What follows belongs to an exercise in optimizing a design on an open flow for small area; a production flow would make more cautious choices.
RTL that was checked went through simulation tests only; none was proved equivalent to the original.
Some runs may be left out. An edit can pass the tests and still lose a function that they never use.
No functional check of the RTL was part of runs 9 and 10.

Figure 1. Signal wires on met3 (run 1).
(4 px per um)
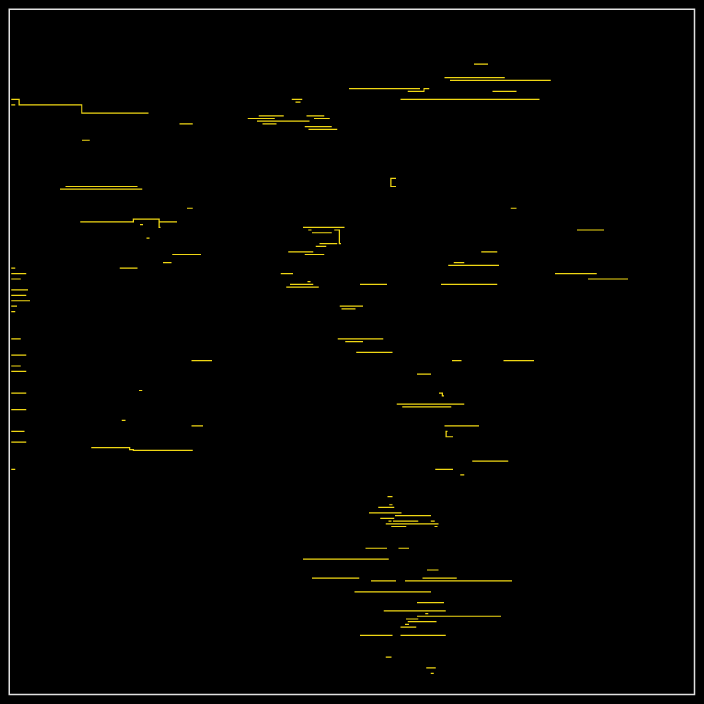
Figure 2. Final layout (run 1).
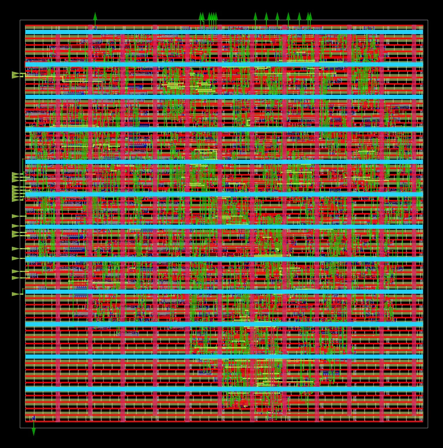
Figure 3. Floorplan with the power grid (run 1).
(3 px per um) Pins as bars on the die edge. Tap cells in grey.
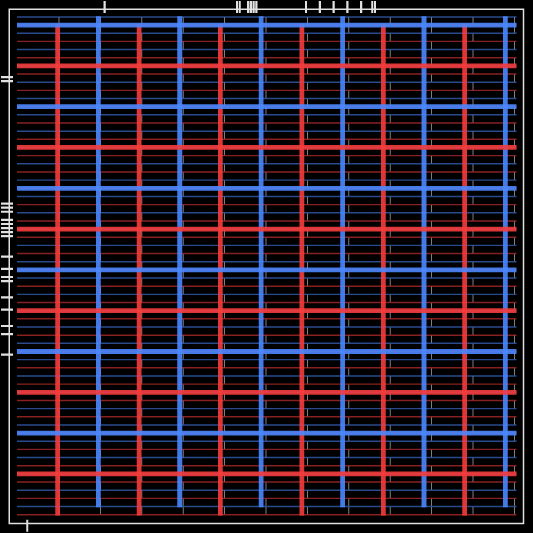
--- flow/run.sh ---
#!/bin/bash
# synth_recipe.tcl (not shown) runs the flow's synth.tcl, then flattens the netlist and writes it again
# the make line also repeats each setting of config.mk as NAME=value (left out here)
make -C /OpenROAD-flow-scripts/flow DESIGN_CONFIG=/design/flow/config.mk WORK_HOME=/design/flow/orfs CLKGATE_MAP_FILE= SYNTH_SCRIPT=/design/flow/synth_recipe.tcl finish
--- flow/config.mk ---
export PLATFORM = sky130hd
export DESIGN_NAME = top
export DESIGN_NICKNAME = top
export VERILOG_FILES = /design/flow/design.v
export SDC_FILE = /design/flow/constraint.sdc
export NUM_CORES = 4
export LEC_CHECK = 0
export CAP_MARGIN = 20
export CORE_MARGIN = 2
export CORE_UTILIZATION = 40
export SLEW_MARGIN = 20
--- flow/constraint.sdc ---
create_clock -name core_clock -period 30.0 [get_ports {clk}]
set_input_delay 6.0000 -clock core_clock [delete_from_list [all_inputs] [get_ports {clk}]]
set_output_delay 6.0000 -clock core_clock [all_outputs]
set_load 0.01 [all_outputs]
--- flow/design.v ---
`timescale 1ns / 1ps
module top(
    input clk,
    input reset,
    input start,
    input [7:0] a,
    input [7:0] b,
    output [6:0] seg,
    output [7:0] an
);
wire [15:0] product;
wire sign;
wire [3:0] ten_thousands, thousands, hundreds, tens, ones;
signed_multiplier mult (
    .clk(clk),
    .reset(reset),
    .start(start),
    .a(a),
    .b(b),
    .product(product)
);
binary_to_bcd bcd_conv (
    .bin(product),
    .sign(sign),
    .ten_thousands(ten_thousands),
    .thousands(thousands),
    .hundreds(hundreds),
    .tens(tens),
    .ones(ones)
);
seven_segment display (
    .clk(clk),
    .reset(reset),
    .sign(sign),
    .ten_thousands(ten_thousands),
    .thousands(thousands),
    .hundreds(hundreds),
    .tens(tens),
    .ones(ones),
    .seg(seg),
    .an(an)
);
endmodule
module signed_multiplier(
    input clk,
    input reset,
    input start,
    input signed [7:0] a,
    input signed [7:0] b,
    output reg signed [15:0] product
);
reg [1:0] state;
localparam IDLE = 2'b00;
localparam CALC = 2'b01;
localparam DONE = 2'b10;
reg [15:0] product_reg;
reg [7:0] counter;
reg result_sign;
reg [7:0] a_abs, b_abs;
always @(posedge clk or posedge reset) begin
    if (reset) begin
        state <= IDLE;
        product <= 16'b0;
        product_reg <= 16'b0;
        counter <= 8'b0;
        result_sign <= 1'b0;
    end else case(state)
        IDLE: if (start) begin
            result_sign <= a[7] ^ b[7];
            a_abs <= a[7] ? -a : a;
            b_abs <= b[7] ? -b : b;
            product_reg <= 0;
            counter <= b[7] ? -b : b;
            state <= CALC;
        end
        CALC: if (counter) begin
            product_reg <= product_reg + a_abs;
            counter <= counter - 1;
        end else state <= DONE;
        DONE: begin
            product <= result_sign ? -product_reg : product_reg;
            state <= IDLE;
        end
    endcase
end
endmodule
module binary_to_bcd(
    input signed [15:0] bin,
    output reg sign,
    output reg [3:0] ten_thousands,
    output reg [3:0] thousands,
    output reg [3:0] hundreds,
    output reg [3:0] tens,
    output reg [3:0] ones
);
reg [35:0] shift_reg;
integer i;
always @(*) begin
    sign = bin[15];
    shift_reg = {20'd0, sign ? -bin : bin};
    for (i = 0; i < 16; i = i+1) begin
        if (shift_reg[19:16] >= 5) shift_reg[19:16] = shift_reg[19:16] +3;
        if (shift_reg[23:20] >= 5) shift_reg[23:20] = shift_reg[23:20] +3;
        if (shift_reg[27:24] >= 5) shift_reg[27:24] = shift_reg[27:24] + 3;
        if (shift_reg[31:28] >= 5) shift_reg[31:28] = shift_reg[31:28] + 3;
        if (shift_reg[35:32] >= 5) shift_reg[35:32] = shift_reg[35:32] + 3;
        shift_reg = shift_reg << 1;
    end
    ten_thousands = shift_reg[35:32];
    thousands = shift_reg[31:28];
    hundreds = shift_reg[27:24];
    tens = shift_reg[23:20];
    ones = shift_reg[19:16];
end
endmodule
module seven_segment(
    input clk,
    input reset,
    input sign,
    input [3:0] ten_thousands,
    input [3:0] thousands,
    input [3:0] hundreds,
    input [3:0] tens,
    input [3:0] ones,
    output reg [6:0] seg,
    output reg [7:0] an
);
reg [14:0] counter;
reg [2:0] sel;
always @(posedge clk or posedge reset) begin
    if (reset) counter <= 0;
    else counter <= counter + 1;
end
always @(posedge clk) begin
    if (reset) sel <= 0;
    else if (&counter) sel <= (sel == 3'd5) ? 0 : sel + 1;
end
always @(*) begin
    an = 8'b11111111;
    seg = 7'b1111111;
    case(sel)
        3'd0: begin  
            an = 8'b11111110;
            seg = sign ? 7'b0111111 : 7'b1111111;
        end
        3'd1: begin  
            an = 8'b11111101;
            seg = get_segment(ten_thousands);
        end
        3'd2: begin  
            an = 8'b11111011;
            seg = get_segment(thousands);
        end
        3'd3: begin  
            an = 8'b11110111;
            seg = get_segment(hundreds);
        end
        3'd4: begin  
            an = 8'b11101111;
            seg = get_segment(tens);
        end
        3'd5: begin  
            an = 8'b11011111;
            seg = get_segment(ones);
        end
    endcase
end
function [6:0] get_segment(input [3:0] num);
    case(num)
        4'd0: get_segment = 7'b1000000;
        4'd1: get_segment = 7'b1111001;
        4'd2: get_segment = 7'b0100100;
        4'd3: get_segment = 7'b0110000;
        4'd4: get_segment = 7'b0011001;
        4'd5: get_segment = 7'b0010010;
        4'd6: get_segment = 7'b0000010;
        4'd7: get_segment = 7'b1111000;
        4'd8: get_segment = 7'b0000000;
        4'd9: get_segment = 7'b0010000;
        default: get_segment = 7'b1111111;
    endcase
endfunction
endmodule
==> out/results.tsv, run 1 <==
metric	value	unit
slowest CP cell	mux2i_1	
initial antenna violation count	0	
antenna cells	0	
Yosys reg bits	69	
share of cells above drive strength 1	10.5	%
first-pass GRT wire length	44700	um
WP data arrival	18.52	ns
Synth cell types	132	
Initial Util	40.3	%
routability cong.	0.882	
initial drt markers	639	
launch point of the worst path	mult.product[0]	
via/cell ratio	5.74	
antenna viol nets, final	0	
Crit Path Class	flop to output pin	
Synth top area share	13.0	%
CP Capture Type	output pin	
die area	29200	sq um
wire length per cell	14.4	um
biggest area consumer among synthesized cells	dfrtp_1	
Max Cap Violations	0	
cell mode on critical path	ha_1	
worst skew pair latency	0.33	ns
drt first pass iters	7	
slowest stage delay, CP	0.80	ns
Clock Tree Buf Depth	2	
synthesized instance count	1427	
clock transition at the registers of the reported paths	0.05	ns
worst flop-to-flop path startpoint	mult.state[1]	
gr ovfl total	0	
I/O Buffers	31	
worst slew pin tran	1.03	ns
worst hold start	display.counter[0]	
run status	timing/DRC/antenna clean	
Tightest Hold Check Type	flop to flop	
all-layer global routing usage	17.9	%
number of flip-flops under the largest register name	32	
clock tree root buffer cell	clkbuf_16	
post-CTS sizing	0	
RSZ-0062 raised after global routing	no	
Fin Clk Skew	0.00491	ns
Critical Path Fanout Max	13	
post-route minimum period	24.52	ns
Back to the opening pictures, Figure 1:
- wire length on this layer: 813 um
- nets with wire on the layer: 100
- share of all routed wire: 3.1%
routed via count: 10400
GR Util met3: 1.48%
final WL: 26000 um

Back to the opening pictures, Figure 2:
Die H: 171 um
design area: 12100 sq um
Final Core Density: 43.7%
Die W: 171 um
IO Pins: 34

Back to the opening pictures, Figure 3:
- VSS: red
- VDD: blue
- met1 rails: 62
- met5 straps: 12
- tap cells: 378
Core ar.: 27600 sq um

[run 1: stage by stage]
stage               setup slack (ns)  cells  hold WS [ns]  area (sq um)
global route                    3.84   1813         0.471         12100
detailed placement              6.15   1797         0.446         11700
floorplan                       9.13   1428         0.422         11200
finish                          5.48   1813         0.451         12100
CTS                             5.72   1813         0.454         12100
global placement                6.60   1797         0.444         11700
[run 1: area by class of cell]
| type | count | area, sq um | share of cell area, % |
|---|---|---|---|
| sequential | 69 | 1750 | 14.5 |
| timing repair buffer | 34 | 333 | 2.75 |
| clock inverter | 2 | 60.1 | 0.497 |
| multi-input combinational | 1224 | 8840 | 73.1 |
| tap | 378 | 473 | 3.91 |
| clock buffer | 14 | 287 | 2.37 |
| inverter | 92 | 345 | 2.86 |
[run 1: layer usage]
metal,global-route usage (%),share of wire [%],up-vias
met5,0,0,-
met4,4.09,1.7,0
met3,1.48,3.1,34
met2,30.2,46,211
met1,24.9,49,4846
li1,-,-,5316
[run 1: critical path: cells and delay by family, from the launching register on]
kind | cells | cell delay, ns
DFF | 1 | 0.42
AOI/OAI and AO/OA | 26 | 6.07
xor gates and xnor gates | 4 | 1.00
adders and majority gates | 12 | 3.41
and+or+nand+nor | 22 | 5.05
muxes | 1 | 0.80
buffers and inverters | 8 | 1.42
[run 1: final timing paths]
check | end | slack, ns | cells past startpoint
min in group asynchronous | display.counter[13] | 6.23 | 2
hold reg to reg | display.counter[0] | 0.45 | 1
max in group asynchronous | mult.product_reg[12] | 22.92 | 3
setup / recovery | seg[1] | 5.48 | 73
setup reg to reg | mult.product_reg[14] | 26.81 | 11
hold / removal | display.counter[0] | 0.45 | 1
[run 1: placed cells by master (no fill, tap or decap), types with 16 or more instances in the layout]
cell,instances
nor2_1,131
nand2_1,109
a21oi_1,107
ha_1,90
inv_1,80
o21ai_0,72
dfrtp_1,58
xnor2_1,53
nand3_1,50
xor2_1,39
nor3_1,31
clkdlybuf4s50_1,31
mux2i_1,26
a21o_1,24
nand2b_1,24
mux2_2,22
a211oi_1,20
o21ai_1,20
nor4_1,19
o22ai_1,18
o211ai_1,18
nor2b_1,17
and2_1,17
or3_1,16
[run 1: logic make-up after synthesis]
kind of cell | count (synthesis) | share of synthesized area [%]
AO/OA/AOI/OAI | 458 | 29.5
other | 1 | 0.0336
AND/OR/NAND/NOR | 507 | 23.7
adder cells (fa/ha/maj) | 93 | 10.5
flip-flops | 69 | 15.7
buffers and inverters | 135 | 5.06
XOR/XNOR | 100 | 8.46
multiplexers | 64 | 7.09
==> inputs of run 2 (changes only) <==
==> flow/design.v (replaced) <==
`timescale 1ns / 1ps
module top(
    input clk,
    input reset,
    input start,
    input [7:0] a,
    input [7:0] b,
    output reg [6:0] seg,
    output reg [7:0] an
);
reg [14:0] cnt;
reg [2:0] sel;
wire wrap = &cnt;
wire c31 = &cnt[4:0];
wire [4:0] s = cnt[4:0];
always @(posedge clk or posedge reset)
    if (reset) cnt <= 15'd0;
    else cnt <= cnt + 15'd1;
always @(posedge clk or posedge reset)
    if (reset) sel <= 3'd0;
    else if (wrap) sel <= (sel == 3'd5) ? 3'd0 : sel + 3'd1;
reg p, v;
always @(posedge clk or posedge reset)
    if (reset) begin
        p <= 1'b0;
        v <= 1'b0;
    end else begin
        p <= start | (p & ~(v & c31));
        v <= ~start & (v | (p & c31));
    end
wire run  = p & v;
wire mult = run & (s[4:3] == 2'b00);
wire conv = run & s[4] & (s[3:0] != 4'd15);
wire [3:0] i = s[3:0];
reg [7:0] ap;       
reg [6:0] hp;       
reg [7:0] bp;       
reg sgn;            
reg seen;           
wire sb = sgn ^ ap[7];
wire bb = bp[0] ^ (sb & seen);
wire [6:0] aoc = ap[6:0] ^ {7{ap[7]}};
wire [7:0] sum = {1'b0, hp} + (bb ? {1'b0, aoc} : 8'd0) + {7'd0, bb & ap[7]};
wire [17:0] r = {ap[2:0], hp, bp};
wire e1  = (i != 4'd0);
wire e5  = (i >= 4'd5);
wire e9  = (i >= 4'd9);
wire e13 = (i >= 4'd13);
function [3:0] add3(input [3:0] d, input en);
    add3 = (en && d >= 4'd5) ? d + 4'd3 : d;
endfunction
wire [3:0] o_c  = add3({r[0], r[17:15]}, e1);
wire [3:0] t_c  = add3(r[4:1], e5);
wire [3:0] h_c  = add3(r[8:5], e9);
wire [3:0] th_c = add3(r[12:9], e13);
wire [17:0] rc = {o_c[2:0] & {3{e1}}, r[14:13], th_c, h_c, t_c, o_c[3]};
wire [17:0] rn = {rc[16:0], rc[17]};
always @(posedge clk) begin
    if (start) begin
        ap <= a;
        bp <= b;
        hp <= 7'd0;
        sgn <= a[7] ^ b[7];
        seen <= 1'b0;
    end else if (mult) begin
        hp <= sum[7:1];
        bp <= {sum[0], bp[7:1]};
        seen <= seen | bp[0];
    end else if (conv) begin
        {ap[2:0], hp, bp} <= rn;
        seen <= (seen & e1) | r[14];
    end
end
function [6:0] seg7(input [3:0] d);
    case (d)
        4'd0: seg7 = 7'b1000000;
        4'd1: seg7 = 7'b1111001;
        4'd2: seg7 = 7'b0100100;
        4'd3: seg7 = 7'b0110000;
        4'd4: seg7 = 7'b0011001;
        4'd5: seg7 = 7'b0010010;
        4'd6: seg7 = 7'b0000010;
        4'd7: seg7 = 7'b1111000;
        4'd8: seg7 = 7'b0000000;
        4'd9: seg7 = 7'b0010000;
        default: seg7 = 7'b1111111;
    endcase
endfunction
reg [3:0] dig;
always @(*) begin
    an = 8'b11111111;
    dig = 4'd0;
    case (sel)
        3'd0: an = 8'b11111110;
        3'd1: begin an = 8'b11111101; dig = {3'd0, r[13]}; end
        3'd2: begin an = 8'b11111011; dig = r[12:9]; end
        3'd3: begin an = 8'b11110111; dig = r[8:5]; end
        3'd4: begin an = 8'b11101111; dig = r[4:1]; end
        3'd5: begin an = 8'b11011111; dig = {r[0], r[17:15]}; end
        default: ;
    endcase
    if (sel == 3'd0)
        seg = (v & sgn & seen) ? 7'b0111111 : 7'b1111111;
    else
        seg = seg7(v ? dig : 4'd0);
end
endmodule
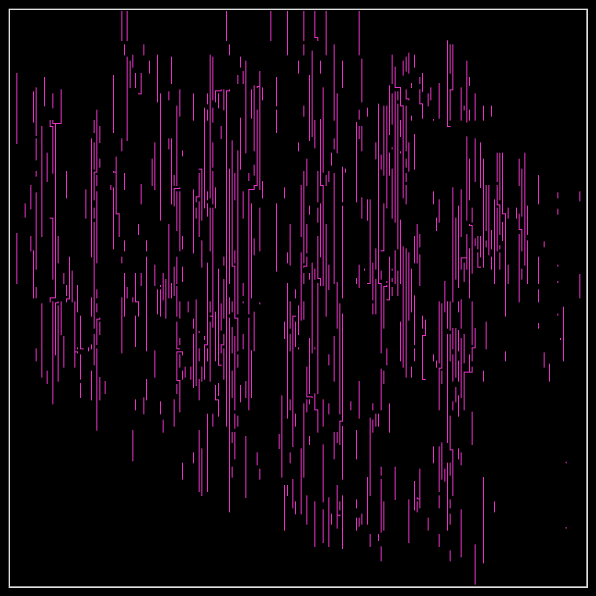
Figure 4: run 2, M2 wires.
(6 px per um)
- nets with wire on the layer: 355
- main direction: vertical
- wire length on this layer: 3360 um
- share of all routed wire: 45%

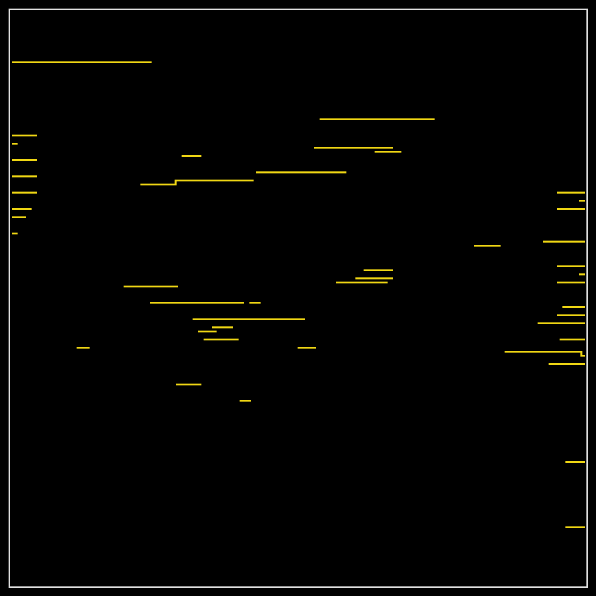
Figure 5: run 2, signal wires on met3.
(6 px per um)
- main direction: horizontal
- longest straight run: 23.0 um
- share of all routed wire: 3.7%

==> run 2 against run 1 <==
Against the previous run: maximum frequency increased to 2.6 times the previous value; hold slack improved by 0.024 ns; first-iteration DRC count is 77% lower; still clean; design area down 68%.
==> out/results.tsv, run 2 <==
metric	value	unit	change
worst flop-to-flop path startpoint	ap[7]		was mult.state[1]
Simple-Gate Fraction of Synth Area	19.7	%	was 23.7%
Fin Clk Skew	0.00760	ns	was 0.00491 ns
number of flip-flops under the largest register name	15		was 32
final WL	7510	um	was 26000 um
share of cells above drive strength 1	5.61	%	was 10.5%
Core ar.	8220	sq um	was 27600 sq um
XOR/XNOR Fraction of Synth Area	7.49	%	was 8.46%
drt first pass iters	4		was 7
RSZ-0062 raised after global routing	no		unchanged
run status	timing/DRC/antenna clean		unchanged
compound-gate portion of the synthesized area	20.3	%	was 29.5%
Synth cell types	58		was 132
Clock Tree Buf Depth	2		unchanged
all-layer global routing usage	17.6	%	was 17.9%
I/O Buffers	31		unchanged
Die H	96.1	um	was 171 um
cell family with most CP delay	compound AO/OA/AOI/OAI gates		unchanged
via/cell ratio	5.39		was 5.74
first-pass GRT wire length	12600	um	was 44700 um
worst skew pair latency	0.30	ns	was 0.33 ns
r2r worst-path depth	11		unchanged
worst slew pin tran	0.933	ns	was 1.03 ns
proportion of synthesized area in mux cells	2.32	%	was 7.09%
==> run 2: cell families after synthesis <==
family | count (synthesis)
AO/OA/AOI/OAI | 102
multiplexers | 7
buffers and inverters | 39
other | 1
AND/OR/NAND/NOR | 131
XOR/XNOR | 29
adder cells (fa/ha/maj) | 28
flip-flops | 45
==> run 2: cell type report <==
class | instances | area, sq um | share of cell area, %
multi-input combinational | 299 | 2060 | 52.7
clock inverter | 2 | 35.0 | 0.896
inverter | 25 | 93.8 | 2.40
timing repair buffer | 33 | 325 | 8.32
clock buffer | 6 | 93.8 | 2.40
sequential | 45 | 1170 | 29.9
tap | 105 | 131 | 3.36
==> run 2: stage by stage <==
stage	utilization, %	worst slack, ns	std cells	cell area, sq um
floorplan	-	21.57	383	3390
global placement	46.0	20.93	507	3780
detailed placement	46.0	20.84	507	3780
CTS	47.6	20.48	515	3910
global route	47.6	20.22	515	3910
finish	47.6	20.48	515	3910
==> run 2: worst max-delay path by stage <==
stage | from | endpoint | slack (ns) | depth (start not counted)
detailed placement | sel[0] | seg[0] | 20.84 | 12
floorplan | sel[0] | seg[1] | 21.57 | 10
global placement | sel[0] | seg[0] | 20.93 | 12
global route | sel[0] | seg[0] | 20.22 | 12
CTS | sel[0] | seg[0] | 20.48 | 12
finish | sel[0] | seg[0] | 20.48 | 12
==> run 2: layer usage <==
layer  vias to the layer above  GRT usage, %  routed length [um]  part of all wire, %
met5                         -             0                   0                    0
met4                         0          4.76                 114                  1.5
met3                         7          2.43                 276                  3.7
met2                        63          28.1                3360                   45
met1                      1290          25.0                3760                   50
li1                       1417             -                   -                    -
==> run 3: a larger rewrite; changed files in full <==
removed: flow/run.sh
==> flow/design.v <==
`timescale 1ns / 1ps
module top(
    input clk,
    input reset,
    input start,
    input [7:0] a,
    input [7:0] b,
    output [6:0] seg,
    output [7:0] an
);
reg [14:0] cnt;
reg [2:0] js;       
wire wrap = &cnt;
wire c31 = &cnt[4:0];
wire [4:0] s = cnt[4:0];
always @(posedge clk or posedge reset)
    if (reset) cnt <= 15'd0;
    else cnt <= cnt + 15'd1;
always @(posedge clk or posedge reset)
    if (reset) js <= 3'd0;
    else if (wrap) js <= {js[1:0], ~js[2]};
wire pos0 = ~js[2] & ~js[0];
wire pos1 = ~js[1] &  js[0];
wire pos2 = ~js[2] &  js[1];
wire pos3 =  js[2] &  js[0];
wire pos4 =  js[1] & ~js[0];
wire pos5 =  js[2] & ~js[1];
assign an = {2'b11, ~pos5, ~pos4, ~pos3, ~pos2, ~pos1, ~pos0};
reg p, v;
always @(posedge clk or posedge reset)
    if (reset) begin
        p <= 1'b0;
        v <= 1'b0;
    end else begin
        p <= start | (p & ~(v & c31));
        v <= ~start & (v | (p & c31));
    end
wire run  = p & v & ~start;
wire mult = run & ~s[4] & ~s[3];
wire conv = run & s[4] & ~(s[3] & s[2] & s[1] & s[0]);
wire [3:0] i = s[3:0];
reg [7:0] ap;       
reg [6:0] hp;       
reg [7:0] bp;       
reg sgn;            
reg seen;           
wire sb = sgn ^ ap[7];
wire bb = bp[0] ^ (sb & seen);
wire [6:0] aoc = (ap[6:0] ^ {7{ap[7]}}) & {7{bb}};
wire [7:0] sum = {1'b0, hp} + {1'b0, aoc} + {7'd0, bb & ap[7]};
wire [17:0] r = {ap[2:0], hp, bp};
wire e1  = |i;                         
wire e5  = i[3] | (i[2] & i[1]);       
wire e9  = i[3] & (i[2] | i[1] | i[0]);
wire e13 = i[3] & i[2] & (i[1] | i[0]);
function [3:0] add3(input [3:0] d, input en);
    reg c;
    begin
        c = en & (d[3] | (d[2] & (d[1] | d[0])));
        add3[3] = d[3] | c;
        add3[2] = c ? (d[3] & d[0]) : d[2];
        add3[1] = c ? ((d[1] & d[0]) | (d[3] & ~d[0])) : d[1];
        add3[0] = d[0] ^ c;
    end
endfunction
wire [3:0] o_c  = add3({r[0], r[17:15]}, e1);
wire [3:0] t_c  = add3(r[4:1], e5);
wire [3:0] h_c  = add3(r[8:5], e9);
wire [3:0] th_c = add3(r[12:9], e13);
wire [17:0] rc = {o_c[2:0] & {3{e1}}, r[14:13], th_c, h_c, t_c, o_c[3]};
wire [17:0] rn = {rc[16:0], rc[17]};
always @(posedge clk) begin
    if (start) begin
        ap <= a;
        bp <= b;
        hp <= 7'd0;
        sgn <= a[7] ^ b[7];
        seen <= 1'b0;
    end else if (mult) begin
        hp <= sum[7:1];
        bp <= {sum[0], bp[7:1]};
        seen <= seen | bp[0];
    end else if (conv) begin
        {ap[2:0], hp, bp} <= rn;
        seen <= (seen & e1) | r[14];
    end
end
wire [3:0] dig = ({4{pos1 & v}} & {3'd0, r[13]})
               | ({4{pos2 & v}} & r[12:9])
               | ({4{pos3 & v}} & r[8:5])
               | ({4{pos4 & v}} & r[4:1])
               | ({4{pos5 & v}} & {r[0], r[17:15]});
wire w = dig[3], x = dig[2], y = dig[1], z = dig[0];
wire [6:0] dec;
assign dec[0] = (~w & ~x & ~y & z) | (x & ~y & ~z);
assign dec[1] = x & (y ^ z);
assign dec[2] = ~x & y & ~z;
assign dec[3] = (~w & ~x & ~y & z) | (x & ~y & ~z) | (x & y & z);
assign dec[4] = z | (x & ~y);
assign dec[5] = (~w & ~x & z) | (~x & y) | (y & z);
assign dec[6] = (~w & ~x & ~y) | (x & y & z);
wire minus = v & sgn & seen;
assign seg = pos0 ? {~minus, 6'b111111} : dec;
endmodule
==> flow/flow/run.sh <==
#!/bin/bash
# Layout flow: the standard ORFS flow (standard.sh's make command) with
#  - synthesis by flow/synth.tcl: synth_recipe.tcl with ABC run on flow/area.abc
#    and no adder pre-mapping (ADDER_MAP_FILE empty), registers unchanged;
#  - buf_1 cells as the port buffers;
#  - CTS without dummy loads.
# Every tool's output goes to the ORFS logs under orfs/logs; make's own
# output goes to make.log here.
set -euo pipefail
W=$(pwd)
export MY_ABC_SCRIPT=$W/flow/area.abc
export ADDER_MAP_FILE=
export BUFFER_PORTS_ARGS="-buffer_cell sky130_fd_sc_hd__buf_1"
export CTS_ARGS="${MY_CTS_ARGS:--sink_clustering_enable -repair_clock_nets -dont_use_dummy_load}"
sed "s#SYNTH_SCRIPT=[^ ]*#SYNTH_SCRIPT=$W/flow/synth.tcl#" standard.sh > my_standard.sh
grep -q "SYNTH_SCRIPT=$W/flow/synth.tcl" my_standard.sh
bash my_standard.sh > make.log 2>&1
test -s out/final.def
==> flow/flow/area.abc <==
strash
&get -n
&fraig -x
&put
scorr
dc2
strash
&get -n
&dch -f
&nf -R 1000
&put
==> flow/flow/synth.tcl <==
# synth_recipe.tcl with ABC's script replaced by $MY_ABC_SCRIPT
proc synth {args} { yosys synth -nofsm -noshare {*}$args }
proc abc {args} {
  set i [lsearch -exact $args -script]
  if { $i >= 0 && [info exists ::env(MY_ABC_SCRIPT)] } {
    lset args [expr {$i + 1}] $::env(MY_ABC_SCRIPT)
  }
  yosys abc {*}$args
}
source $::env(SCRIPTS_DIR)/synth.tcl
# left out here: clear keep_hierarchy, flatten, clean up, hide names made inside functions, write 1_2_yosys.v
==> flow/standard.sh <==
#!/bin/bash
# synth_recipe.tcl (not shown) runs the flow's synth.tcl, then flattens the netlist and writes it again
# the make line also repeats each setting of config.mk as NAME=value (left out here)
make -C /OpenROAD-flow-scripts/flow DESIGN_CONFIG=/design/flow/config.mk WORK_HOME=/design/flow/orfs CLKGATE_MAP_FILE= SYNTH_SCRIPT=/design/flow/synth_recipe.tcl "${@:-finish}"
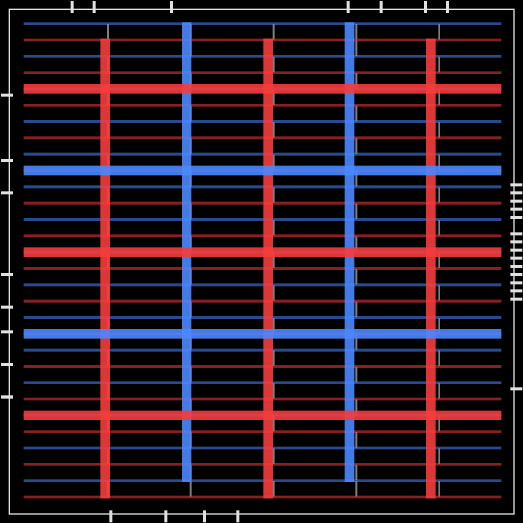
Figure 6: run 3, floorplan with the power grid.
(6 px per um) Pins as bars on the die edge. Tap cells in grey.
- VDD: blue
- VSS: red
- met4 straps: 5
- met1 rails: 30
- met5 straps: 5
- rows: 29

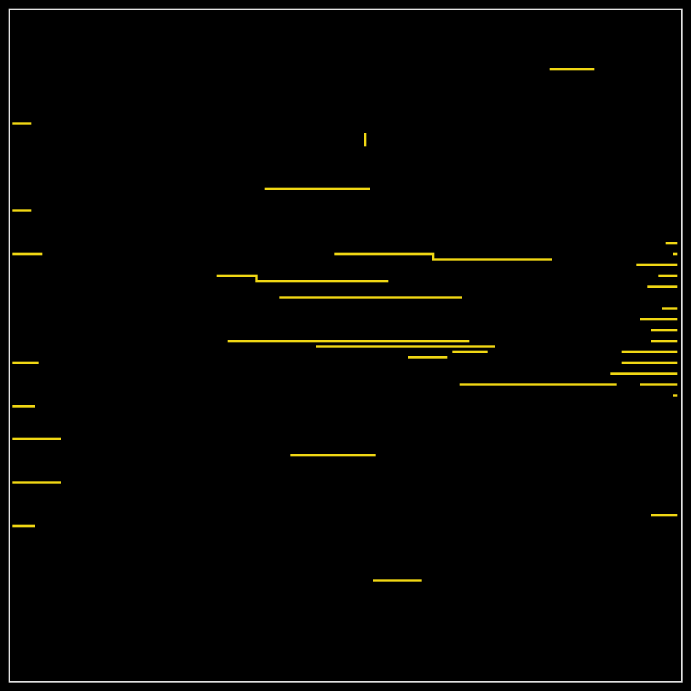
Figure 7: run 3, signal wires on met3.
(8 px per um)
- wire length on this layer: 267 um
- share of all routed wire: 4.7%
- longest straight run: 29.9 um
- main direction: horizontal
routed via count: 2106
GR Util met3: 4.25%
final WL: 5700 um

==> run 3 against run 2 <==
Against the previous run: first-iteration DRC count rose by 15%; sequential share of layout area increased by 11 points; die area is 24% lower; worst setup slack better by 0.81 ns; still clean; non-clock buffer count stayed put; clock skew increased by 0.013 ns; register-to-register slack got worse by 1.2 ns; largest cell class unchanged; via count down 24%; critical path type unchanged.
==> out/results.tsv, run 3 <==
metric	value	unit	change
post-route minimum period	8.71	ns	was 9.52 ns
share of cells above drive strength 1	2.56	%	was 5.61%
commonest non-fill, non-tap cell in the layout	nand2_1		was clkdlybuf4s50_1
synthesized instance count	275		was 382
Setup crit end	seg[3]		was seg[0]
worst flop-to-flop path startpoint	ap[7]		unchanged
I/O Buffers	31		unchanged
Fin Clk Skew	0.0203	ns	was 0.00760 ns
r2r endpoint	hp[6]		unchanged
all-layer global routing usage	16.8	%	was 17.6%
clock tree root buffer cell	clkbuf_8		unchanged
Yosys reg bits	45		unchanged
Max Cap Violations	0		unchanged
Synth cell types	45		was 58
Reg2Reg Setup Slack	25.63	ns	was 26.87 ns
via/cell ratio	5.41		was 5.39
CP Capture Type	output pin		unchanged
IO Pins	34		unchanged
run status	timing/DRC/antenna clean		unchanged
antenna cells	0		unchanged
Clock Tree Buf Depth	2		unchanged
Die H	83.9	um	was 96.1 um
gr ovfl total	0		unchanged
r2r worst-path depth	17		was 11
==> run 3: cell count changes after synthesis, moves of 6 or more <==
| cell | change |
|---|---|
| nor2b_1 | -9 |
| xor2_1 | +12 |
| xnor2_1 | -10 |
| a21oi_1 | -6 |
| or3_1 | -6 |
| nand2_1 | +15 |
| nor3_1 | -8 |
| inv_1 | -25 |
| nand2b_1 | -9 |
| clkbuf_1 | -7 |
| o21ai_0 | -6 |
| clkinv_1 | +8 |
| ha_1 | -26 |
==> run 3: cells by family after synthesis <==
group                    Yosys count  share of synthesized area [%]
other                              1                          0.147
AO/OA/AOI/OAI                     76                           19.8
flip-flops                        45                           45.9
buffers and inverters             10                           1.76
adder cells (fa/ha/maj)            2                          0.784
AND/OR/NAND/NOR                  105                           18.9
XOR/XNOR                          31                           10.6
multiplexers                       5                           2.11
==> run 3: stage by stage <==
step                worst slack, ns  area [sq um]  hold WS [ns]  std cells
global placement              21.78          2770         0.456        384
floorplan                     21.87          2560         0.441        276
finish                        21.29          2840         0.478        389
global route                  20.99          2840         0.499        389
detailed placement            21.66          2770         0.469        384
CTS                           21.31          2840         0.482        389
==> run 3: worst max-delay path: stages (launching register included) <==
cell and delay (ns):
dfrtp_1 0.44, nand2_1 0.11, nor2_1 0.08, a222oi_1 0.32, a21boi_0 0.50, and3_1 0.25, clkinv_1 0.07, o21ai_0 0.21
o21a_1 0.16, or2_0 0.10, buf_1 0.15
==> run 3: worst min-delay path by stage <==
stage / slack [ns] / to / depth (start not counted) / from
after floorplan: 0.44 / cnt[14] / 1 / cnt[14]
after global placement: 0.46 / cnt[14] / 1 / cnt[14]
after detailed placement: 0.47 / cnt[12] / 1 / cnt[12]
final: 0.48 / cnt[12] / 1 / cnt[12]
after global routing: 0.50 / cnt[13] / 1 / cnt[13]
after CTS: 0.48 / cnt[12] / 1 / cnt[12]
==> run 3: metal layers <==
| metal | global-route usage, % | vias up | part of all wire (%) | wire length, um |
|---|---|---|---|---|
| met4 | 5.57 | 0 | 1.1 | 61 |
| met1 | 23.2 | 978 | 49 | 2810 |
| met5 | 0 | - | 0 | 0 |
| met3 | 4.25 | 5 | 4.7 | 267 |
| met2 | 25.7 | 46 | 45 | 2560 |
| li1 | - | 1077 | - | - |
==> run 3: final cells by class <==
cell class / instances / area [sq um] / share of cell area, %
Sequential cell: 45 / 1170 / 41.2
Multi-Input combinational cell: 221 / 1350 / 47.3
Inverter: 8 / 30.0 / 1.06
Tap cell: 77 / 96.3 / 3.39
Timing Repair Buffer: 33 / 131 / 4.62
Clock buffer: 5 / 68.8 / 2.42
==> inputs of run 4 (changes only) <==
--- a/flow/flow/run.sh
+++ b/flow/flow/run.sh
@@ -13,3 +13,3 @@
 export BUFFER_PORTS_ARGS="-buffer_cell sky130_fd_sc_hd__buf_1"
-export CTS_ARGS="${MY_CTS_ARGS:--sink_clustering_enable -repair_clock_nets -dont_use_dummy_load}"
+export CTS_ARGS="-sink_clustering_enable -sink_clustering_size 50 -sink_clustering_max_diameter 400 -buf_list sky130_fd_sc_hd__clkbuf_8 -repair_clock_nets -dont_use_dummy_load"
 sed "s#SYNTH_SCRIPT=[^ ]*#SYNTH_SCRIPT=$W/flow/synth.tcl#" standard.sh > my_standard.sh
--- a/flow/config.mk
+++ b/flow/config.mk
@@ -9,3 +9,3 @@
 export CORE_MARGIN = 2
-export CORE_UTILIZATION = 40
+export CORE_UTILIZATION = 70
 export SLEW_MARGIN = 20
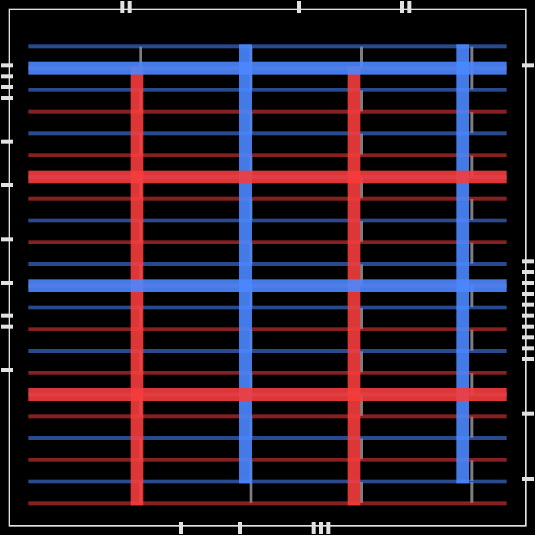
Figure 8: run 4, floorplan with the power grid.
(8 px per um) Pins as bars on the die edge. Tap cells in grey.
- VSS: red
- VDD: blue
- met4 straps: 4
- met1 rails: 22
- met5 straps: 4
- tap cells: 46
Die W: 64.4 um
Core ar.: 3420 sq um
Die H: 64.4 um

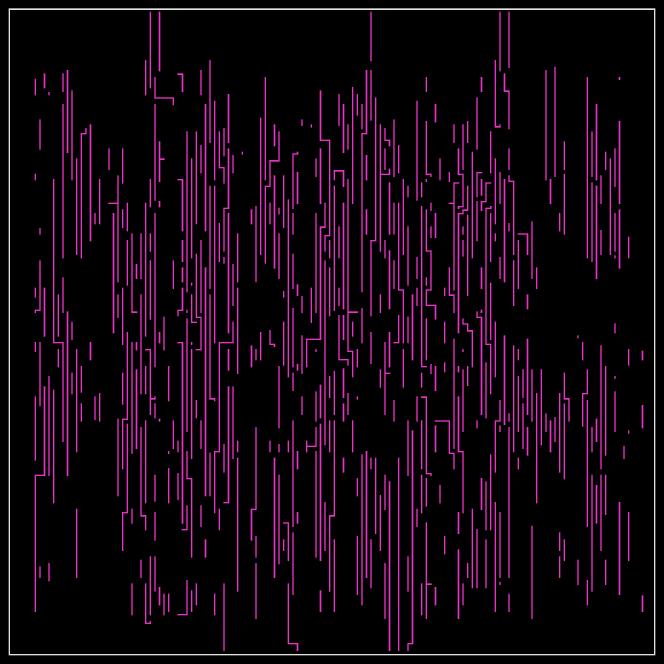
Figure 9: run 4, M2 wires.
(10 px per um)
- longest straight run: 22.8 um
- share of all routed wire: 45%
- nets with wire on the layer: 268
- wire length on this layer: 2470 um
- main direction: vertical
GRT met2 Usage: 46.4%
routed via count: 2191
final WL: 5490 um

==> run 4 against run 3 <==
Against the previous run: clock-buffer cell count unchanged; cell count down 8.0%; still clean on timing, DRC and antenna; synthesized area unchanged; critical endpoint unchanged; register-to-register slack about the same; first-iteration DRC count up 54%; global-route usage up 13 points; core utilization up 37 points; hold slack worse by 0.0024 ns; routed wire length down 3.7%.
==> out/results.tsv, run 4 <==
metric	value	unit	change
first-pass GRT wire length	9570	um	was 9380 um
placed insts	353		was 384
post-synthesis adder-cell area fraction	0.784	%	unchanged
share of cells above drive strength 1	2.24	%	was 2.56%
wire length per cell	15.3	um	was 14.6 um
CP Capture Type	output pin		unchanged
Buf/Inv on CP	2		unchanged
via/cell ratio	6.12		was 5.41
initial drt markers	264		was 171
initial antenna violation count	0		unchanged
Final Core Density	81.9	%	was 45.3%
Simple-Gate Fraction of Synth Area	18.9	%	unchanged
slowest CP cell	a21boi_0		unchanged
post-CTS sizing	0		unchanged
Initial Util	74.7	%	was 40.7%
Final Non-Filler Cells	358		was 389
worst skew pair latency	0.30	ns	about the same
post-route minimum period	8.67	ns	was 8.71 ns
run status	timing/DRC/antenna clean		unchanged
ordered list of cells on the worst path	nand2_1 -> nor2_1 -> a222oi_1 -> a21boi_0 -> and3_1 -> clkinv_1 -> o21ai_0 -> o21a_1 -> or2_0 -> buf_1		unchanged
worst slew pin tran	0.896	ns	was 0.889 ns
compound-gate portion of the synthesized area	19.8	%	unchanged
Synth cell types	45		unchanged
cell family with most CP delay	compound AO/OA/AOI/OAI gates		unchanged
slowest stage delay, CP	0.45	ns	was 0.50 ns
Yosys reg bits	45		unchanged
Synth top area share	20.0	%	unchanged
-- run 4: cell types whose count changed in the layout (fill, tap and decap cells not counted) --
cell | previous run | this run
nor3_1 | 5 | 6
nor3_2 | 1 | 0
-- run 4: metal layers --
metal  wire (um)  GRT usage, %  part of all wire, %
met4         129          9.57                  2.4
met2        2470          46.4                   45
met3         494          6.69                  9.0
met1        2390          42.8                   44
met5           0             0                    0
-- run 4: final timing paths --
check                         from      end  slack, ns  cells after the start
max                          js[0]   seg[3]      21.33                     10
min                        cnt[12]  cnt[12]       0.48                      1
max reg2reg                  ap[7]    hp[6]      25.63                     17
min reg2reg                cnt[12]  cnt[12]       0.48                      1
max in group asynchronous    reset        p      23.99                      2
min in group asynchronous    reset  cnt[12]       5.68                      2
-- run 4: cell families after synthesis --
group,after synthesis
and+or+nand+nor,105
AOI/OAI and AO/OA,76
DFF,45
xor gates and xnor gates,31
buffers and inverters,10
muxes,5
adders and majority gates,2
other,1
-- run 4: area by class of cell --
type | count | area [sq um] | share of cell area [%]
multi-input cells | 221 | 1340 | 47.9
flip-flops and latches | 45 | 1170 | 41.8
repair buffers | 33 | 131 | 4.69
clock buffers | 5 | 68.8 | 2.46
well taps | 46 | 57.6 | 2.06
inverters | 8 | 30.0 | 1.07
-- run 4: worst reg2reg max path, delay by kind of cell (launching register included) --
family                     cells  cell delay [ns]
and+or+nand+nor                5             0.64
AOI/OAI and AO/OA              8             1.22
xor gates and xnor gates       2             0.95
adders and majority gates      2             0.81
DFF                            1             0.63
-- run 4: through the flow --
stage | cell area, sq um | setup WS [ns]
after floorplan | 2560 | 21.87
after global placement | 2730 | 21.83
after detailed placement | 2730 | 21.71
after CTS | 2800 | 21.36
after global routing | 2800 | 21.04
final | 2800 | 21.33
==> inputs of run 5 (changes only) <==
--- a/flow/design.v
+++ b/flow/design.v
@@ -15,6 +15,6 @@
 wire [4:0] s = cnt[4:0];
-always @(posedge clk or posedge reset)
+always @(posedge clk)
     if (reset) cnt <= 15'd0;
     else cnt <= cnt + 15'd1;
-always @(posedge clk or posedge reset)
+always @(posedge clk)
     if (reset) js <= 3'd0;
@@ -29,3 +29,3 @@
 reg p, v;
-always @(posedge clk or posedge reset)
+always @(posedge clk)
     if (reset) begin
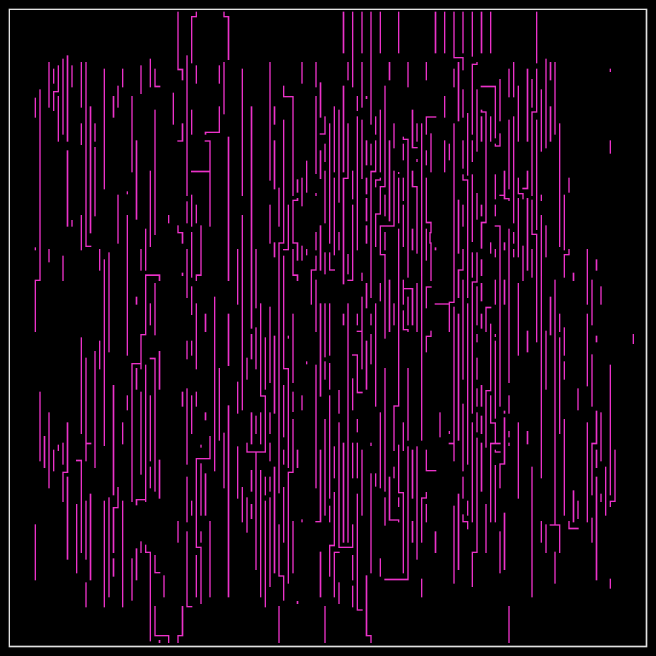
Figure 10: run 5, M2 wires.
(10 px per um)
- share of all routed wire: 47%
- wire length on this layer: 2720 um
- main direction: vertical
- longest straight run: 31.6 um
- nets with wire on the layer: 291
final WL: 5730 um
GRT met2 Usage: 47.5%
routed via count: 2306

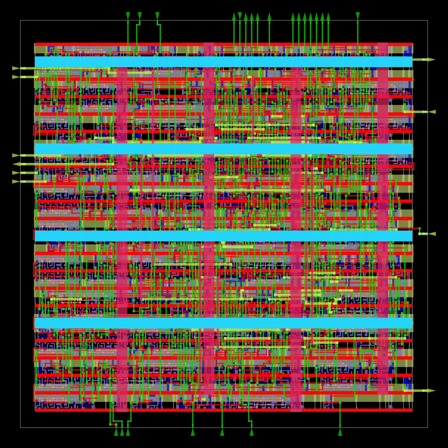
Figure 11: run 5, final layout.
Final Non-Filler Cells: 373
die area: 4040 sq um

==> run 5 against run 4 <==
Against the previous run: still clean; via count increased by 5.2%; critical path depth decreased by 1; worst setup slack improved by 0.055 ns; flip-flop and latch count unchanged; synthesized area decreased by 2.6%.
==> out/results.tsv, run 5 <==
metric	value	unit	change
post-CTS sizing	0		unchanged
all-layer global routing usage	29.5	%	was 30.1%
number of flip-flops under the largest register name	15		unchanged
Critical Path Fanout Max	7		unchanged
Synth cell types	43		was 45
initial drt markers	237		was 264
Die W	63.6	um	was 64.4 um
RSZ-0062 raised after global routing	no		unchanged
share of cells above drive strength 1	2.45	%	was 2.24%
routability cong.	0.885		was 0.923
synthesized instance count	289		was 275
via/cell ratio	6.18		was 6.12
commonest non-fill, non-tap cell in the layout	nand2_1		unchanged
biggest area consumer among synthesized cells	dfxtp_1		was edfxtp_1
Yosys reg bits	45		unchanged
wire length per cell	15.4	um	was 15.3 um
clock tree root buffer cell	clkbuf_8		unchanged
CP Capture Type	output pin		unchanged
run status	timing/DRC/antenna clean		unchanged
drt first pass iters	5		unchanged
worst skew pair latency	0.29	ns	was 0.30 ns
Core ar.	3360	sq um	was 3420 sq um
Fin Clk Skew	0.0201	ns	was 0.0138 ns
worst slew pin tran	0.853	ns	was 0.896 ns
Synth top area share	22.6	%	was 20.0%
clock transition at the registers of the reported paths	0.08	ns	about the same
Clock Tree Buf Depth	2		unchanged
hold path depth	2		was 1
Die H	63.6	um	was 64.4 um
I/O Buffers	31		unchanged
post-route minimum period	8.61	ns	was 8.67 ns
final hold slack	0.489	ns	was 0.475 ns
antenna cells	0		unchanged
antenna viol nets, final	0		unchanged
## run 5: metrics by stage
stage	setup slack [ns]	cells	utilization [%]	area, sq um
after floorplan	21.94	290	-	2490
after global placement	21.79	368	79.4	2670
after detailed placement	21.69	368	79.4	2670
after CTS	21.43	373	81.4	2740
after global routing	21.05	373	81.4	2740
final	21.39	373	81.4	2740
## run 5: worst max-delay path: stages, from the launching register on
cell	delay, ns
dfxtp_1	0.41
nand2b_1	0.16
nor2_1	0.08
a222oi_1	0.33
a21boi_0	0.49
nand3_1	0.17
o21ai_0	0.26
o21a_1	0.16
or2_0	0.11
buf_1	0.15
## run 5: routing by layer
layer  up-vias  global-route usage (%)  wire, um
met2        91                    47.5      2720
met4         0                    12.2       153
met5         -                       0         0
met3        15                    6.07       370
li1       1139                       -         -
met1      1061                    38.8      2490
## run 5: kinds of logic (layout without fill, tap and decap cells)
| kind of cell | Yosys count | after routing | share of synthesized area (%) |
|---|---|---|---|
| AND/OR/NAND/NOR | 116 | 116 | 21.8 |
| AO/OA/AOI/OAI | 93 | 93 | 24.0 |
| flip-flops | 45 | 45 | 43.1 |
| XOR/XNOR | 20 | 20 | 7.05 |
| buffers and inverters | 8 | 45 | 1.51 |
| multiplexers | 4 | 4 | 1.61 |
| adder cells (fa/ha/maj) | 2 | 2 | 0.806 |
| other | 1 | 2 | 0.151 |
## run 5: area by class of cell
| class | instances | area, sq um | area share [%] |
|---|---|---|---|
| multi-input combinational | 237 | 1380 | 50.4 |
| sequential | 45 | 1070 | 39.1 |
| tap | 46 | 57.6 | 2.10 |
| inverter | 6 | 22.5 | 0.822 |
| timing repair buffer | 34 | 139 | 5.07 |
| clock buffer | 5 | 68.8 | 2.51 |
## run 5: path summary, 6_finish.rpt
path | startpoint | endpoint | slack, ns
max reg2reg | ap[7] | hp[5] | 26.14
min | cnt[11] | cnt[11] | 0.49
min reg2reg | cnt[11] | cnt[11] | 0.49
max | js[1] | seg[3] | 21.39
==> inputs of run 6 (changes only) <==
==> flow/flow/area.abc (replaced) <==
strash
&get -n
&fraig -x
&put
scorr
&get -n
&deepsyn -T 20 -S 2
&put
strash
&get -n
&dch -f
&nf -R 1000
&put
--- a/flow/config.mk
+++ b/flow/config.mk
@@ -7,5 +7,5 @@
 export LEC_CHECK = 0
-export CAP_MARGIN = 20
+export CAP_MARGIN = 0
 export CORE_MARGIN = 2
 export CORE_UTILIZATION = 70
-export SLEW_MARGIN = 20
+export SLEW_MARGIN = 0
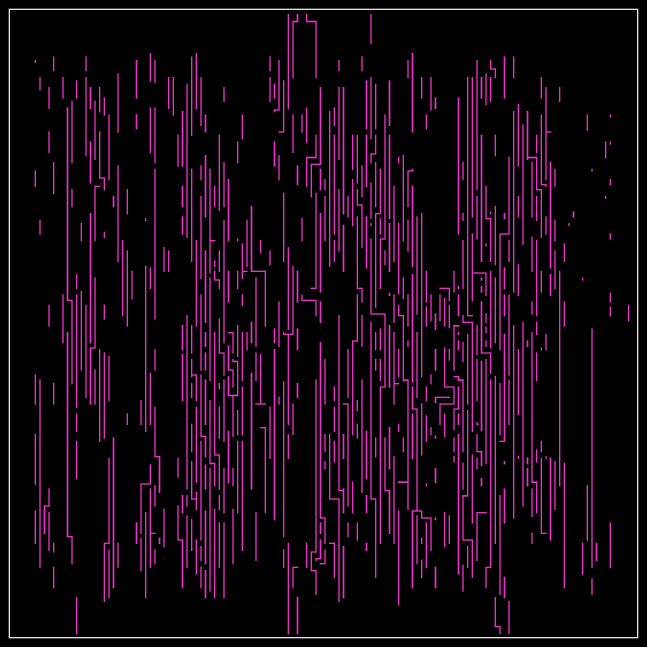
Figure 12: run 6, M2 wires.
(10 px per um)
- wire length on this layer: 2570 um
- longest straight run: 23.8 um
- share of all routed wire: 46%
- main direction: vertical
- nets with wire on the layer: 288
routed via count: 2351
GRT met2 Usage: 49.2%

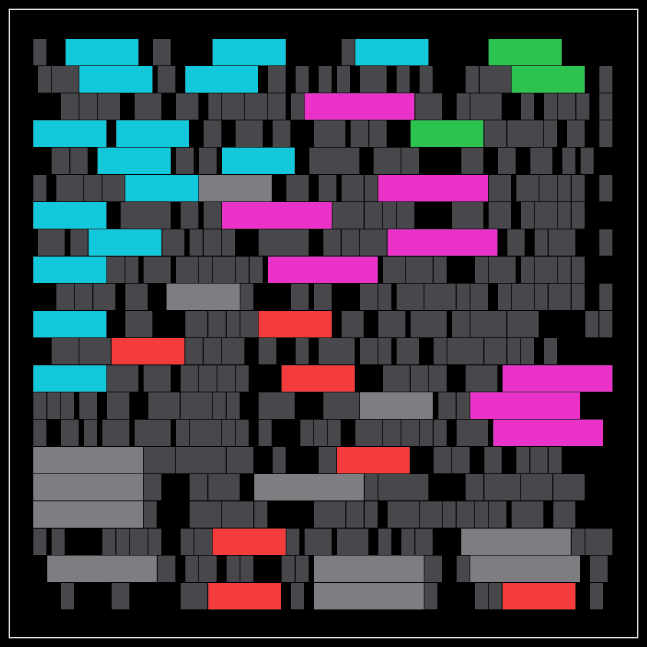
Figure 13: run 6, register map, names as in the netlist.
(10 px per um) Other sequential cells in the stronger grey, the rest of the logic in the fainter grey.
- bp: magenta (placed flops 8)
- hp: red (placed flops 7)
- js: green (placed flops 3)
- cnt: cyan (placed flops 15)
Final Core Density: 80.0%
fraction of area in registers: 40.4%
register area: 1070 sq um

==> run 6 against run 5 <==
Against the previous run: clock-buffer cell count unchanged; hold slack better by 0.0046 ns; design area down 3.2%; maximum frequency up 3.6%.
==> out/results.tsv, run 6 <==
metric	value	unit	change
antenna cells	0		unchanged
placed insts	361		was 368
post-route minimum period	8.32	ns	was 8.61 ns
initial drt markers	337		was 237
clock tree root buffer cell	clkbuf_8		unchanged
worst skew pair latency	0.30	ns	was 0.29 ns
most frequent cells in the layout	31 x buf_1, 30 x nand2_1, 30 x nor2_1		was 34 x nand2_1, 31 x buf_1, 29 x nor2_1
Fin Clk Skew	0.0197	ns	was 0.0201 ns
Crit Path Class	flop to output pin		unchanged
IO Pins	34		unchanged
Setup crit end	seg[1]		was seg[3]
Core ar.	3310	sq um	was 3360 sq um
wire length per cell	15.1	um	was 15.4 um
number of flip-flops under the largest register name	15		unchanged
worst flop-to-flop path startpoint	bp[0]		was ap[7]
compound-gate portion of the synthesized area	26.3	%	was 24.0%
gr ovfl total	0		unchanged
antenna viol nets, final	0		unchanged
post-synthesis adder-cell area fraction	0.830	%	was 0.806%
Simple-Gate Fraction of Synth Area	20.7	%	was 21.8%
launch point of the worst path	js[2]		was js[1]
Die W	62.7	um	was 63.6 um
routability cong.	0.922		was 0.885
final WL	5540	um	was 5730 um
run status	timing/DRC/antenna clean		unchanged
I/O Buffers	31		unchanged
Synth top area share	23.2	%	was 22.6%
die area	3930	sq um	was 4040 sq um
RSZ-0062 raised after global routing	no		unchanged
largest family of logic cells by synthesized area	compound AO/OA/AOI/OAI gates		unchanged
XOR/XNOR Fraction of Synth Area	4.72	%	was 7.05%
Die H	62.7	um	was 63.6 um
Critical Path Fanout Max	9		was 7
drt first pass iters	5		unchanged
M1 GR Usage	40.6	%	was 38.8%
synthesized instance count	284		was 289
GRT busiest layer	met2		unchanged
via/cell ratio	6.42		was 6.18
commonest non-fill, non-tap cell in the layout	buf_1		was nand2_1
Tightest Hold Check Type	flop to flop		unchanged
final hold slack	0.493	ns	was 0.489 ns
Reg2Reg Setup Slack	26.28	ns	was 26.14 ns
initial antenna violation count	0		unchanged
Final Non-Filler Cells	366		was 373
GR Util met3	6.67	%	was 6.07%
Synth cell types	41		was 43
worst slew pin tran	0.836	ns	was 0.853 ns
worst hold start	cnt[11]		unchanged
==> run 6: cell types whose count changed after synthesis, sizes merged, moves of 4 or more <==
cell	change
xor2	-9
nor2b	+6
a32oi	+4
clkinv	+9
mux2i	-4
nand2	-4
nand4	+4
nand2b	-7
==> run 6: layout make-up <==
type	count	area [sq um]
multi-input cells	223	1270
well taps	46	57.6
inverters	15	56.3
clock buffers	5	68.8
repair buffers	32	124
flip-flops and latches	45	1070
fillers	242	661
==> run 6: kinds of logic (layout without fill, tap and decap cells) <==
group	after synthesis	count (layout)
XOR/XNOR	13	13
AO/OA/AOI/OAI	98	98
flip-flops	45	45
other	1	2
adder cells (fa/ha/maj)	2	2
buffers and inverters	17	52
AND/OR/NAND/NOR	108	108
==> run 6: worst max-delay path, stage by stage, from the launching register on <==
cell and delay [ns]:
dfxtp_1 0.51, nor2b_1 0.17, a222oi_1 0.48, nand4_1 0.16, or2_0 0.31, a41o_1 0.26, buf_1 0.12
==> run 6: how the worst min path moves through the flow <==
stage | end | slack, ns | cells after the start
global placement | cnt[14] | 0.47 | 1
floorplan | cnt[0] | 0.45 | 1
detailed placement | cnt[14] | 0.49 | 1
finish | cnt[11] | 0.49 | 2
global route | cnt[0] | 0.53 | 1
CTS | cnt[11] | 0.50 | 2
==> run 6: metrics by stage <==
step                instance area [sq um]  setup WS (ns)
floorplan                            2410          22.38
global placement                     2580          22.07
detailed placement                   2580          22.03
CTS                                  2650          21.69
global route                         2650          21.49
finish                               2650          21.68
==> run 6: metal layers <==
layer  routed length, um  vias up
met5                   0        -
met4                 130        0
met3                 538       19
met2                2570      143
met1                2300     1056
li1                    -     1133
==> inputs of run 7 (changes only) <==
--- a/flow/flow/run.sh
+++ b/flow/flow/run.sh
@@ -13,3 +13,3 @@
 export BUFFER_PORTS_ARGS="-buffer_cell sky130_fd_sc_hd__buf_1"
-export CTS_ARGS="-sink_clustering_enable -sink_clustering_size 50 -sink_clustering_max_diameter 400 -buf_list sky130_fd_sc_hd__clkbuf_8 -repair_clock_nets -dont_use_dummy_load"
+export CTS_ARGS="-sink_clustering_enable -buf_list {sky130_fd_sc_hd__clkbuf_4 sky130_fd_sc_hd__clkbuf_8} -root_buf sky130_fd_sc_hd__clkbuf_8 -repair_clock_nets -dont_use_dummy_load"
 sed "s#SYNTH_SCRIPT=[^ ]*#SYNTH_SCRIPT=$W/flow/synth.tcl#" standard.sh > my_standard.sh
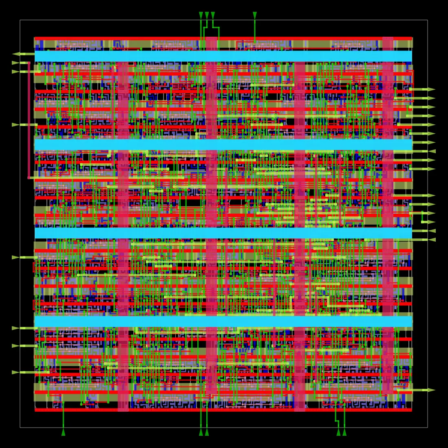
Figure 14: run 7, final layout.
die area: 3930 sq um
final WL: 5540 um
Die W: 62.7 um
Final Non-Filler Cells: 366
design area: 2650 sq um

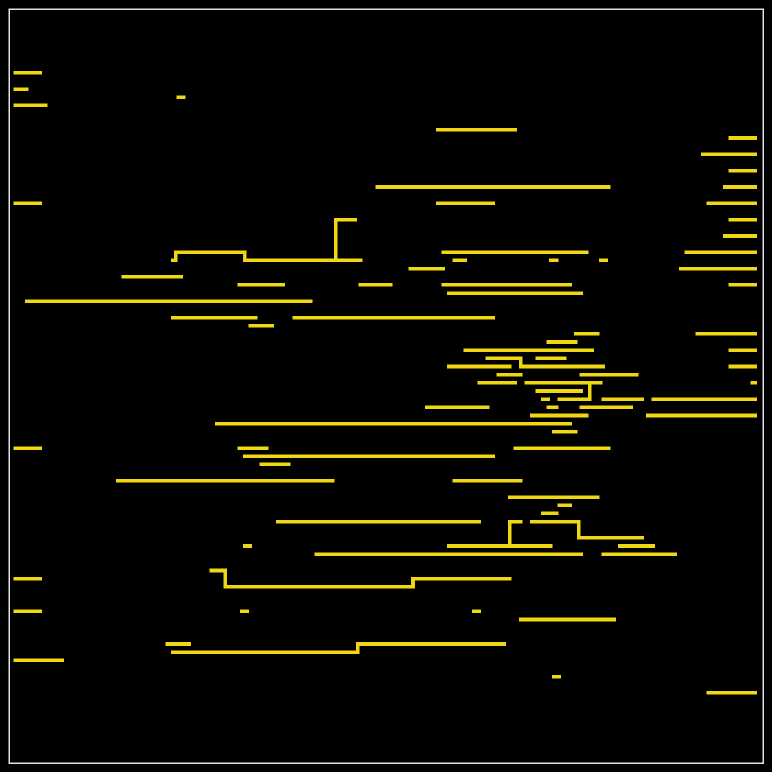
Figure 15: run 7, signal wires on met3.
(12 px per um)
- share of all routed wire: 9.7%
- main direction: horizontal
- nets with wire on the layer: 66
- wire length on this layer: 538 um

==> run 7 against run 6 <==
Against the previous run: still clean; core utilization is the same; die area unchanged; register-to-register slack about the same; cell count is the same; design area did not move; hold slack did not move.
==> out/results.tsv, run 7 <==
metric	value	unit	change
IO Pins	34		unchanged
worst slew pin tran	0.836	ns	unchanged
all-layer global routing usage	30.4	%	unchanged
clock tree root buffer cell	clkbuf_8		unchanged
post-route minimum period	8.32	ns	unchanged
routability cong.	0.922		unchanged
antenna viol nets, final	0		unchanged
worst hold start	cnt[11]		unchanged
final worst slack	21.68	ns	unchanged
commonest non-fill, non-tap cell in the layout	buf_1		unchanged
first-pass GRT wire length	9540	um	unchanged
routed via count	2351		unchanged
Tightest Hold Check Type	flop to flop		unchanged
Yosys reg bits	45		unchanged
run status	timing/DRC/antenna clean		unchanged
Core ar.	3310	sq um	unchanged
Setup WS pre-CTS	22.03	ns	unchanged
Initial Util	72.8	%	unchanged
drt first pass iters	5		unchanged
initial drt markers	337		unchanged
WP data arrival	2.32	ns	about the same
Max Cap Violations	0		unchanged
Synth cell types	41		unchanged
post-CTS sizing	0		unchanged
slowest stage delay, CP	0.51	ns	about the same
antenna cells	0		unchanged
launch point of the worst path	js[2]		unchanged
clock transition at the registers of the reported paths	0.08	ns	about the same
wire length per cell	15.1	um	unchanged
Buf/Inv on CP	1		unchanged
number of flip-flops under the largest register name	15		unchanged
synthesized instance count	284		unchanged
worst rel slew slack	43.8	%	unchanged
Crit Path Class	flop to output pin		unchanged
most frequent cells in the layout	31 x buf_1, 30 x nand2_1, 30 x nor2_1		unchanged
share of cells above drive strength 1	1.88	%	unchanged
via/cell ratio	6.42		unchanged
worst flop-to-flop path startpoint	bp[0]		unchanged
Clock Tree Buf Depth	2		unchanged
initial antenna violation count	0		unchanged
==> run 7: cell counts after synthesis <==
No cell type changed its count.
==> run 7: worst reg2reg max path, cell delays in order, from the launching register on <==
cell and delay [ns]:
edfxtp_1 0.56, o21ai_0 0.22, a21o_1 0.27, clkinv_1 0.09, o21ai_0 0.36, a21oi_1 0.17
maj3_1 0.42, nor2b_1 0.14, a21oi_1 0.07, nor2_1 0.20, o21a_1 0.16, a21oi_1 0.07
maj3_1 0.41, nor2b_1 0.12, a211oi_1 0.06, a221o_1 0.28
==> run 7: routing by layer <==
metal	global-route usage (%)	up-vias	routed length, um
met3	6.67	19	538
met2	49.2	143	2570
met5	0	-	0
li1	-	1133	-
met4	10.3	0	130
met1	40.6	1056	2300
==> run 7: area by class of cell <==
class / count / area (sq um) / area share [%]
multi-input combinational: 223 / 1270 / 48.0
sequential: 45 / 1070 / 40.4
timing repair buffer: 32 / 124 / 4.67
clock buffer: 5 / 68.8 / 2.60
tap: 46 / 57.6 / 2.17
inverter: 15 / 56.3 / 2.12
==> run 7: path summary, 6_finish.rpt <==
| path | end | slack, ns | depth (start not counted) |
|---|---|---|---|
| min reg2reg | cnt[11] | 0.49 | 2 |
| max reg2reg | hp[6] | 26.28 | 15 |
| min | cnt[11] | 0.49 | 2 |
| max | seg[1] | 21.68 | 6 |
==> run 7: stage by stage <==
step / util [%] / hold slack [ns] / std cells
final: 80.0 / 0.493 / 366
after floorplan: - / 0.451 / 285
after global placement: 78.0 / 0.469 / 361
after detailed placement: 78.0 / 0.486 / 361
after global routing: 80.0 / 0.526 / 366
after CTS: 80.0 / 0.498 / 366
==> run 7: cells by family after synthesis <==
family          synth area share, %
flops                          44.4
buf+inv                        2.96
fa+ha+maj                     0.830
xor+xnor                       4.72
compound gates                 26.3
simple gates                   20.7
other cells                   0.156
==> inputs of run 8 (changes only) <==
--- a/flow/flow/run.sh
+++ b/flow/flow/run.sh
@@ -13,3 +13,3 @@
 export BUFFER_PORTS_ARGS="-buffer_cell sky130_fd_sc_hd__buf_1"
-export CTS_ARGS="-sink_clustering_enable -buf_list {sky130_fd_sc_hd__clkbuf_4 sky130_fd_sc_hd__clkbuf_8} -root_buf sky130_fd_sc_hd__clkbuf_8 -repair_clock_nets -dont_use_dummy_load"
+export CTS_ARGS="-sink_clustering_enable -buf_list sky130_fd_sc_hd__clkbuf_4 -root_buf sky130_fd_sc_hd__clkbuf_8 -repair_clock_nets -dont_use_dummy_load"
 sed "s#SYNTH_SCRIPT=[^ ]*#SYNTH_SCRIPT=$W/flow/synth.tcl#" standard.sh > my_standard.sh
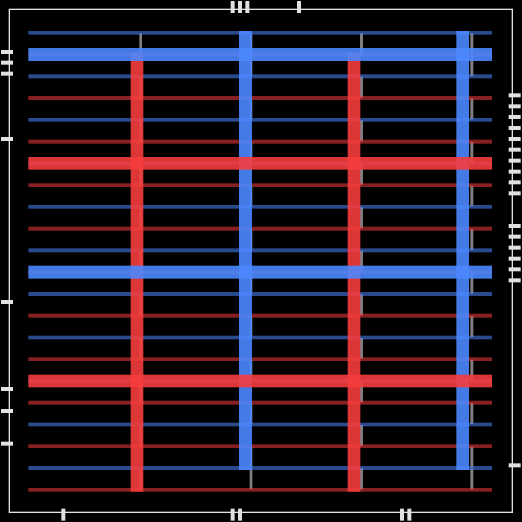
Figure 16: run 8, floorplan with the power grid.
(8 px per um) Pins as bars on the die edge. Tap cells in grey.
- VSS: red
- VDD: blue
- rows: 21
- signal pins: 34

==> run 8 against run 7 <==
Against the previous run: die area unchanged; non-clock buffer count unchanged; global-route usage unchanged; sequential share of layout area unchanged; clock-buffer cell count unchanged; routed wire length unchanged; critical path type unchanged; core utilization unchanged; maximum frequency unchanged.
==> out/results.tsv, run 8 <==
metric	value	unit	change
Core ar.	3310	sq um	unchanged
wire length per cell	15.1	um	unchanged
Yosys reg bits	45		unchanged
antenna viol nets, final	0		unchanged
routability cong.	0.922		unchanged
first-pass GRT wire length	9540	um	unchanged
worst skew pair latency	0.30	ns	about the same
number of flip-flops under the largest register name	15		unchanged
GRT busiest layer	met2		unchanged
all-layer global routing usage	30.4	%	unchanged
GR Util met3	6.67	%	unchanged
biggest area consumer among synthesized cells	dfxtp_1		unchanged
initial antenna violation count	0		unchanged
share of cells above drive strength 1	1.88	%	unchanged
die area	3930	sq um	unchanged
run status	timing/DRC/antenna clean		unchanged
worst hold start	cnt[11]		unchanged
CP Capture Type	output pin		unchanged
antenna cells	0		unchanged
RSZ-0062 raised after global routing	no		unchanged
final hold slack	0.493	ns	unchanged
I/O Buffers	31		unchanged
Synth top area share	23.2	%	unchanged
drt first pass iters	5		unchanged
worst flop-to-flop path startpoint	bp[0]		unchanged
hold path depth	2		unchanged
M1 GR Usage	40.6	%	unchanged
Critical Path Fanout Max	9		unchanged
Hold Path Sink	cnt[11]		unchanged
Initial Util	72.8	%	unchanged
Max Cap Violations	0		unchanged
worst rel slew slack	43.8	%	unchanged
synthesized instance count	284		unchanged
GRT met2 Usage	49.2	%	unchanged
post-route minimum period	8.32	ns	unchanged
[run 8: cell counts in the layout (fill, tap and decap cells not counted)]
Identical to the previous run, type by type.
[run 8: layout make-up]
type | count | area, sq um
Clock buffer | 5 | 68.8
Fill cell | 242 | 661
Inverter | 15 | 56.3
Multi-Input combinational cell | 223 | 1270
Sequential cell | 45 | 1070
Tap cell | 46 | 57.6
Timing Repair Buffer | 32 | 124
[run 8: worst max-delay path by stage]
stage | from | end | cells past startpoint
after floorplan | js[2] | seg[1] | 5
after global placement | js[2] | seg[1] | 6
after detailed placement | js[2] | seg[1] | 6
after CTS | js[2] | seg[1] | 6
after global routing | js[2] | seg[1] | 6
final | js[2] | seg[1] | 6
[run 8: cell families after synthesis]
family / after synthesis / synth area share (%)
buffers and inverters: 17 / 2.96
adders and majority gates: 2 / 0.830
AOI/OAI and AO/OA: 98 / 26.3
xor gates and xnor gates: 13 / 4.72
other: 1 / 0.156
and+or+nand+nor: 108 / 20.7
DFF: 45 / 44.4
[run 8: per-stage QoR]
step	std cells	cell area (sq um)	setup WS, ns	utilization (%)
floorplan	285	2410	22.38	-
global placement	361	2580	22.07	78.0
detailed placement	361	2580	22.03	78.0
CTS	366	2650	21.69	80.0
global route	366	2650	21.49	80.0
finish	366	2650	21.68	80.0
[run 8: routing by layer]
layer,vias to the layer above,wire [um],share of wire [%]
met2,143,2570,46
li1,1133,-,-
met4,0,130,2.3
met3,19,538,9.7
met5,-,0,0
met1,1056,2300,42
[run 8: worst max-delay path: stages, from the launching register on]
cell	delay, ns
dfxtp_1	0.51
nor2b_1	0.17
a222oi_1	0.48
nand4_1	0.16
or2_0	0.31
a41o_1	0.26
buf_1	0.12
==> inputs of run 9 (changes only) <==
--- a/flow/design.v
+++ b/flow/design.v
@@ -48,4 +48,4 @@
 wire bb = bp[0] ^ (sb & seen);
-wire [6:0] aoc = (ap[6:0] ^ {7{ap[7]}}) & {7{bb}};
-wire [7:0] sum = {1'b0, hp} + {1'b0, aoc} + {7'd0, bb & ap[7]};
+wire [7:0] lo = {1'b0, hp} + {1'b0, ap[6:0] & {7{bb}}};
+wire [7:0] sum = {lo[7] ^ (ap[7] & ~bb), lo[6:0]};
 wire [17:0] r = {ap[2:0], hp, bp};
@@ -69,3 +69,4 @@
 wire [3:0] th_c = add3(r[12:9], e13);
-wire [17:0] rc = {o_c[2:0] & {3{e1}}, r[14:13], th_c, h_c, t_c, o_c[3]};
+wire x14 = r[14] ^ ap[7];
+wire [17:0] rc = {o_c[2:0] & {3{e1}}, x14, r[13], th_c, h_c, t_c, o_c[3]};
 wire [17:0] rn = {rc[16:0], rc[17]};
@@ -75,3 +76,3 @@
         bp <= b;
-        hp <= 7'd0;
+        hp <= {7{a[7]}};
         sgn <= a[7] ^ b[7];
@@ -84,3 +85,3 @@
         {ap[2:0], hp, bp} <= rn;
-        seen <= (seen & e1) | r[14];
+        seen <= (seen & e1) | x14;
     end
--- a/flow/flow/run.sh
+++ b/flow/flow/run.sh
@@ -13,3 +13,3 @@
 export BUFFER_PORTS_ARGS="-buffer_cell sky130_fd_sc_hd__buf_1"
-export CTS_ARGS="-sink_clustering_enable -buf_list sky130_fd_sc_hd__clkbuf_4 -root_buf sky130_fd_sc_hd__clkbuf_8 -repair_clock_nets -dont_use_dummy_load"
+export CTS_ARGS="-sink_clustering_enable -sink_clustering_size 50 -sink_clustering_max_diameter 400 -buf_list sky130_fd_sc_hd__clkbuf_8 -repair_clock_nets -dont_use_dummy_load"
 sed "s#SYNTH_SCRIPT=[^ ]*#SYNTH_SCRIPT=$W/flow/synth.tcl#" standard.sh > my_standard.sh
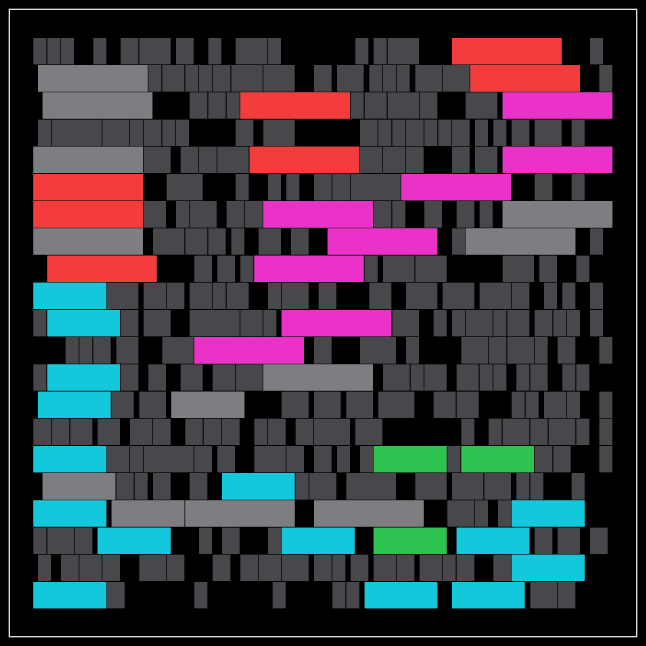
Figure 17: run 9, register map, names as in the netlist.
(10 px per um) Other sequential cells in the stronger grey, the rest of the logic in the fainter grey.
- js: green (placed flops 3)
- cnt: cyan (placed flops 15)
- bp: magenta (placed flops 8)
- hp: red (placed flops 7)
fraction of area in registers: 42.9%
Final Core Density: 80.3%
register area: 1140 sq um

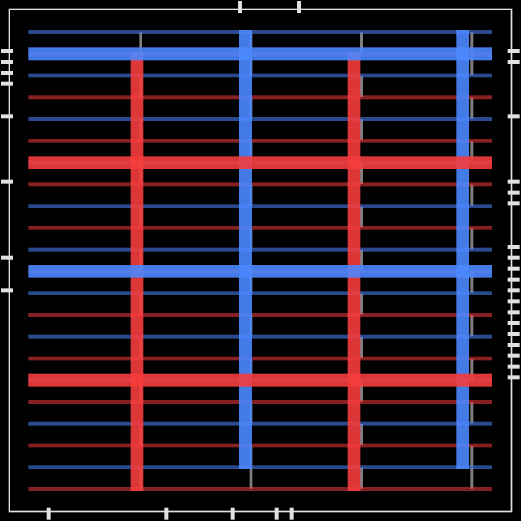
Figure 18: run 9, floorplan with the power grid.
(8 px per um) Pins as bars on the die edge. Tap cells in grey.
- VSS: red
- VDD: blue
- signal pins: 34
- tap cells: 46
- rows: 21
- met1 rails: 22

==> run 9 against run 8 <==
Against the previous run: design area is 0.28% higher; hold slack worse by 0.016 ns; clock-buffer cell count stayed put.
==> out/results.tsv, run 9 <==
metric	value	unit	change
run status	timing/DRC/antenna clean		unchanged
Crit Path Class	flop to output pin		unchanged
Die H	62.6	um	was 62.7 um
final WL	5780	um	was 5540 um
share of cells above drive strength 1	2.58	%	was 1.88%
fillers	245		was 242
final worst slack	21.38	ns	was 21.68 ns
routability cong.	0.868		was 0.922
Tightest Hold Check Type	flop to flop		unchanged
Setup WS pre-CTS	21.77	ns	was 22.03 ns
biggest area consumer among synthesized cells	edfxtp_1		was dfxtp_1
synthesized instance count	272		was 284
antenna cells	0		unchanged
worst rel slew slack	47.9	%	was 43.8%
routed wl met3	606	um	was 538 um
Max Cap Violations	0		unchanged
WP data arrival	2.62	ns	was 2.32 ns
slowest stage delay, CP	0.52	ns	was 0.51 ns
Yosys reg bits	45		unchanged
Synth cell types	38		was 41
via/cell ratio	6.42		about the same
all-layer global routing usage	31.4	%	was 30.4%
hold path depth	1		was 2
commonest non-fill, non-tap cell in the layout	nor2_1		was buf_1
initial drt markers	223		was 337
clock tree root buffer cell	clkbuf_8		unchanged
drt first pass iters	5		unchanged
Clock Tree Buf Depth	2		unchanged
Core ar.	3310	sq um	unchanged
IO Pins	34		unchanged
worst skew pair latency	0.30	ns	about the same
run 9: changes by cell type after synthesis, sizes merged, moves of 3 or more:
| cell | change |
|---|---|
| dfxtp | -7 |
| edfxtp | +7 |
| o21ai | -3 |
| a211oi | +3 |
| nor2 | +3 |
| nand4 | -3 |
| clkinv | -3 |
| and2 | +3 |
| nor3 | +6 |
| nand2 | -10 |
run 9: area by class of cell:
cell class                      instances  area (sq um)  share of cell area [%]
Multi-Input combinational cell        214          1210                    45.4
Sequential cell                        45          1140                    42.9
Timing Repair Buffer                   34           139                    5.23
Clock buffer                            5          68.8                    2.59
Tap cell                               46          57.6                    2.17
Inverter                               12          45.0                    1.69
run 9: worst max-delay path: cells and delay by family, from the launching register on:
family | cells | cell delay [ns]
AO/OA/AOI/OAI | 3 | 1.04
AND/OR/NAND/NOR | 3 | 0.47
buffers and inverters | 2 | 0.29
flip-flops | 1 | 0.52
run 9: worst paths after layout:
kind	slack, ns	start	endpoint
max	21.38	js[2]	seg[3]
min	0.48	cnt[0]	cnt[0]
max reg2reg	25.69	ap[7]	hp[6]
min reg2reg	0.48	cnt[0]	cnt[0]
run 9: metrics by stage:
stage	hold WS, ns	instance area [sq um]	util, %	instances
floorplan	0.429	2410	-	273
global placement	0.442	2590	78.2	351
detailed placement	0.474	2590	78.2	351
CTS	0.486	2660	80.3	356
global route	0.501	2660	80.3	356
finish	0.478	2660	80.3	356
run 9: logic make-up after synthesis:
| group | after synthesis | synth area share, % |
|---|---|---|
| buffers and inverters | 14 | 2.50 |
| AOI/OAI and AO/OA | 92 | 24.2 |
| DFF | 45 | 47.5 |
| and+or+nand+nor | 108 | 21.3 |
| other | 1 | 0.156 |
| adders and majority gates | 1 | 0.416 |
| xor gates and xnor gates | 11 | 4.01 |
run 9: routing by layer:
layer / track usage, % / up-vias
met5: 0 / -
met3: 7.03 / 20
li1: - / 1104
met4: 12.5 / 0
met1: 40.9 / 1028
met2: 51.1 / 134
==> inputs of run 10 (changes only) <==
--- a/flow/design.v
+++ b/flow/design.v
@@ -44,5 +44,4 @@
 reg [7:0] bp;       
-reg sgn;            
+reg sb;             
 reg seen;           
-wire sb = sgn ^ ap[7];
 wire bb = bp[0] ^ (sb & seen);
@@ -77,3 +76,3 @@
         hp <= {7{a[7]}};
-        sgn <= a[7] ^ b[7];
+        sb <= b[7];
         seen <= 1'b0;
@@ -102,3 +101,3 @@
 assign dec[6] = (~w & ~x & ~y) | (x & y & z);
-wire minus = v & sgn & seen;
+wire minus = v & (sb ^ ap[7]) & seen;
 assign seg = pos0 ? {~minus, 6'b111111} : dec;
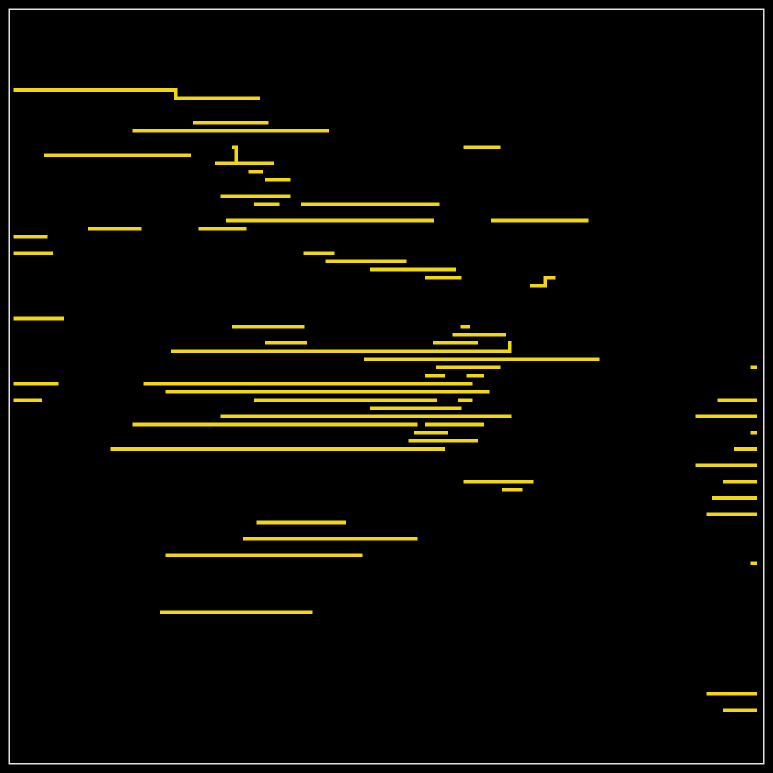
Figure 19: run 10, signal wires on met3.
(12 px per um)
- nets with wire on the layer: 52
- longest straight run: 28.1 um
- main direction: horizontal
GR Util met3: 8.11%
final WL: 5590 um

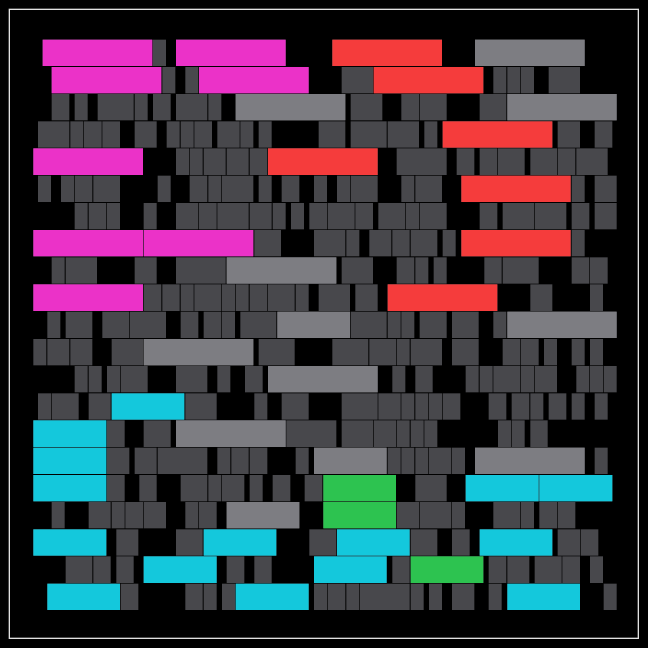
Figure 20: run 10, register map, names as in the netlist.
(10 px per um) Other sequential cells in the stronger grey, the rest of the logic in the fainter grey.
- cnt: cyan (placed flops 15)
- hp: red (placed flops 7)
- js: green (placed flops 3)
- bp: magenta (placed flops 8; where north-west)

==> run 10 against run 9 <==
Against the previous run: still clean on timing, DRC and antenna; flip-flop and latch count stayed put; clock-buffer cell count unchanged; largest cell class unchanged; cell count down 1.1%.
==> out/results.tsv, run 10 <==
metric	value	unit	change
run status	timing/DRC/antenna clean		unchanged
initial drt markers	200		was 223
Critical Path Stages	9		was 8
cell family with most CP delay	compound AO/OA/AOI/OAI gates		unchanged
Reg2Reg Setup Slack	26.16	ns	was 25.69 ns
final hold slack	0.490	ns	was 0.478 ns
worst skew pair latency	0.29	ns	was 0.30 ns
IO Pins	34		unchanged
antenna cells	0		unchanged
Fin Clk Skew	0.00420	ns	was 0.0234 ns
biggest area consumer among synthesized cells	edfxtp_1		unchanged
routability cong.	0.893		was 0.868
slowest CP cell	a21boi_0		was dfxtp_1
RSZ-0062 raised after global routing	no		unchanged
WP data arrival	2.60	ns	was 2.62 ns
Final Core Density	80.1	%	was 80.3%
die area	3940	sq um	was 3920 sq um
Crit Path Class	flop to output pin		unchanged
Die W	62.8	um	was 62.6 um
worst rel slew slack	40.4	%	was 47.9%
commonest non-fill, non-tap cell in the layout	nor2_1		unchanged
clock transition at the registers of the reported paths	0.07	ns	was 0.08 ns
CP Capture Type	output pin		unchanged
worst slew pin tran	0.887	ns	was 0.782 ns
Yosys reg bits	45		unchanged
all-layer global routing usage	31.0	%	was 31.4%
Max Cap Violations	0		unchanged
Initial Util	72.4	%	was 72.6%
Multi-input gate area	1250	sq um	was 1210 sq um
I/O Buffers	31		unchanged
[run 10: cell types whose count changed after synthesis, sizes merged, moves of 5 or more]
cell	change
nand2	+5
o21ai	-6
a21oi	-6
nor2b	-5
nor2	+5
clkinv	-8
[run 10: path summary, 6_finish.rpt]
kind | end | from
min | cnt[11] | cnt[11]
max reg2reg | hp[6] | bp[0]
min reg2reg | cnt[11] | cnt[11]
max | seg[6] | js[1]
[run 10: cell families after synthesis]
kind of cell / count (synthesis) / synth area share (%)
other cells: 1 / 0.155
flops: 45 / 47.2
buf+inv: 6 / 1.24
fa+ha+maj: 2 / 0.828
xor+xnor: 12 / 4.35
compound gates: 86 / 23.8
simple gates: 116 / 22.5
[run 10: through the flow]
stage	worst slack, ns	instances
global route	21.16	352
CTS	21.42	352
finish	21.40	352
floorplan	21.98	269
detailed placement	21.75	347
global placement	21.84	347
[run 10: cell type report]
type / instances / share of cell area, %
multi-input combinational: 218 / 46.8
sequential: 45 / 42.7
timing repair buffer: 34 / 5.20
clock buffer: 5 / 2.58
tap: 46 / 2.15
inverter: 4 / 0.562
[run 10: worst min-delay path, delay by kind of cell (launching register included)]
family / cells / cell delay, ns
DFF: 1 / 0.31
and+or+nand+nor: 2 / 0.13
[run 10: metal layers]
layer	up-vias	GRT usage [%]	wire [um]
met4	0	10.6	85
met2	109	47.8	2620
met5	-	0	0
met3	11	8.11	479
met1	1024	42.6	2410
li1	1092	-	-
==> inputs of run 11 (changes only) <==
--- a/flow/design.v
+++ b/flow/design.v
@@ -47,3 +47,5 @@
 wire bb = bp[0] ^ (sb & seen);
-wire [7:0] lo = {1'b0, hp} + {1'b0, ap[6:0] & {7{bb}}};
+wire bm = bb & mult;
+wire cth;
+wire [7:0] lo = {1'b0, hp} + {1'b0, (ap[6:0] & {7{bm}}) | {4'd0, cth, cth, 1'b0}};
 wire [7:0] sum = {lo[7] ^ (ap[7] & ~bb), lo[6:0]};
@@ -67,3 +69,4 @@
 wire [3:0] h_c  = add3(r[8:5], e9);
-wire [3:0] th_c = add3(r[12:9], e13);
+assign cth = e13 & (r[12] | (r[11] & (r[10] | r[9])));
+wire [3:0] th_c = lo[4:1];
 wire x14 = r[14] ^ ap[7];
--- a/flow/flow/run.sh
+++ b/flow/flow/run.sh
@@ -2,4 +2,6 @@
 # Layout flow: the standard ORFS flow (standard.sh's make command) with
-#  - synthesis by flow/synth.tcl: synth_recipe.tcl with ABC run on flow/area.abc
-#    and no adder pre-mapping (ADDER_MAP_FILE empty), registers unchanged;
+#  - synthesis by flow/synth.tcl: synth_recipe.tcl, except that ABC maps the
+#    logic with each flow/abc_*.abc script and the smallest result is kept,
+#    and there is no adder pre-mapping (ADDER_MAP_FILE empty); the registers
+#    are the standard synthesis's;
 #  - buf_1 cells as the port buffers;
@@ -10,3 +12,3 @@
 W=$(pwd)
-export MY_ABC_SCRIPT=$W/flow/area.abc
+export MY_ABC_SCRIPTS="$(ls $W/flow/abc_*.abc | tr '\n' ' ')"
 export ADDER_MAP_FILE=
==> flow/flow/abc_a1.abc (new file) <==
strash
dch
map -a
topo
==> flow/flow/abc_c1.abc (new file) <==
strash
&get -n
&fraig -x
&put
scorr
dc2
strash
&get -n
&dch -f
&nf -R 1000
&put
==> flow/flow/abc_d1.abc (new file) <==
strash
&get -n
&fraig -x
&put
scorr
&get -n
&deepsyn -T 60
&put
strash
&get -n
&dch -f
&nf -R 1000
&put
==> flow/flow/abc_d3.abc (new file) <==
strash
&get -n
&fraig -x
&put
scorr
&get -n
&deepsyn -T 20 -S 2
&put
strash
&get -n
&dch -f
&nf -R 1000
&put
==> flow/flow/synth.tcl (replaced) <==
# synth_recipe.tcl, with ABC run once per script in $MY_ABC_SCRIPTS (each on
# the same netlist) and the mapping of least cell area kept.
proc synth {args} { yosys synth -nofsm -noshare {*}$args }
proc abc {args} {
  set i [lsearch -exact $args -script]
  if { $i < 0 || ![info exists ::env(MY_ABC_SCRIPTS)] } {
    yosys abc {*}$args
    return
  }
  set libargs {}
  foreach lib $::env(LIB_FILES) { lappend libargs -liberty $lib }
  yosys design -save pre_abc
  set best_area ""
  foreach sc $::env(MY_ABC_SCRIPTS) {
    yosys design -load pre_abc
    lset args [expr {$i + 1}] $sc
    yosys abc {*}$args
    set st [yosys tee -q -s result.string stat {*}$libargs]
    if { ![regexp {Chip area for module[^:]*:\s*([0-9.]+)} $st -> area] } {
      error "no area from stat after abc with $sc"
    }
    puts "ABC script $sc: area $area"
    if { $best_area eq "" || $area < $best_area } {
      set best_area $area
      set best_sc $sc
      yosys design -save best_abc
    }
  }
  puts "ABC script chosen: $best_sc (area $best_area)"
  yosys design -load best_abc
}
source $::env(SCRIPTS_DIR)/synth.tcl
# left out here: clear keep_hierarchy, flatten, clean up, hide names made inside functions, write 1_2_yosys.v
removed: flow/flow/area.abc
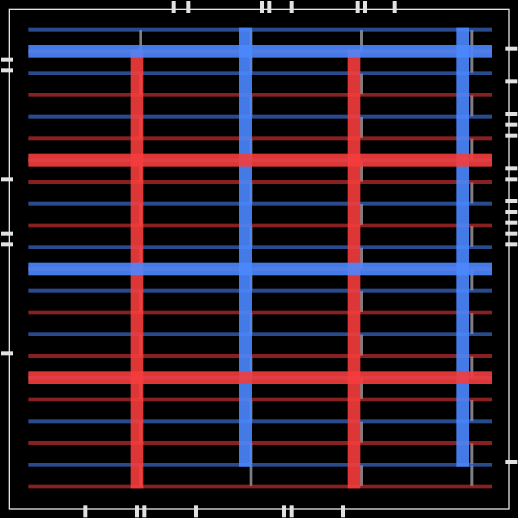
Figure 21: run 11, floorplan with the power grid.
(8 px per um) Pins as bars on the die edge. Tap cells in grey.
- VSS: red
- VDD: blue
- met4 straps: 4
- met1 rails: 22
- signal pins: 34
- rows: 21
Core ar.: 3310 sq um
Die H: 62.3 um

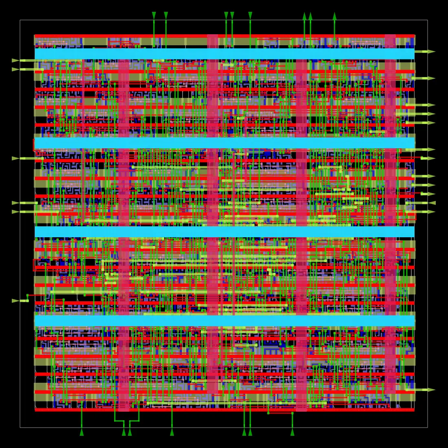
Figure 22: run 11, final layout.
die area: 3880 sq um
FP Rows: 21
Die W: 62.3 um
final WL: 5470 um

==> run 11 against run 10 <==
Against the previous run: largest cell class unchanged; synthesized area is 1.6% lower; non-clock buffer count is 2 lower; highest routed layer unchanged; critical endpoint is now seg[3]; sequential share of layout area is 0.88 points higher.
==> out/results.tsv, run 11 <==
metric	value	unit	change
gr ovfl total	0		unchanged
worst skew pair latency	0.30	ns	was 0.29 ns
Synth cell types	41		was 45
Final Non-Filler Cells	339		was 352
WP data arrival	2.27	ns	was 2.60 ns
number of flip-flops under the largest register name	15		unchanged
post-CTS sizing	0		unchanged
clock transition at the registers of the reported paths	0.08	ns	was 0.07 ns
Initial Util	71.8	%	was 72.4%
routed via count	2170		was 2236
Final Core Density	79.1	%	was 80.1%
Critical Path Fanout Max	10		was 7
Tightest Hold Check Type	flop to flop		unchanged
first-pass GRT wire length	9240	um	was 9360 um
share of cells above drive strength 1	2.05	%	was 2.61%
Yosys reg bits	45		unchanged
placed inst area	2550	sq um	was 2600 sq um
worst slew pin tran	0.883	ns	was 0.887 ns
placed insts	334		was 347
post-route minimum period	8.27	ns	was 8.60 ns
Reg2Reg Setup Slack	24.78	ns	was 26.16 ns
initial antenna violation count	0		unchanged
clock tree root buffer cell	clkbuf_8		unchanged
run status	timing/DRC/antenna clean		unchanged
Crit Path Class	flop to output pin		unchanged
worst rel slew slack	41.2	%	was 40.4%
biggest area consumer among synthesized cells	edfxtp_1		unchanged
CP Capture Type	output pin		unchanged
post-DP HPWL	4090	um	was 4070 um
initial drt markers	175		was 200
drt first pass iters	5		was 8
design area	2620	sq um	was 2670 sq um
RSZ-0062 raised after global routing	no		unchanged
all-layer global routing usage	30.6	%	was 31.0%
final max-slew violation count	0		unchanged
most frequent cells in the layout	31 x buf_1, 29 x nor2_1, 25 x a21oi_1		was 38 x nor2_1, 31 x buf_1, 25 x nand2_1
Clock Tree Buf Depth	2		unchanged
# hold bufs at CTS	0		unchanged
Synth top area share	30.3	%	was 29.8%
largest registers in the final layout	cnt (15), ap (8), bp (8)		unchanged
routability cong.	0.941		was 0.893
commonest non-fill, non-tap cell in the layout	buf_1		was nor2_1
antenna viol nets, final	0		unchanged
via/cell ratio	6.40		was 6.35
synthesized instance count	257		was 268
I/O Buffers	31		unchanged
Max Cap Violations	0		unchanged
most common cell in the netlist	nor2_1		unchanged
Fin Clk Skew	0.0181	ns	was 0.00420 ns
antenna cells	0		unchanged
==> run 11: changes by cell type after synthesis, sizes merged, moves of 4 or more <==
cell	previous run	this run
nor3	18	14
nand2	25	21
clkinv	4	9
nand2b	5	1
nor2b	1	5
nor2	38	29
==> run 11: logic make-up (layout without fill, tap and decap cells) <==
group	after synthesis	after routing	synth area share (%)
AO/OA/AOI/OAI	88	88	24.2
other	1	2	0.158
buffers and inverters	11	46	2.05
multiplexers	1	1	0.421
flip-flops	45	45	48.0
adder cells (fa/ha/maj)	3	3	1.26
XOR/XNOR	15	15	5.52
AND/OR/NAND/NOR	93	93	18.4
==> run 11: per-stage QoR <==
| stage | hold slack, ns | setup slack (ns) |
|---|---|---|
| after CTS | 0.505 | 21.75 |
| after detailed placement | 0.481 | 21.89 |
| final | 0.500 | 21.73 |
| after floorplan | 0.451 | 22.31 |
| after global routing | 0.537 | 21.52 |
| after global placement | 0.469 | 21.96 |
==> run 11: layout make-up <==
type,instances,area (sq um)
Clock buffer,5,68.8
Tap cell,46,57.6
Inverter,9,33.8
Multi-Input combinational cell,202,1190
Sequential cell,45,1140
Timing Repair Buffer,32,124
Fill cell,259,693
==> run 11: per-layer routing <==
metal | routed length [um] | GRT usage (%) | up-vias
li1 | - | - | 1043
met1 | 2310 | 40.5 | 999
met2 | 2590 | 50.3 | 115
met3 | 468 | 6.52 | 13
met4 | 98 | 10.8 | 0
met5 | 0 | 0 | -
==> run 11: final timing paths <==
path	from	end	cells past startpoint
worst max-delay path	js[2]	seg[3]	9
worst min-delay path	cnt[0]	cnt[0]	1
worst max register to register	v	hp[6]	19
worst min register to register	cnt[0]	cnt[0]	1
==> run 11: worst max-delay path: stages, from the launching register on <==
cell and delay, ns:
dfxtp_1 0.51, nor2b_1 0.18, a222oi_1 0.36, nand2_1 0.14, nand2_1 0.10, and4b_1 0.23
nand3_1 0.11, nand2_1 0.11, or2_0 0.10, buf_1 0.15
==> inputs of run 12 (changes only) <==
--- a/flow/design.v
+++ b/flow/design.v
@@ -49,9 +49,10 @@
 wire cth;
-wire [7:0] lo = {1'b0, hp} + {1'b0, (ap[6:0] & {7{bm}}) | {4'd0, cth, cth, 1'b0}};
+wire [7:0] lo = {1'b0, hp} + {1'b0, (ap[6:0] & {7{bm}}) | {3'd0, cth, cth, 2'd0}};
 wire [7:0] sum = {lo[7] ^ (ap[7] & ~bb), lo[6:0]};
-wire [17:0] r = {ap[2:0], hp, bp};
+wire [16:0] r = {ap[1:0], hp, bp};
 wire e1  = |i;                         
-wire e5  = i[3] | (i[2] & i[1]);       
-wire e9  = i[3] & (i[2] | i[1] | i[0]);
-wire e13 = i[3] & i[2] & (i[1] | i[0]);
+wire eo  = i[3] | i[2];                
+wire et  = i[3] | (i[2] & i[1]);       
+wire eh  = i[3] & (i[2] | i[1]);       
+wire eth = i[3] & i[2] & i[1];         
 function [3:0] add3(input [3:0] d, input en);
@@ -66,10 +67,10 @@
 endfunction
-wire [3:0] o_c  = add3({r[0], r[17:15]}, e1);
-wire [3:0] t_c  = add3(r[4:1], e5);
-wire [3:0] h_c  = add3(r[8:5], e9);
-assign cth = e13 & (r[12] | (r[11] & (r[10] | r[9])));
-wire [3:0] th_c = lo[4:1];
+wire [3:0] o_c  = add3({r[1:0], r[16:15]}, eo);
+wire [3:0] t_c  = add3(r[5:2], et);
+wire [3:0] h_c  = add3(r[9:6], eh);
+assign cth = eth & (r[13] | (r[12] & (r[11] | r[10])));
+wire [3:0] th_c = lo[5:2];
 wire x14 = r[14] ^ ap[7];
-wire [17:0] rc = {o_c[2:0] & {3{e1}}, x14, r[13], th_c, h_c, t_c, o_c[3]};
-wire [17:0] rn = {rc[16:0], rc[17]};
+wire [16:0] rc = {o_c[1:0] & {2{e1}}, x14, th_c, h_c, t_c, o_c[3:2]};
+wire [16:0] rn = {rc[15:0], rc[16]};
 always @(posedge clk) begin
@@ -86,3 +87,3 @@
     end else if (conv) begin
-        {ap[2:0], hp, bp} <= rn;
+        {ap[1:0], hp, bp} <= rn;
         seen <= (seen & e1) | x14;
@@ -90,7 +91,7 @@
 end
-wire [3:0] dig = ({4{pos1 & v}} & {3'd0, r[13]})
-               | ({4{pos2 & v}} & r[12:9])
-               | ({4{pos3 & v}} & r[8:5])
-               | ({4{pos4 & v}} & r[4:1])
-               | ({4{pos5 & v}} & {r[0], r[17:15]});
+wire [3:0] dig = ({4{pos1 & v}} & {3'd0, r[14]})
+               | ({4{pos2 & v}} & r[13:10])
+               | ({4{pos3 & v}} & r[9:6])
+               | ({4{pos4 & v}} & r[5:2])
+               | ({4{pos5 & v}} & {r[1:0], r[16:15]});
 wire w = dig[3], x = dig[2], y = dig[1], z = dig[0];
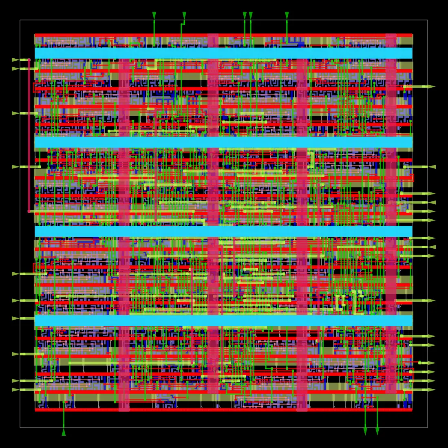
Figure 23: run 12, final layout.
die area: 3870 sq um
Final Core Density: 79.4%

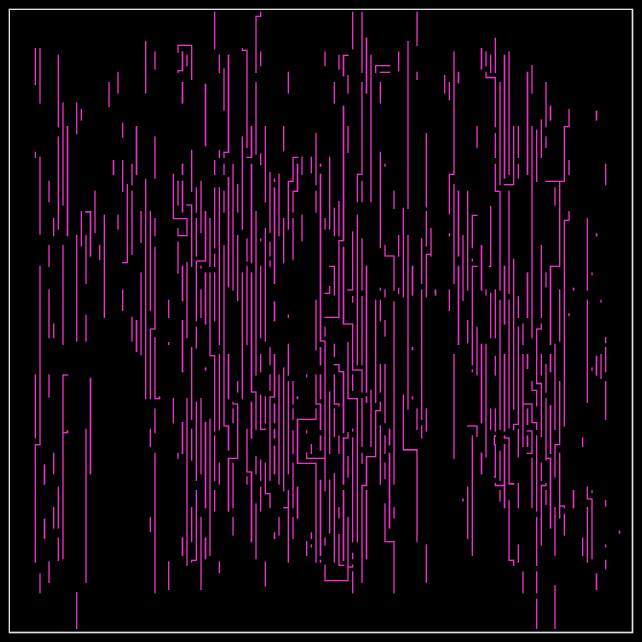
Figure 24: run 12, M2 wires.
(10 px per um)
- wire length on this layer: 2290 um
- main direction: vertical

==> run 12 against run 11 <==
Against the previous run: die area decreased by 0.38%; non-clock buffer count unchanged; clock skew increased by 0.0043 ns; synthesized area decreased by 0.42%; flip-flop and latch count unchanged; critical endpoint unchanged; largest cell class unchanged; highest routed layer unchanged.
==> out/results.tsv, run 12 <==
metric	value	unit	change
Crit Path Class	flop to output pin		unchanged
most frequent cells in the layout	31 x buf_1, 25 x nor2_1, 24 x a21oi_1, 24 x nand2_1, 24 x edfxtp_1		was 31 x buf_1, 29 x nor2_1, 25 x a21oi_1
Yosys reg bits	45		unchanged
# hold bufs at CTS	0		unchanged
drt first pass iters	5		unchanged
FP Rows	21		unchanged
CP Capture Type	output pin		unchanged
antenna viol nets, final	0		unchanged
slowest CP cell	a21boi_0		was dfxtp_1
final WL	5150	um	was 5470 um
r2r endpoint	hp[5]		was hp[6]
worst rel slew slack	36.2	%	was 41.2%
post-CTS sizing	0		unchanged
worst hold start	cnt[11]		was cnt[0]
post-DP HPWL	3900	um	was 4090 um
GR Util met3	6.88	%	was 6.52%
commonest non-fill, non-tap cell in the layout	buf_1		unchanged
RSZ-0062 raised after global routing	no		unchanged
r2r worst-path depth	12		was 19
Die W	62.2	um	was 62.3 um
synthesized instance count	255		was 257
Fin Clk Skew	0.0225	ns	was 0.0181 ns
Critical Path Fanout Max	6		was 10
run status	timing/DRC/antenna clean		unchanged
proportion of synthesized area in mux cells	0.423	%	was 0.421%
wire length per cell	15.3	um	was 16.1 um
worst skew pair latency	0.30	ns	about the same
GRT met2 Usage	45.2	%	was 50.3%
via/cell ratio	6.30		was 6.40
cell mode on critical path	nor2_1		was nand2_1
Max Cap Violations	0		unchanged
slowest stage delay, CP	0.50	ns	was 0.51 ns
-- run 12: final cells by class --
| type | instances | area (sq um) |
|---|---|---|
| Clock buffer | 5 | 68.8 |
| Inverter | 7 | 26.3 |
| Fill cell | 224 | 677 |
| Sequential cell | 45 | 1140 |
| Tap cell | 46 | 57.6 |
| Multi-Input combinational cell | 202 | 1190 |
| Timing Repair Buffer | 32 | 124 |
-- run 12: stage by stage --
| stage | area (sq um) | util [%] | setup WS, ns | std cells |
|---|---|---|---|---|
| 5_1_grt | 2610 | 79.4 | 21.08 | 337 |
| 6_report | 2610 | 79.4 | 21.41 | 337 |
| 3_5_place_dp | 2540 | 77.3 | 21.76 | 332 |
| 2_1_floorplan | 2370 | - | 21.97 | 256 |
| 3_3_place_gp | 2540 | 77.3 | 21.85 | 332 |
| 4_1_cts | 2610 | 79.4 | 21.41 | 337 |
-- run 12: worst max-delay path: cells and delay by family (launching register included) --
family          cells  cell delay [ns]
flops               1             0.42
buf+inv             1             0.14
compound gates      4             1.16
simple gates        5             0.55
-- run 12: metal layers --
| metal | routed length [um] | vias to the layer above |
|---|---|---|
| met5 | 0 | - |
| met4 | 108 | 0 |
| met3 | 575 | 12 |
| met2 | 2290 | 133 |
| met1 | 2170 | 944 |
| li1 | - | 1033 |
-- run 12: logic make-up (layout without fill, tap and decap cells) --
family,Yosys count,after routing
other,1,2
DFF,45,45
adders and majority gates,4,4
xor gates and xnor gates,13,13
AOI/OAI and AO/OA,89,89
muxes,1,1
and+or+nand+nor,93,93
buffers and inverters,9,44
-- run 12: how the worst max path moves through the flow --
stage | depth (start not counted) | start | end | slack [ns]
after floorplan | 9 | js[1] | seg[3] | 21.97
after global placement | 10 | js[1] | seg[3] | 21.85
after detailed placement | 10 | js[1] | seg[3] | 21.76
after CTS | 10 | js[1] | seg[3] | 21.41
after global routing | 10 | js[1] | seg[3] | 21.08
final | 10 | js[1] | seg[3] | 21.41

==> layout pictures side by side <==
Floorplan with the power grid.
(a)
(4 px per um) Pins as bars on the die edge. Tap cells in grey.
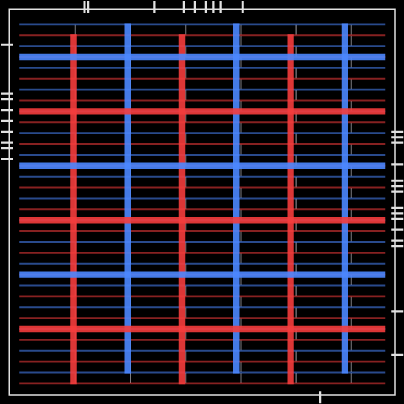
(b)
(8 px per um) Pins as bars on the die edge. Tap cells in grey.
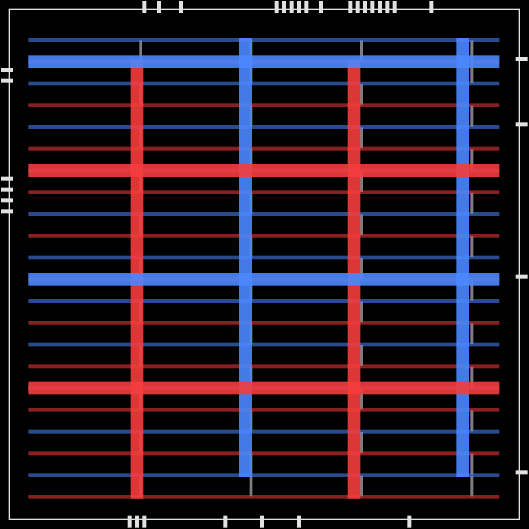
Of these, largest die: (a)
- (b) = run 5
- (a) = run 2

Key to (b):
- VDD: blue
- VSS: red
- rows: 21
- met5 straps: 4
- met1 rails: 22

-- port drivers added, routing unchanged --
Ports are ideal in the flow. The routed layouts listed here were re-timed in OpenROAD.
Step 1 sets driving cells, clkbuf_16 on the clock port and buf_2 on the other inputs (assumed; they add their load-dependent delay and slew).
Step 2, shift: input delay + t, output delay - t, t = (earliest + latest rising clock arrival at the registers) / 2. This alone moves slack from input paths to output paths.
Three values: ideal ports, drivers, drivers and shift; two values: the first two.
| run | shift t [ns] | slack for setup (ns) | worst slew at a driven data input, ns |
|---|---|---|---|
| run 1 | 0.363 | 5.477 / 5.443 / 5.806 | 0.03 |
| run 2 | 0.328 | 20.478 / 20.447 / 20.775 | 0.03 |
| run 3 | 0.324 | 21.287 / 21.259 / 21.582 | 0.03 |
| run 4 | 0.322 | 21.330 / 21.302 / 21.624 | 0.03 |
| run 5 | 0.313 | 21.385 / 21.355 / 21.628 | 0.03 |
| run 6 | 0.313 | 21.684 / 21.660 / 21.973 | 0.03 |
| run 7 | 0.313 | 21.684 / 21.660 / 21.973 | 0.03 |
| run 8 | 0.313 | 21.684 / 21.660 / 21.973 | 0.03 |
| run 9 | 0.315 | 21.376 / 21.352 / 21.666 | 0.03 |
| run 10 | 0.318 | 21.397 / 21.368 / 21.686 | 0.03 |
| run 11 | 0.313 | 21.730 / 21.704 / 21.804 | 0.03 |
| run 12 | 0.315 | 21.405 / 21.380 / 21.695 | 0.03 |
After both steps every run listed still meets setup and hold.
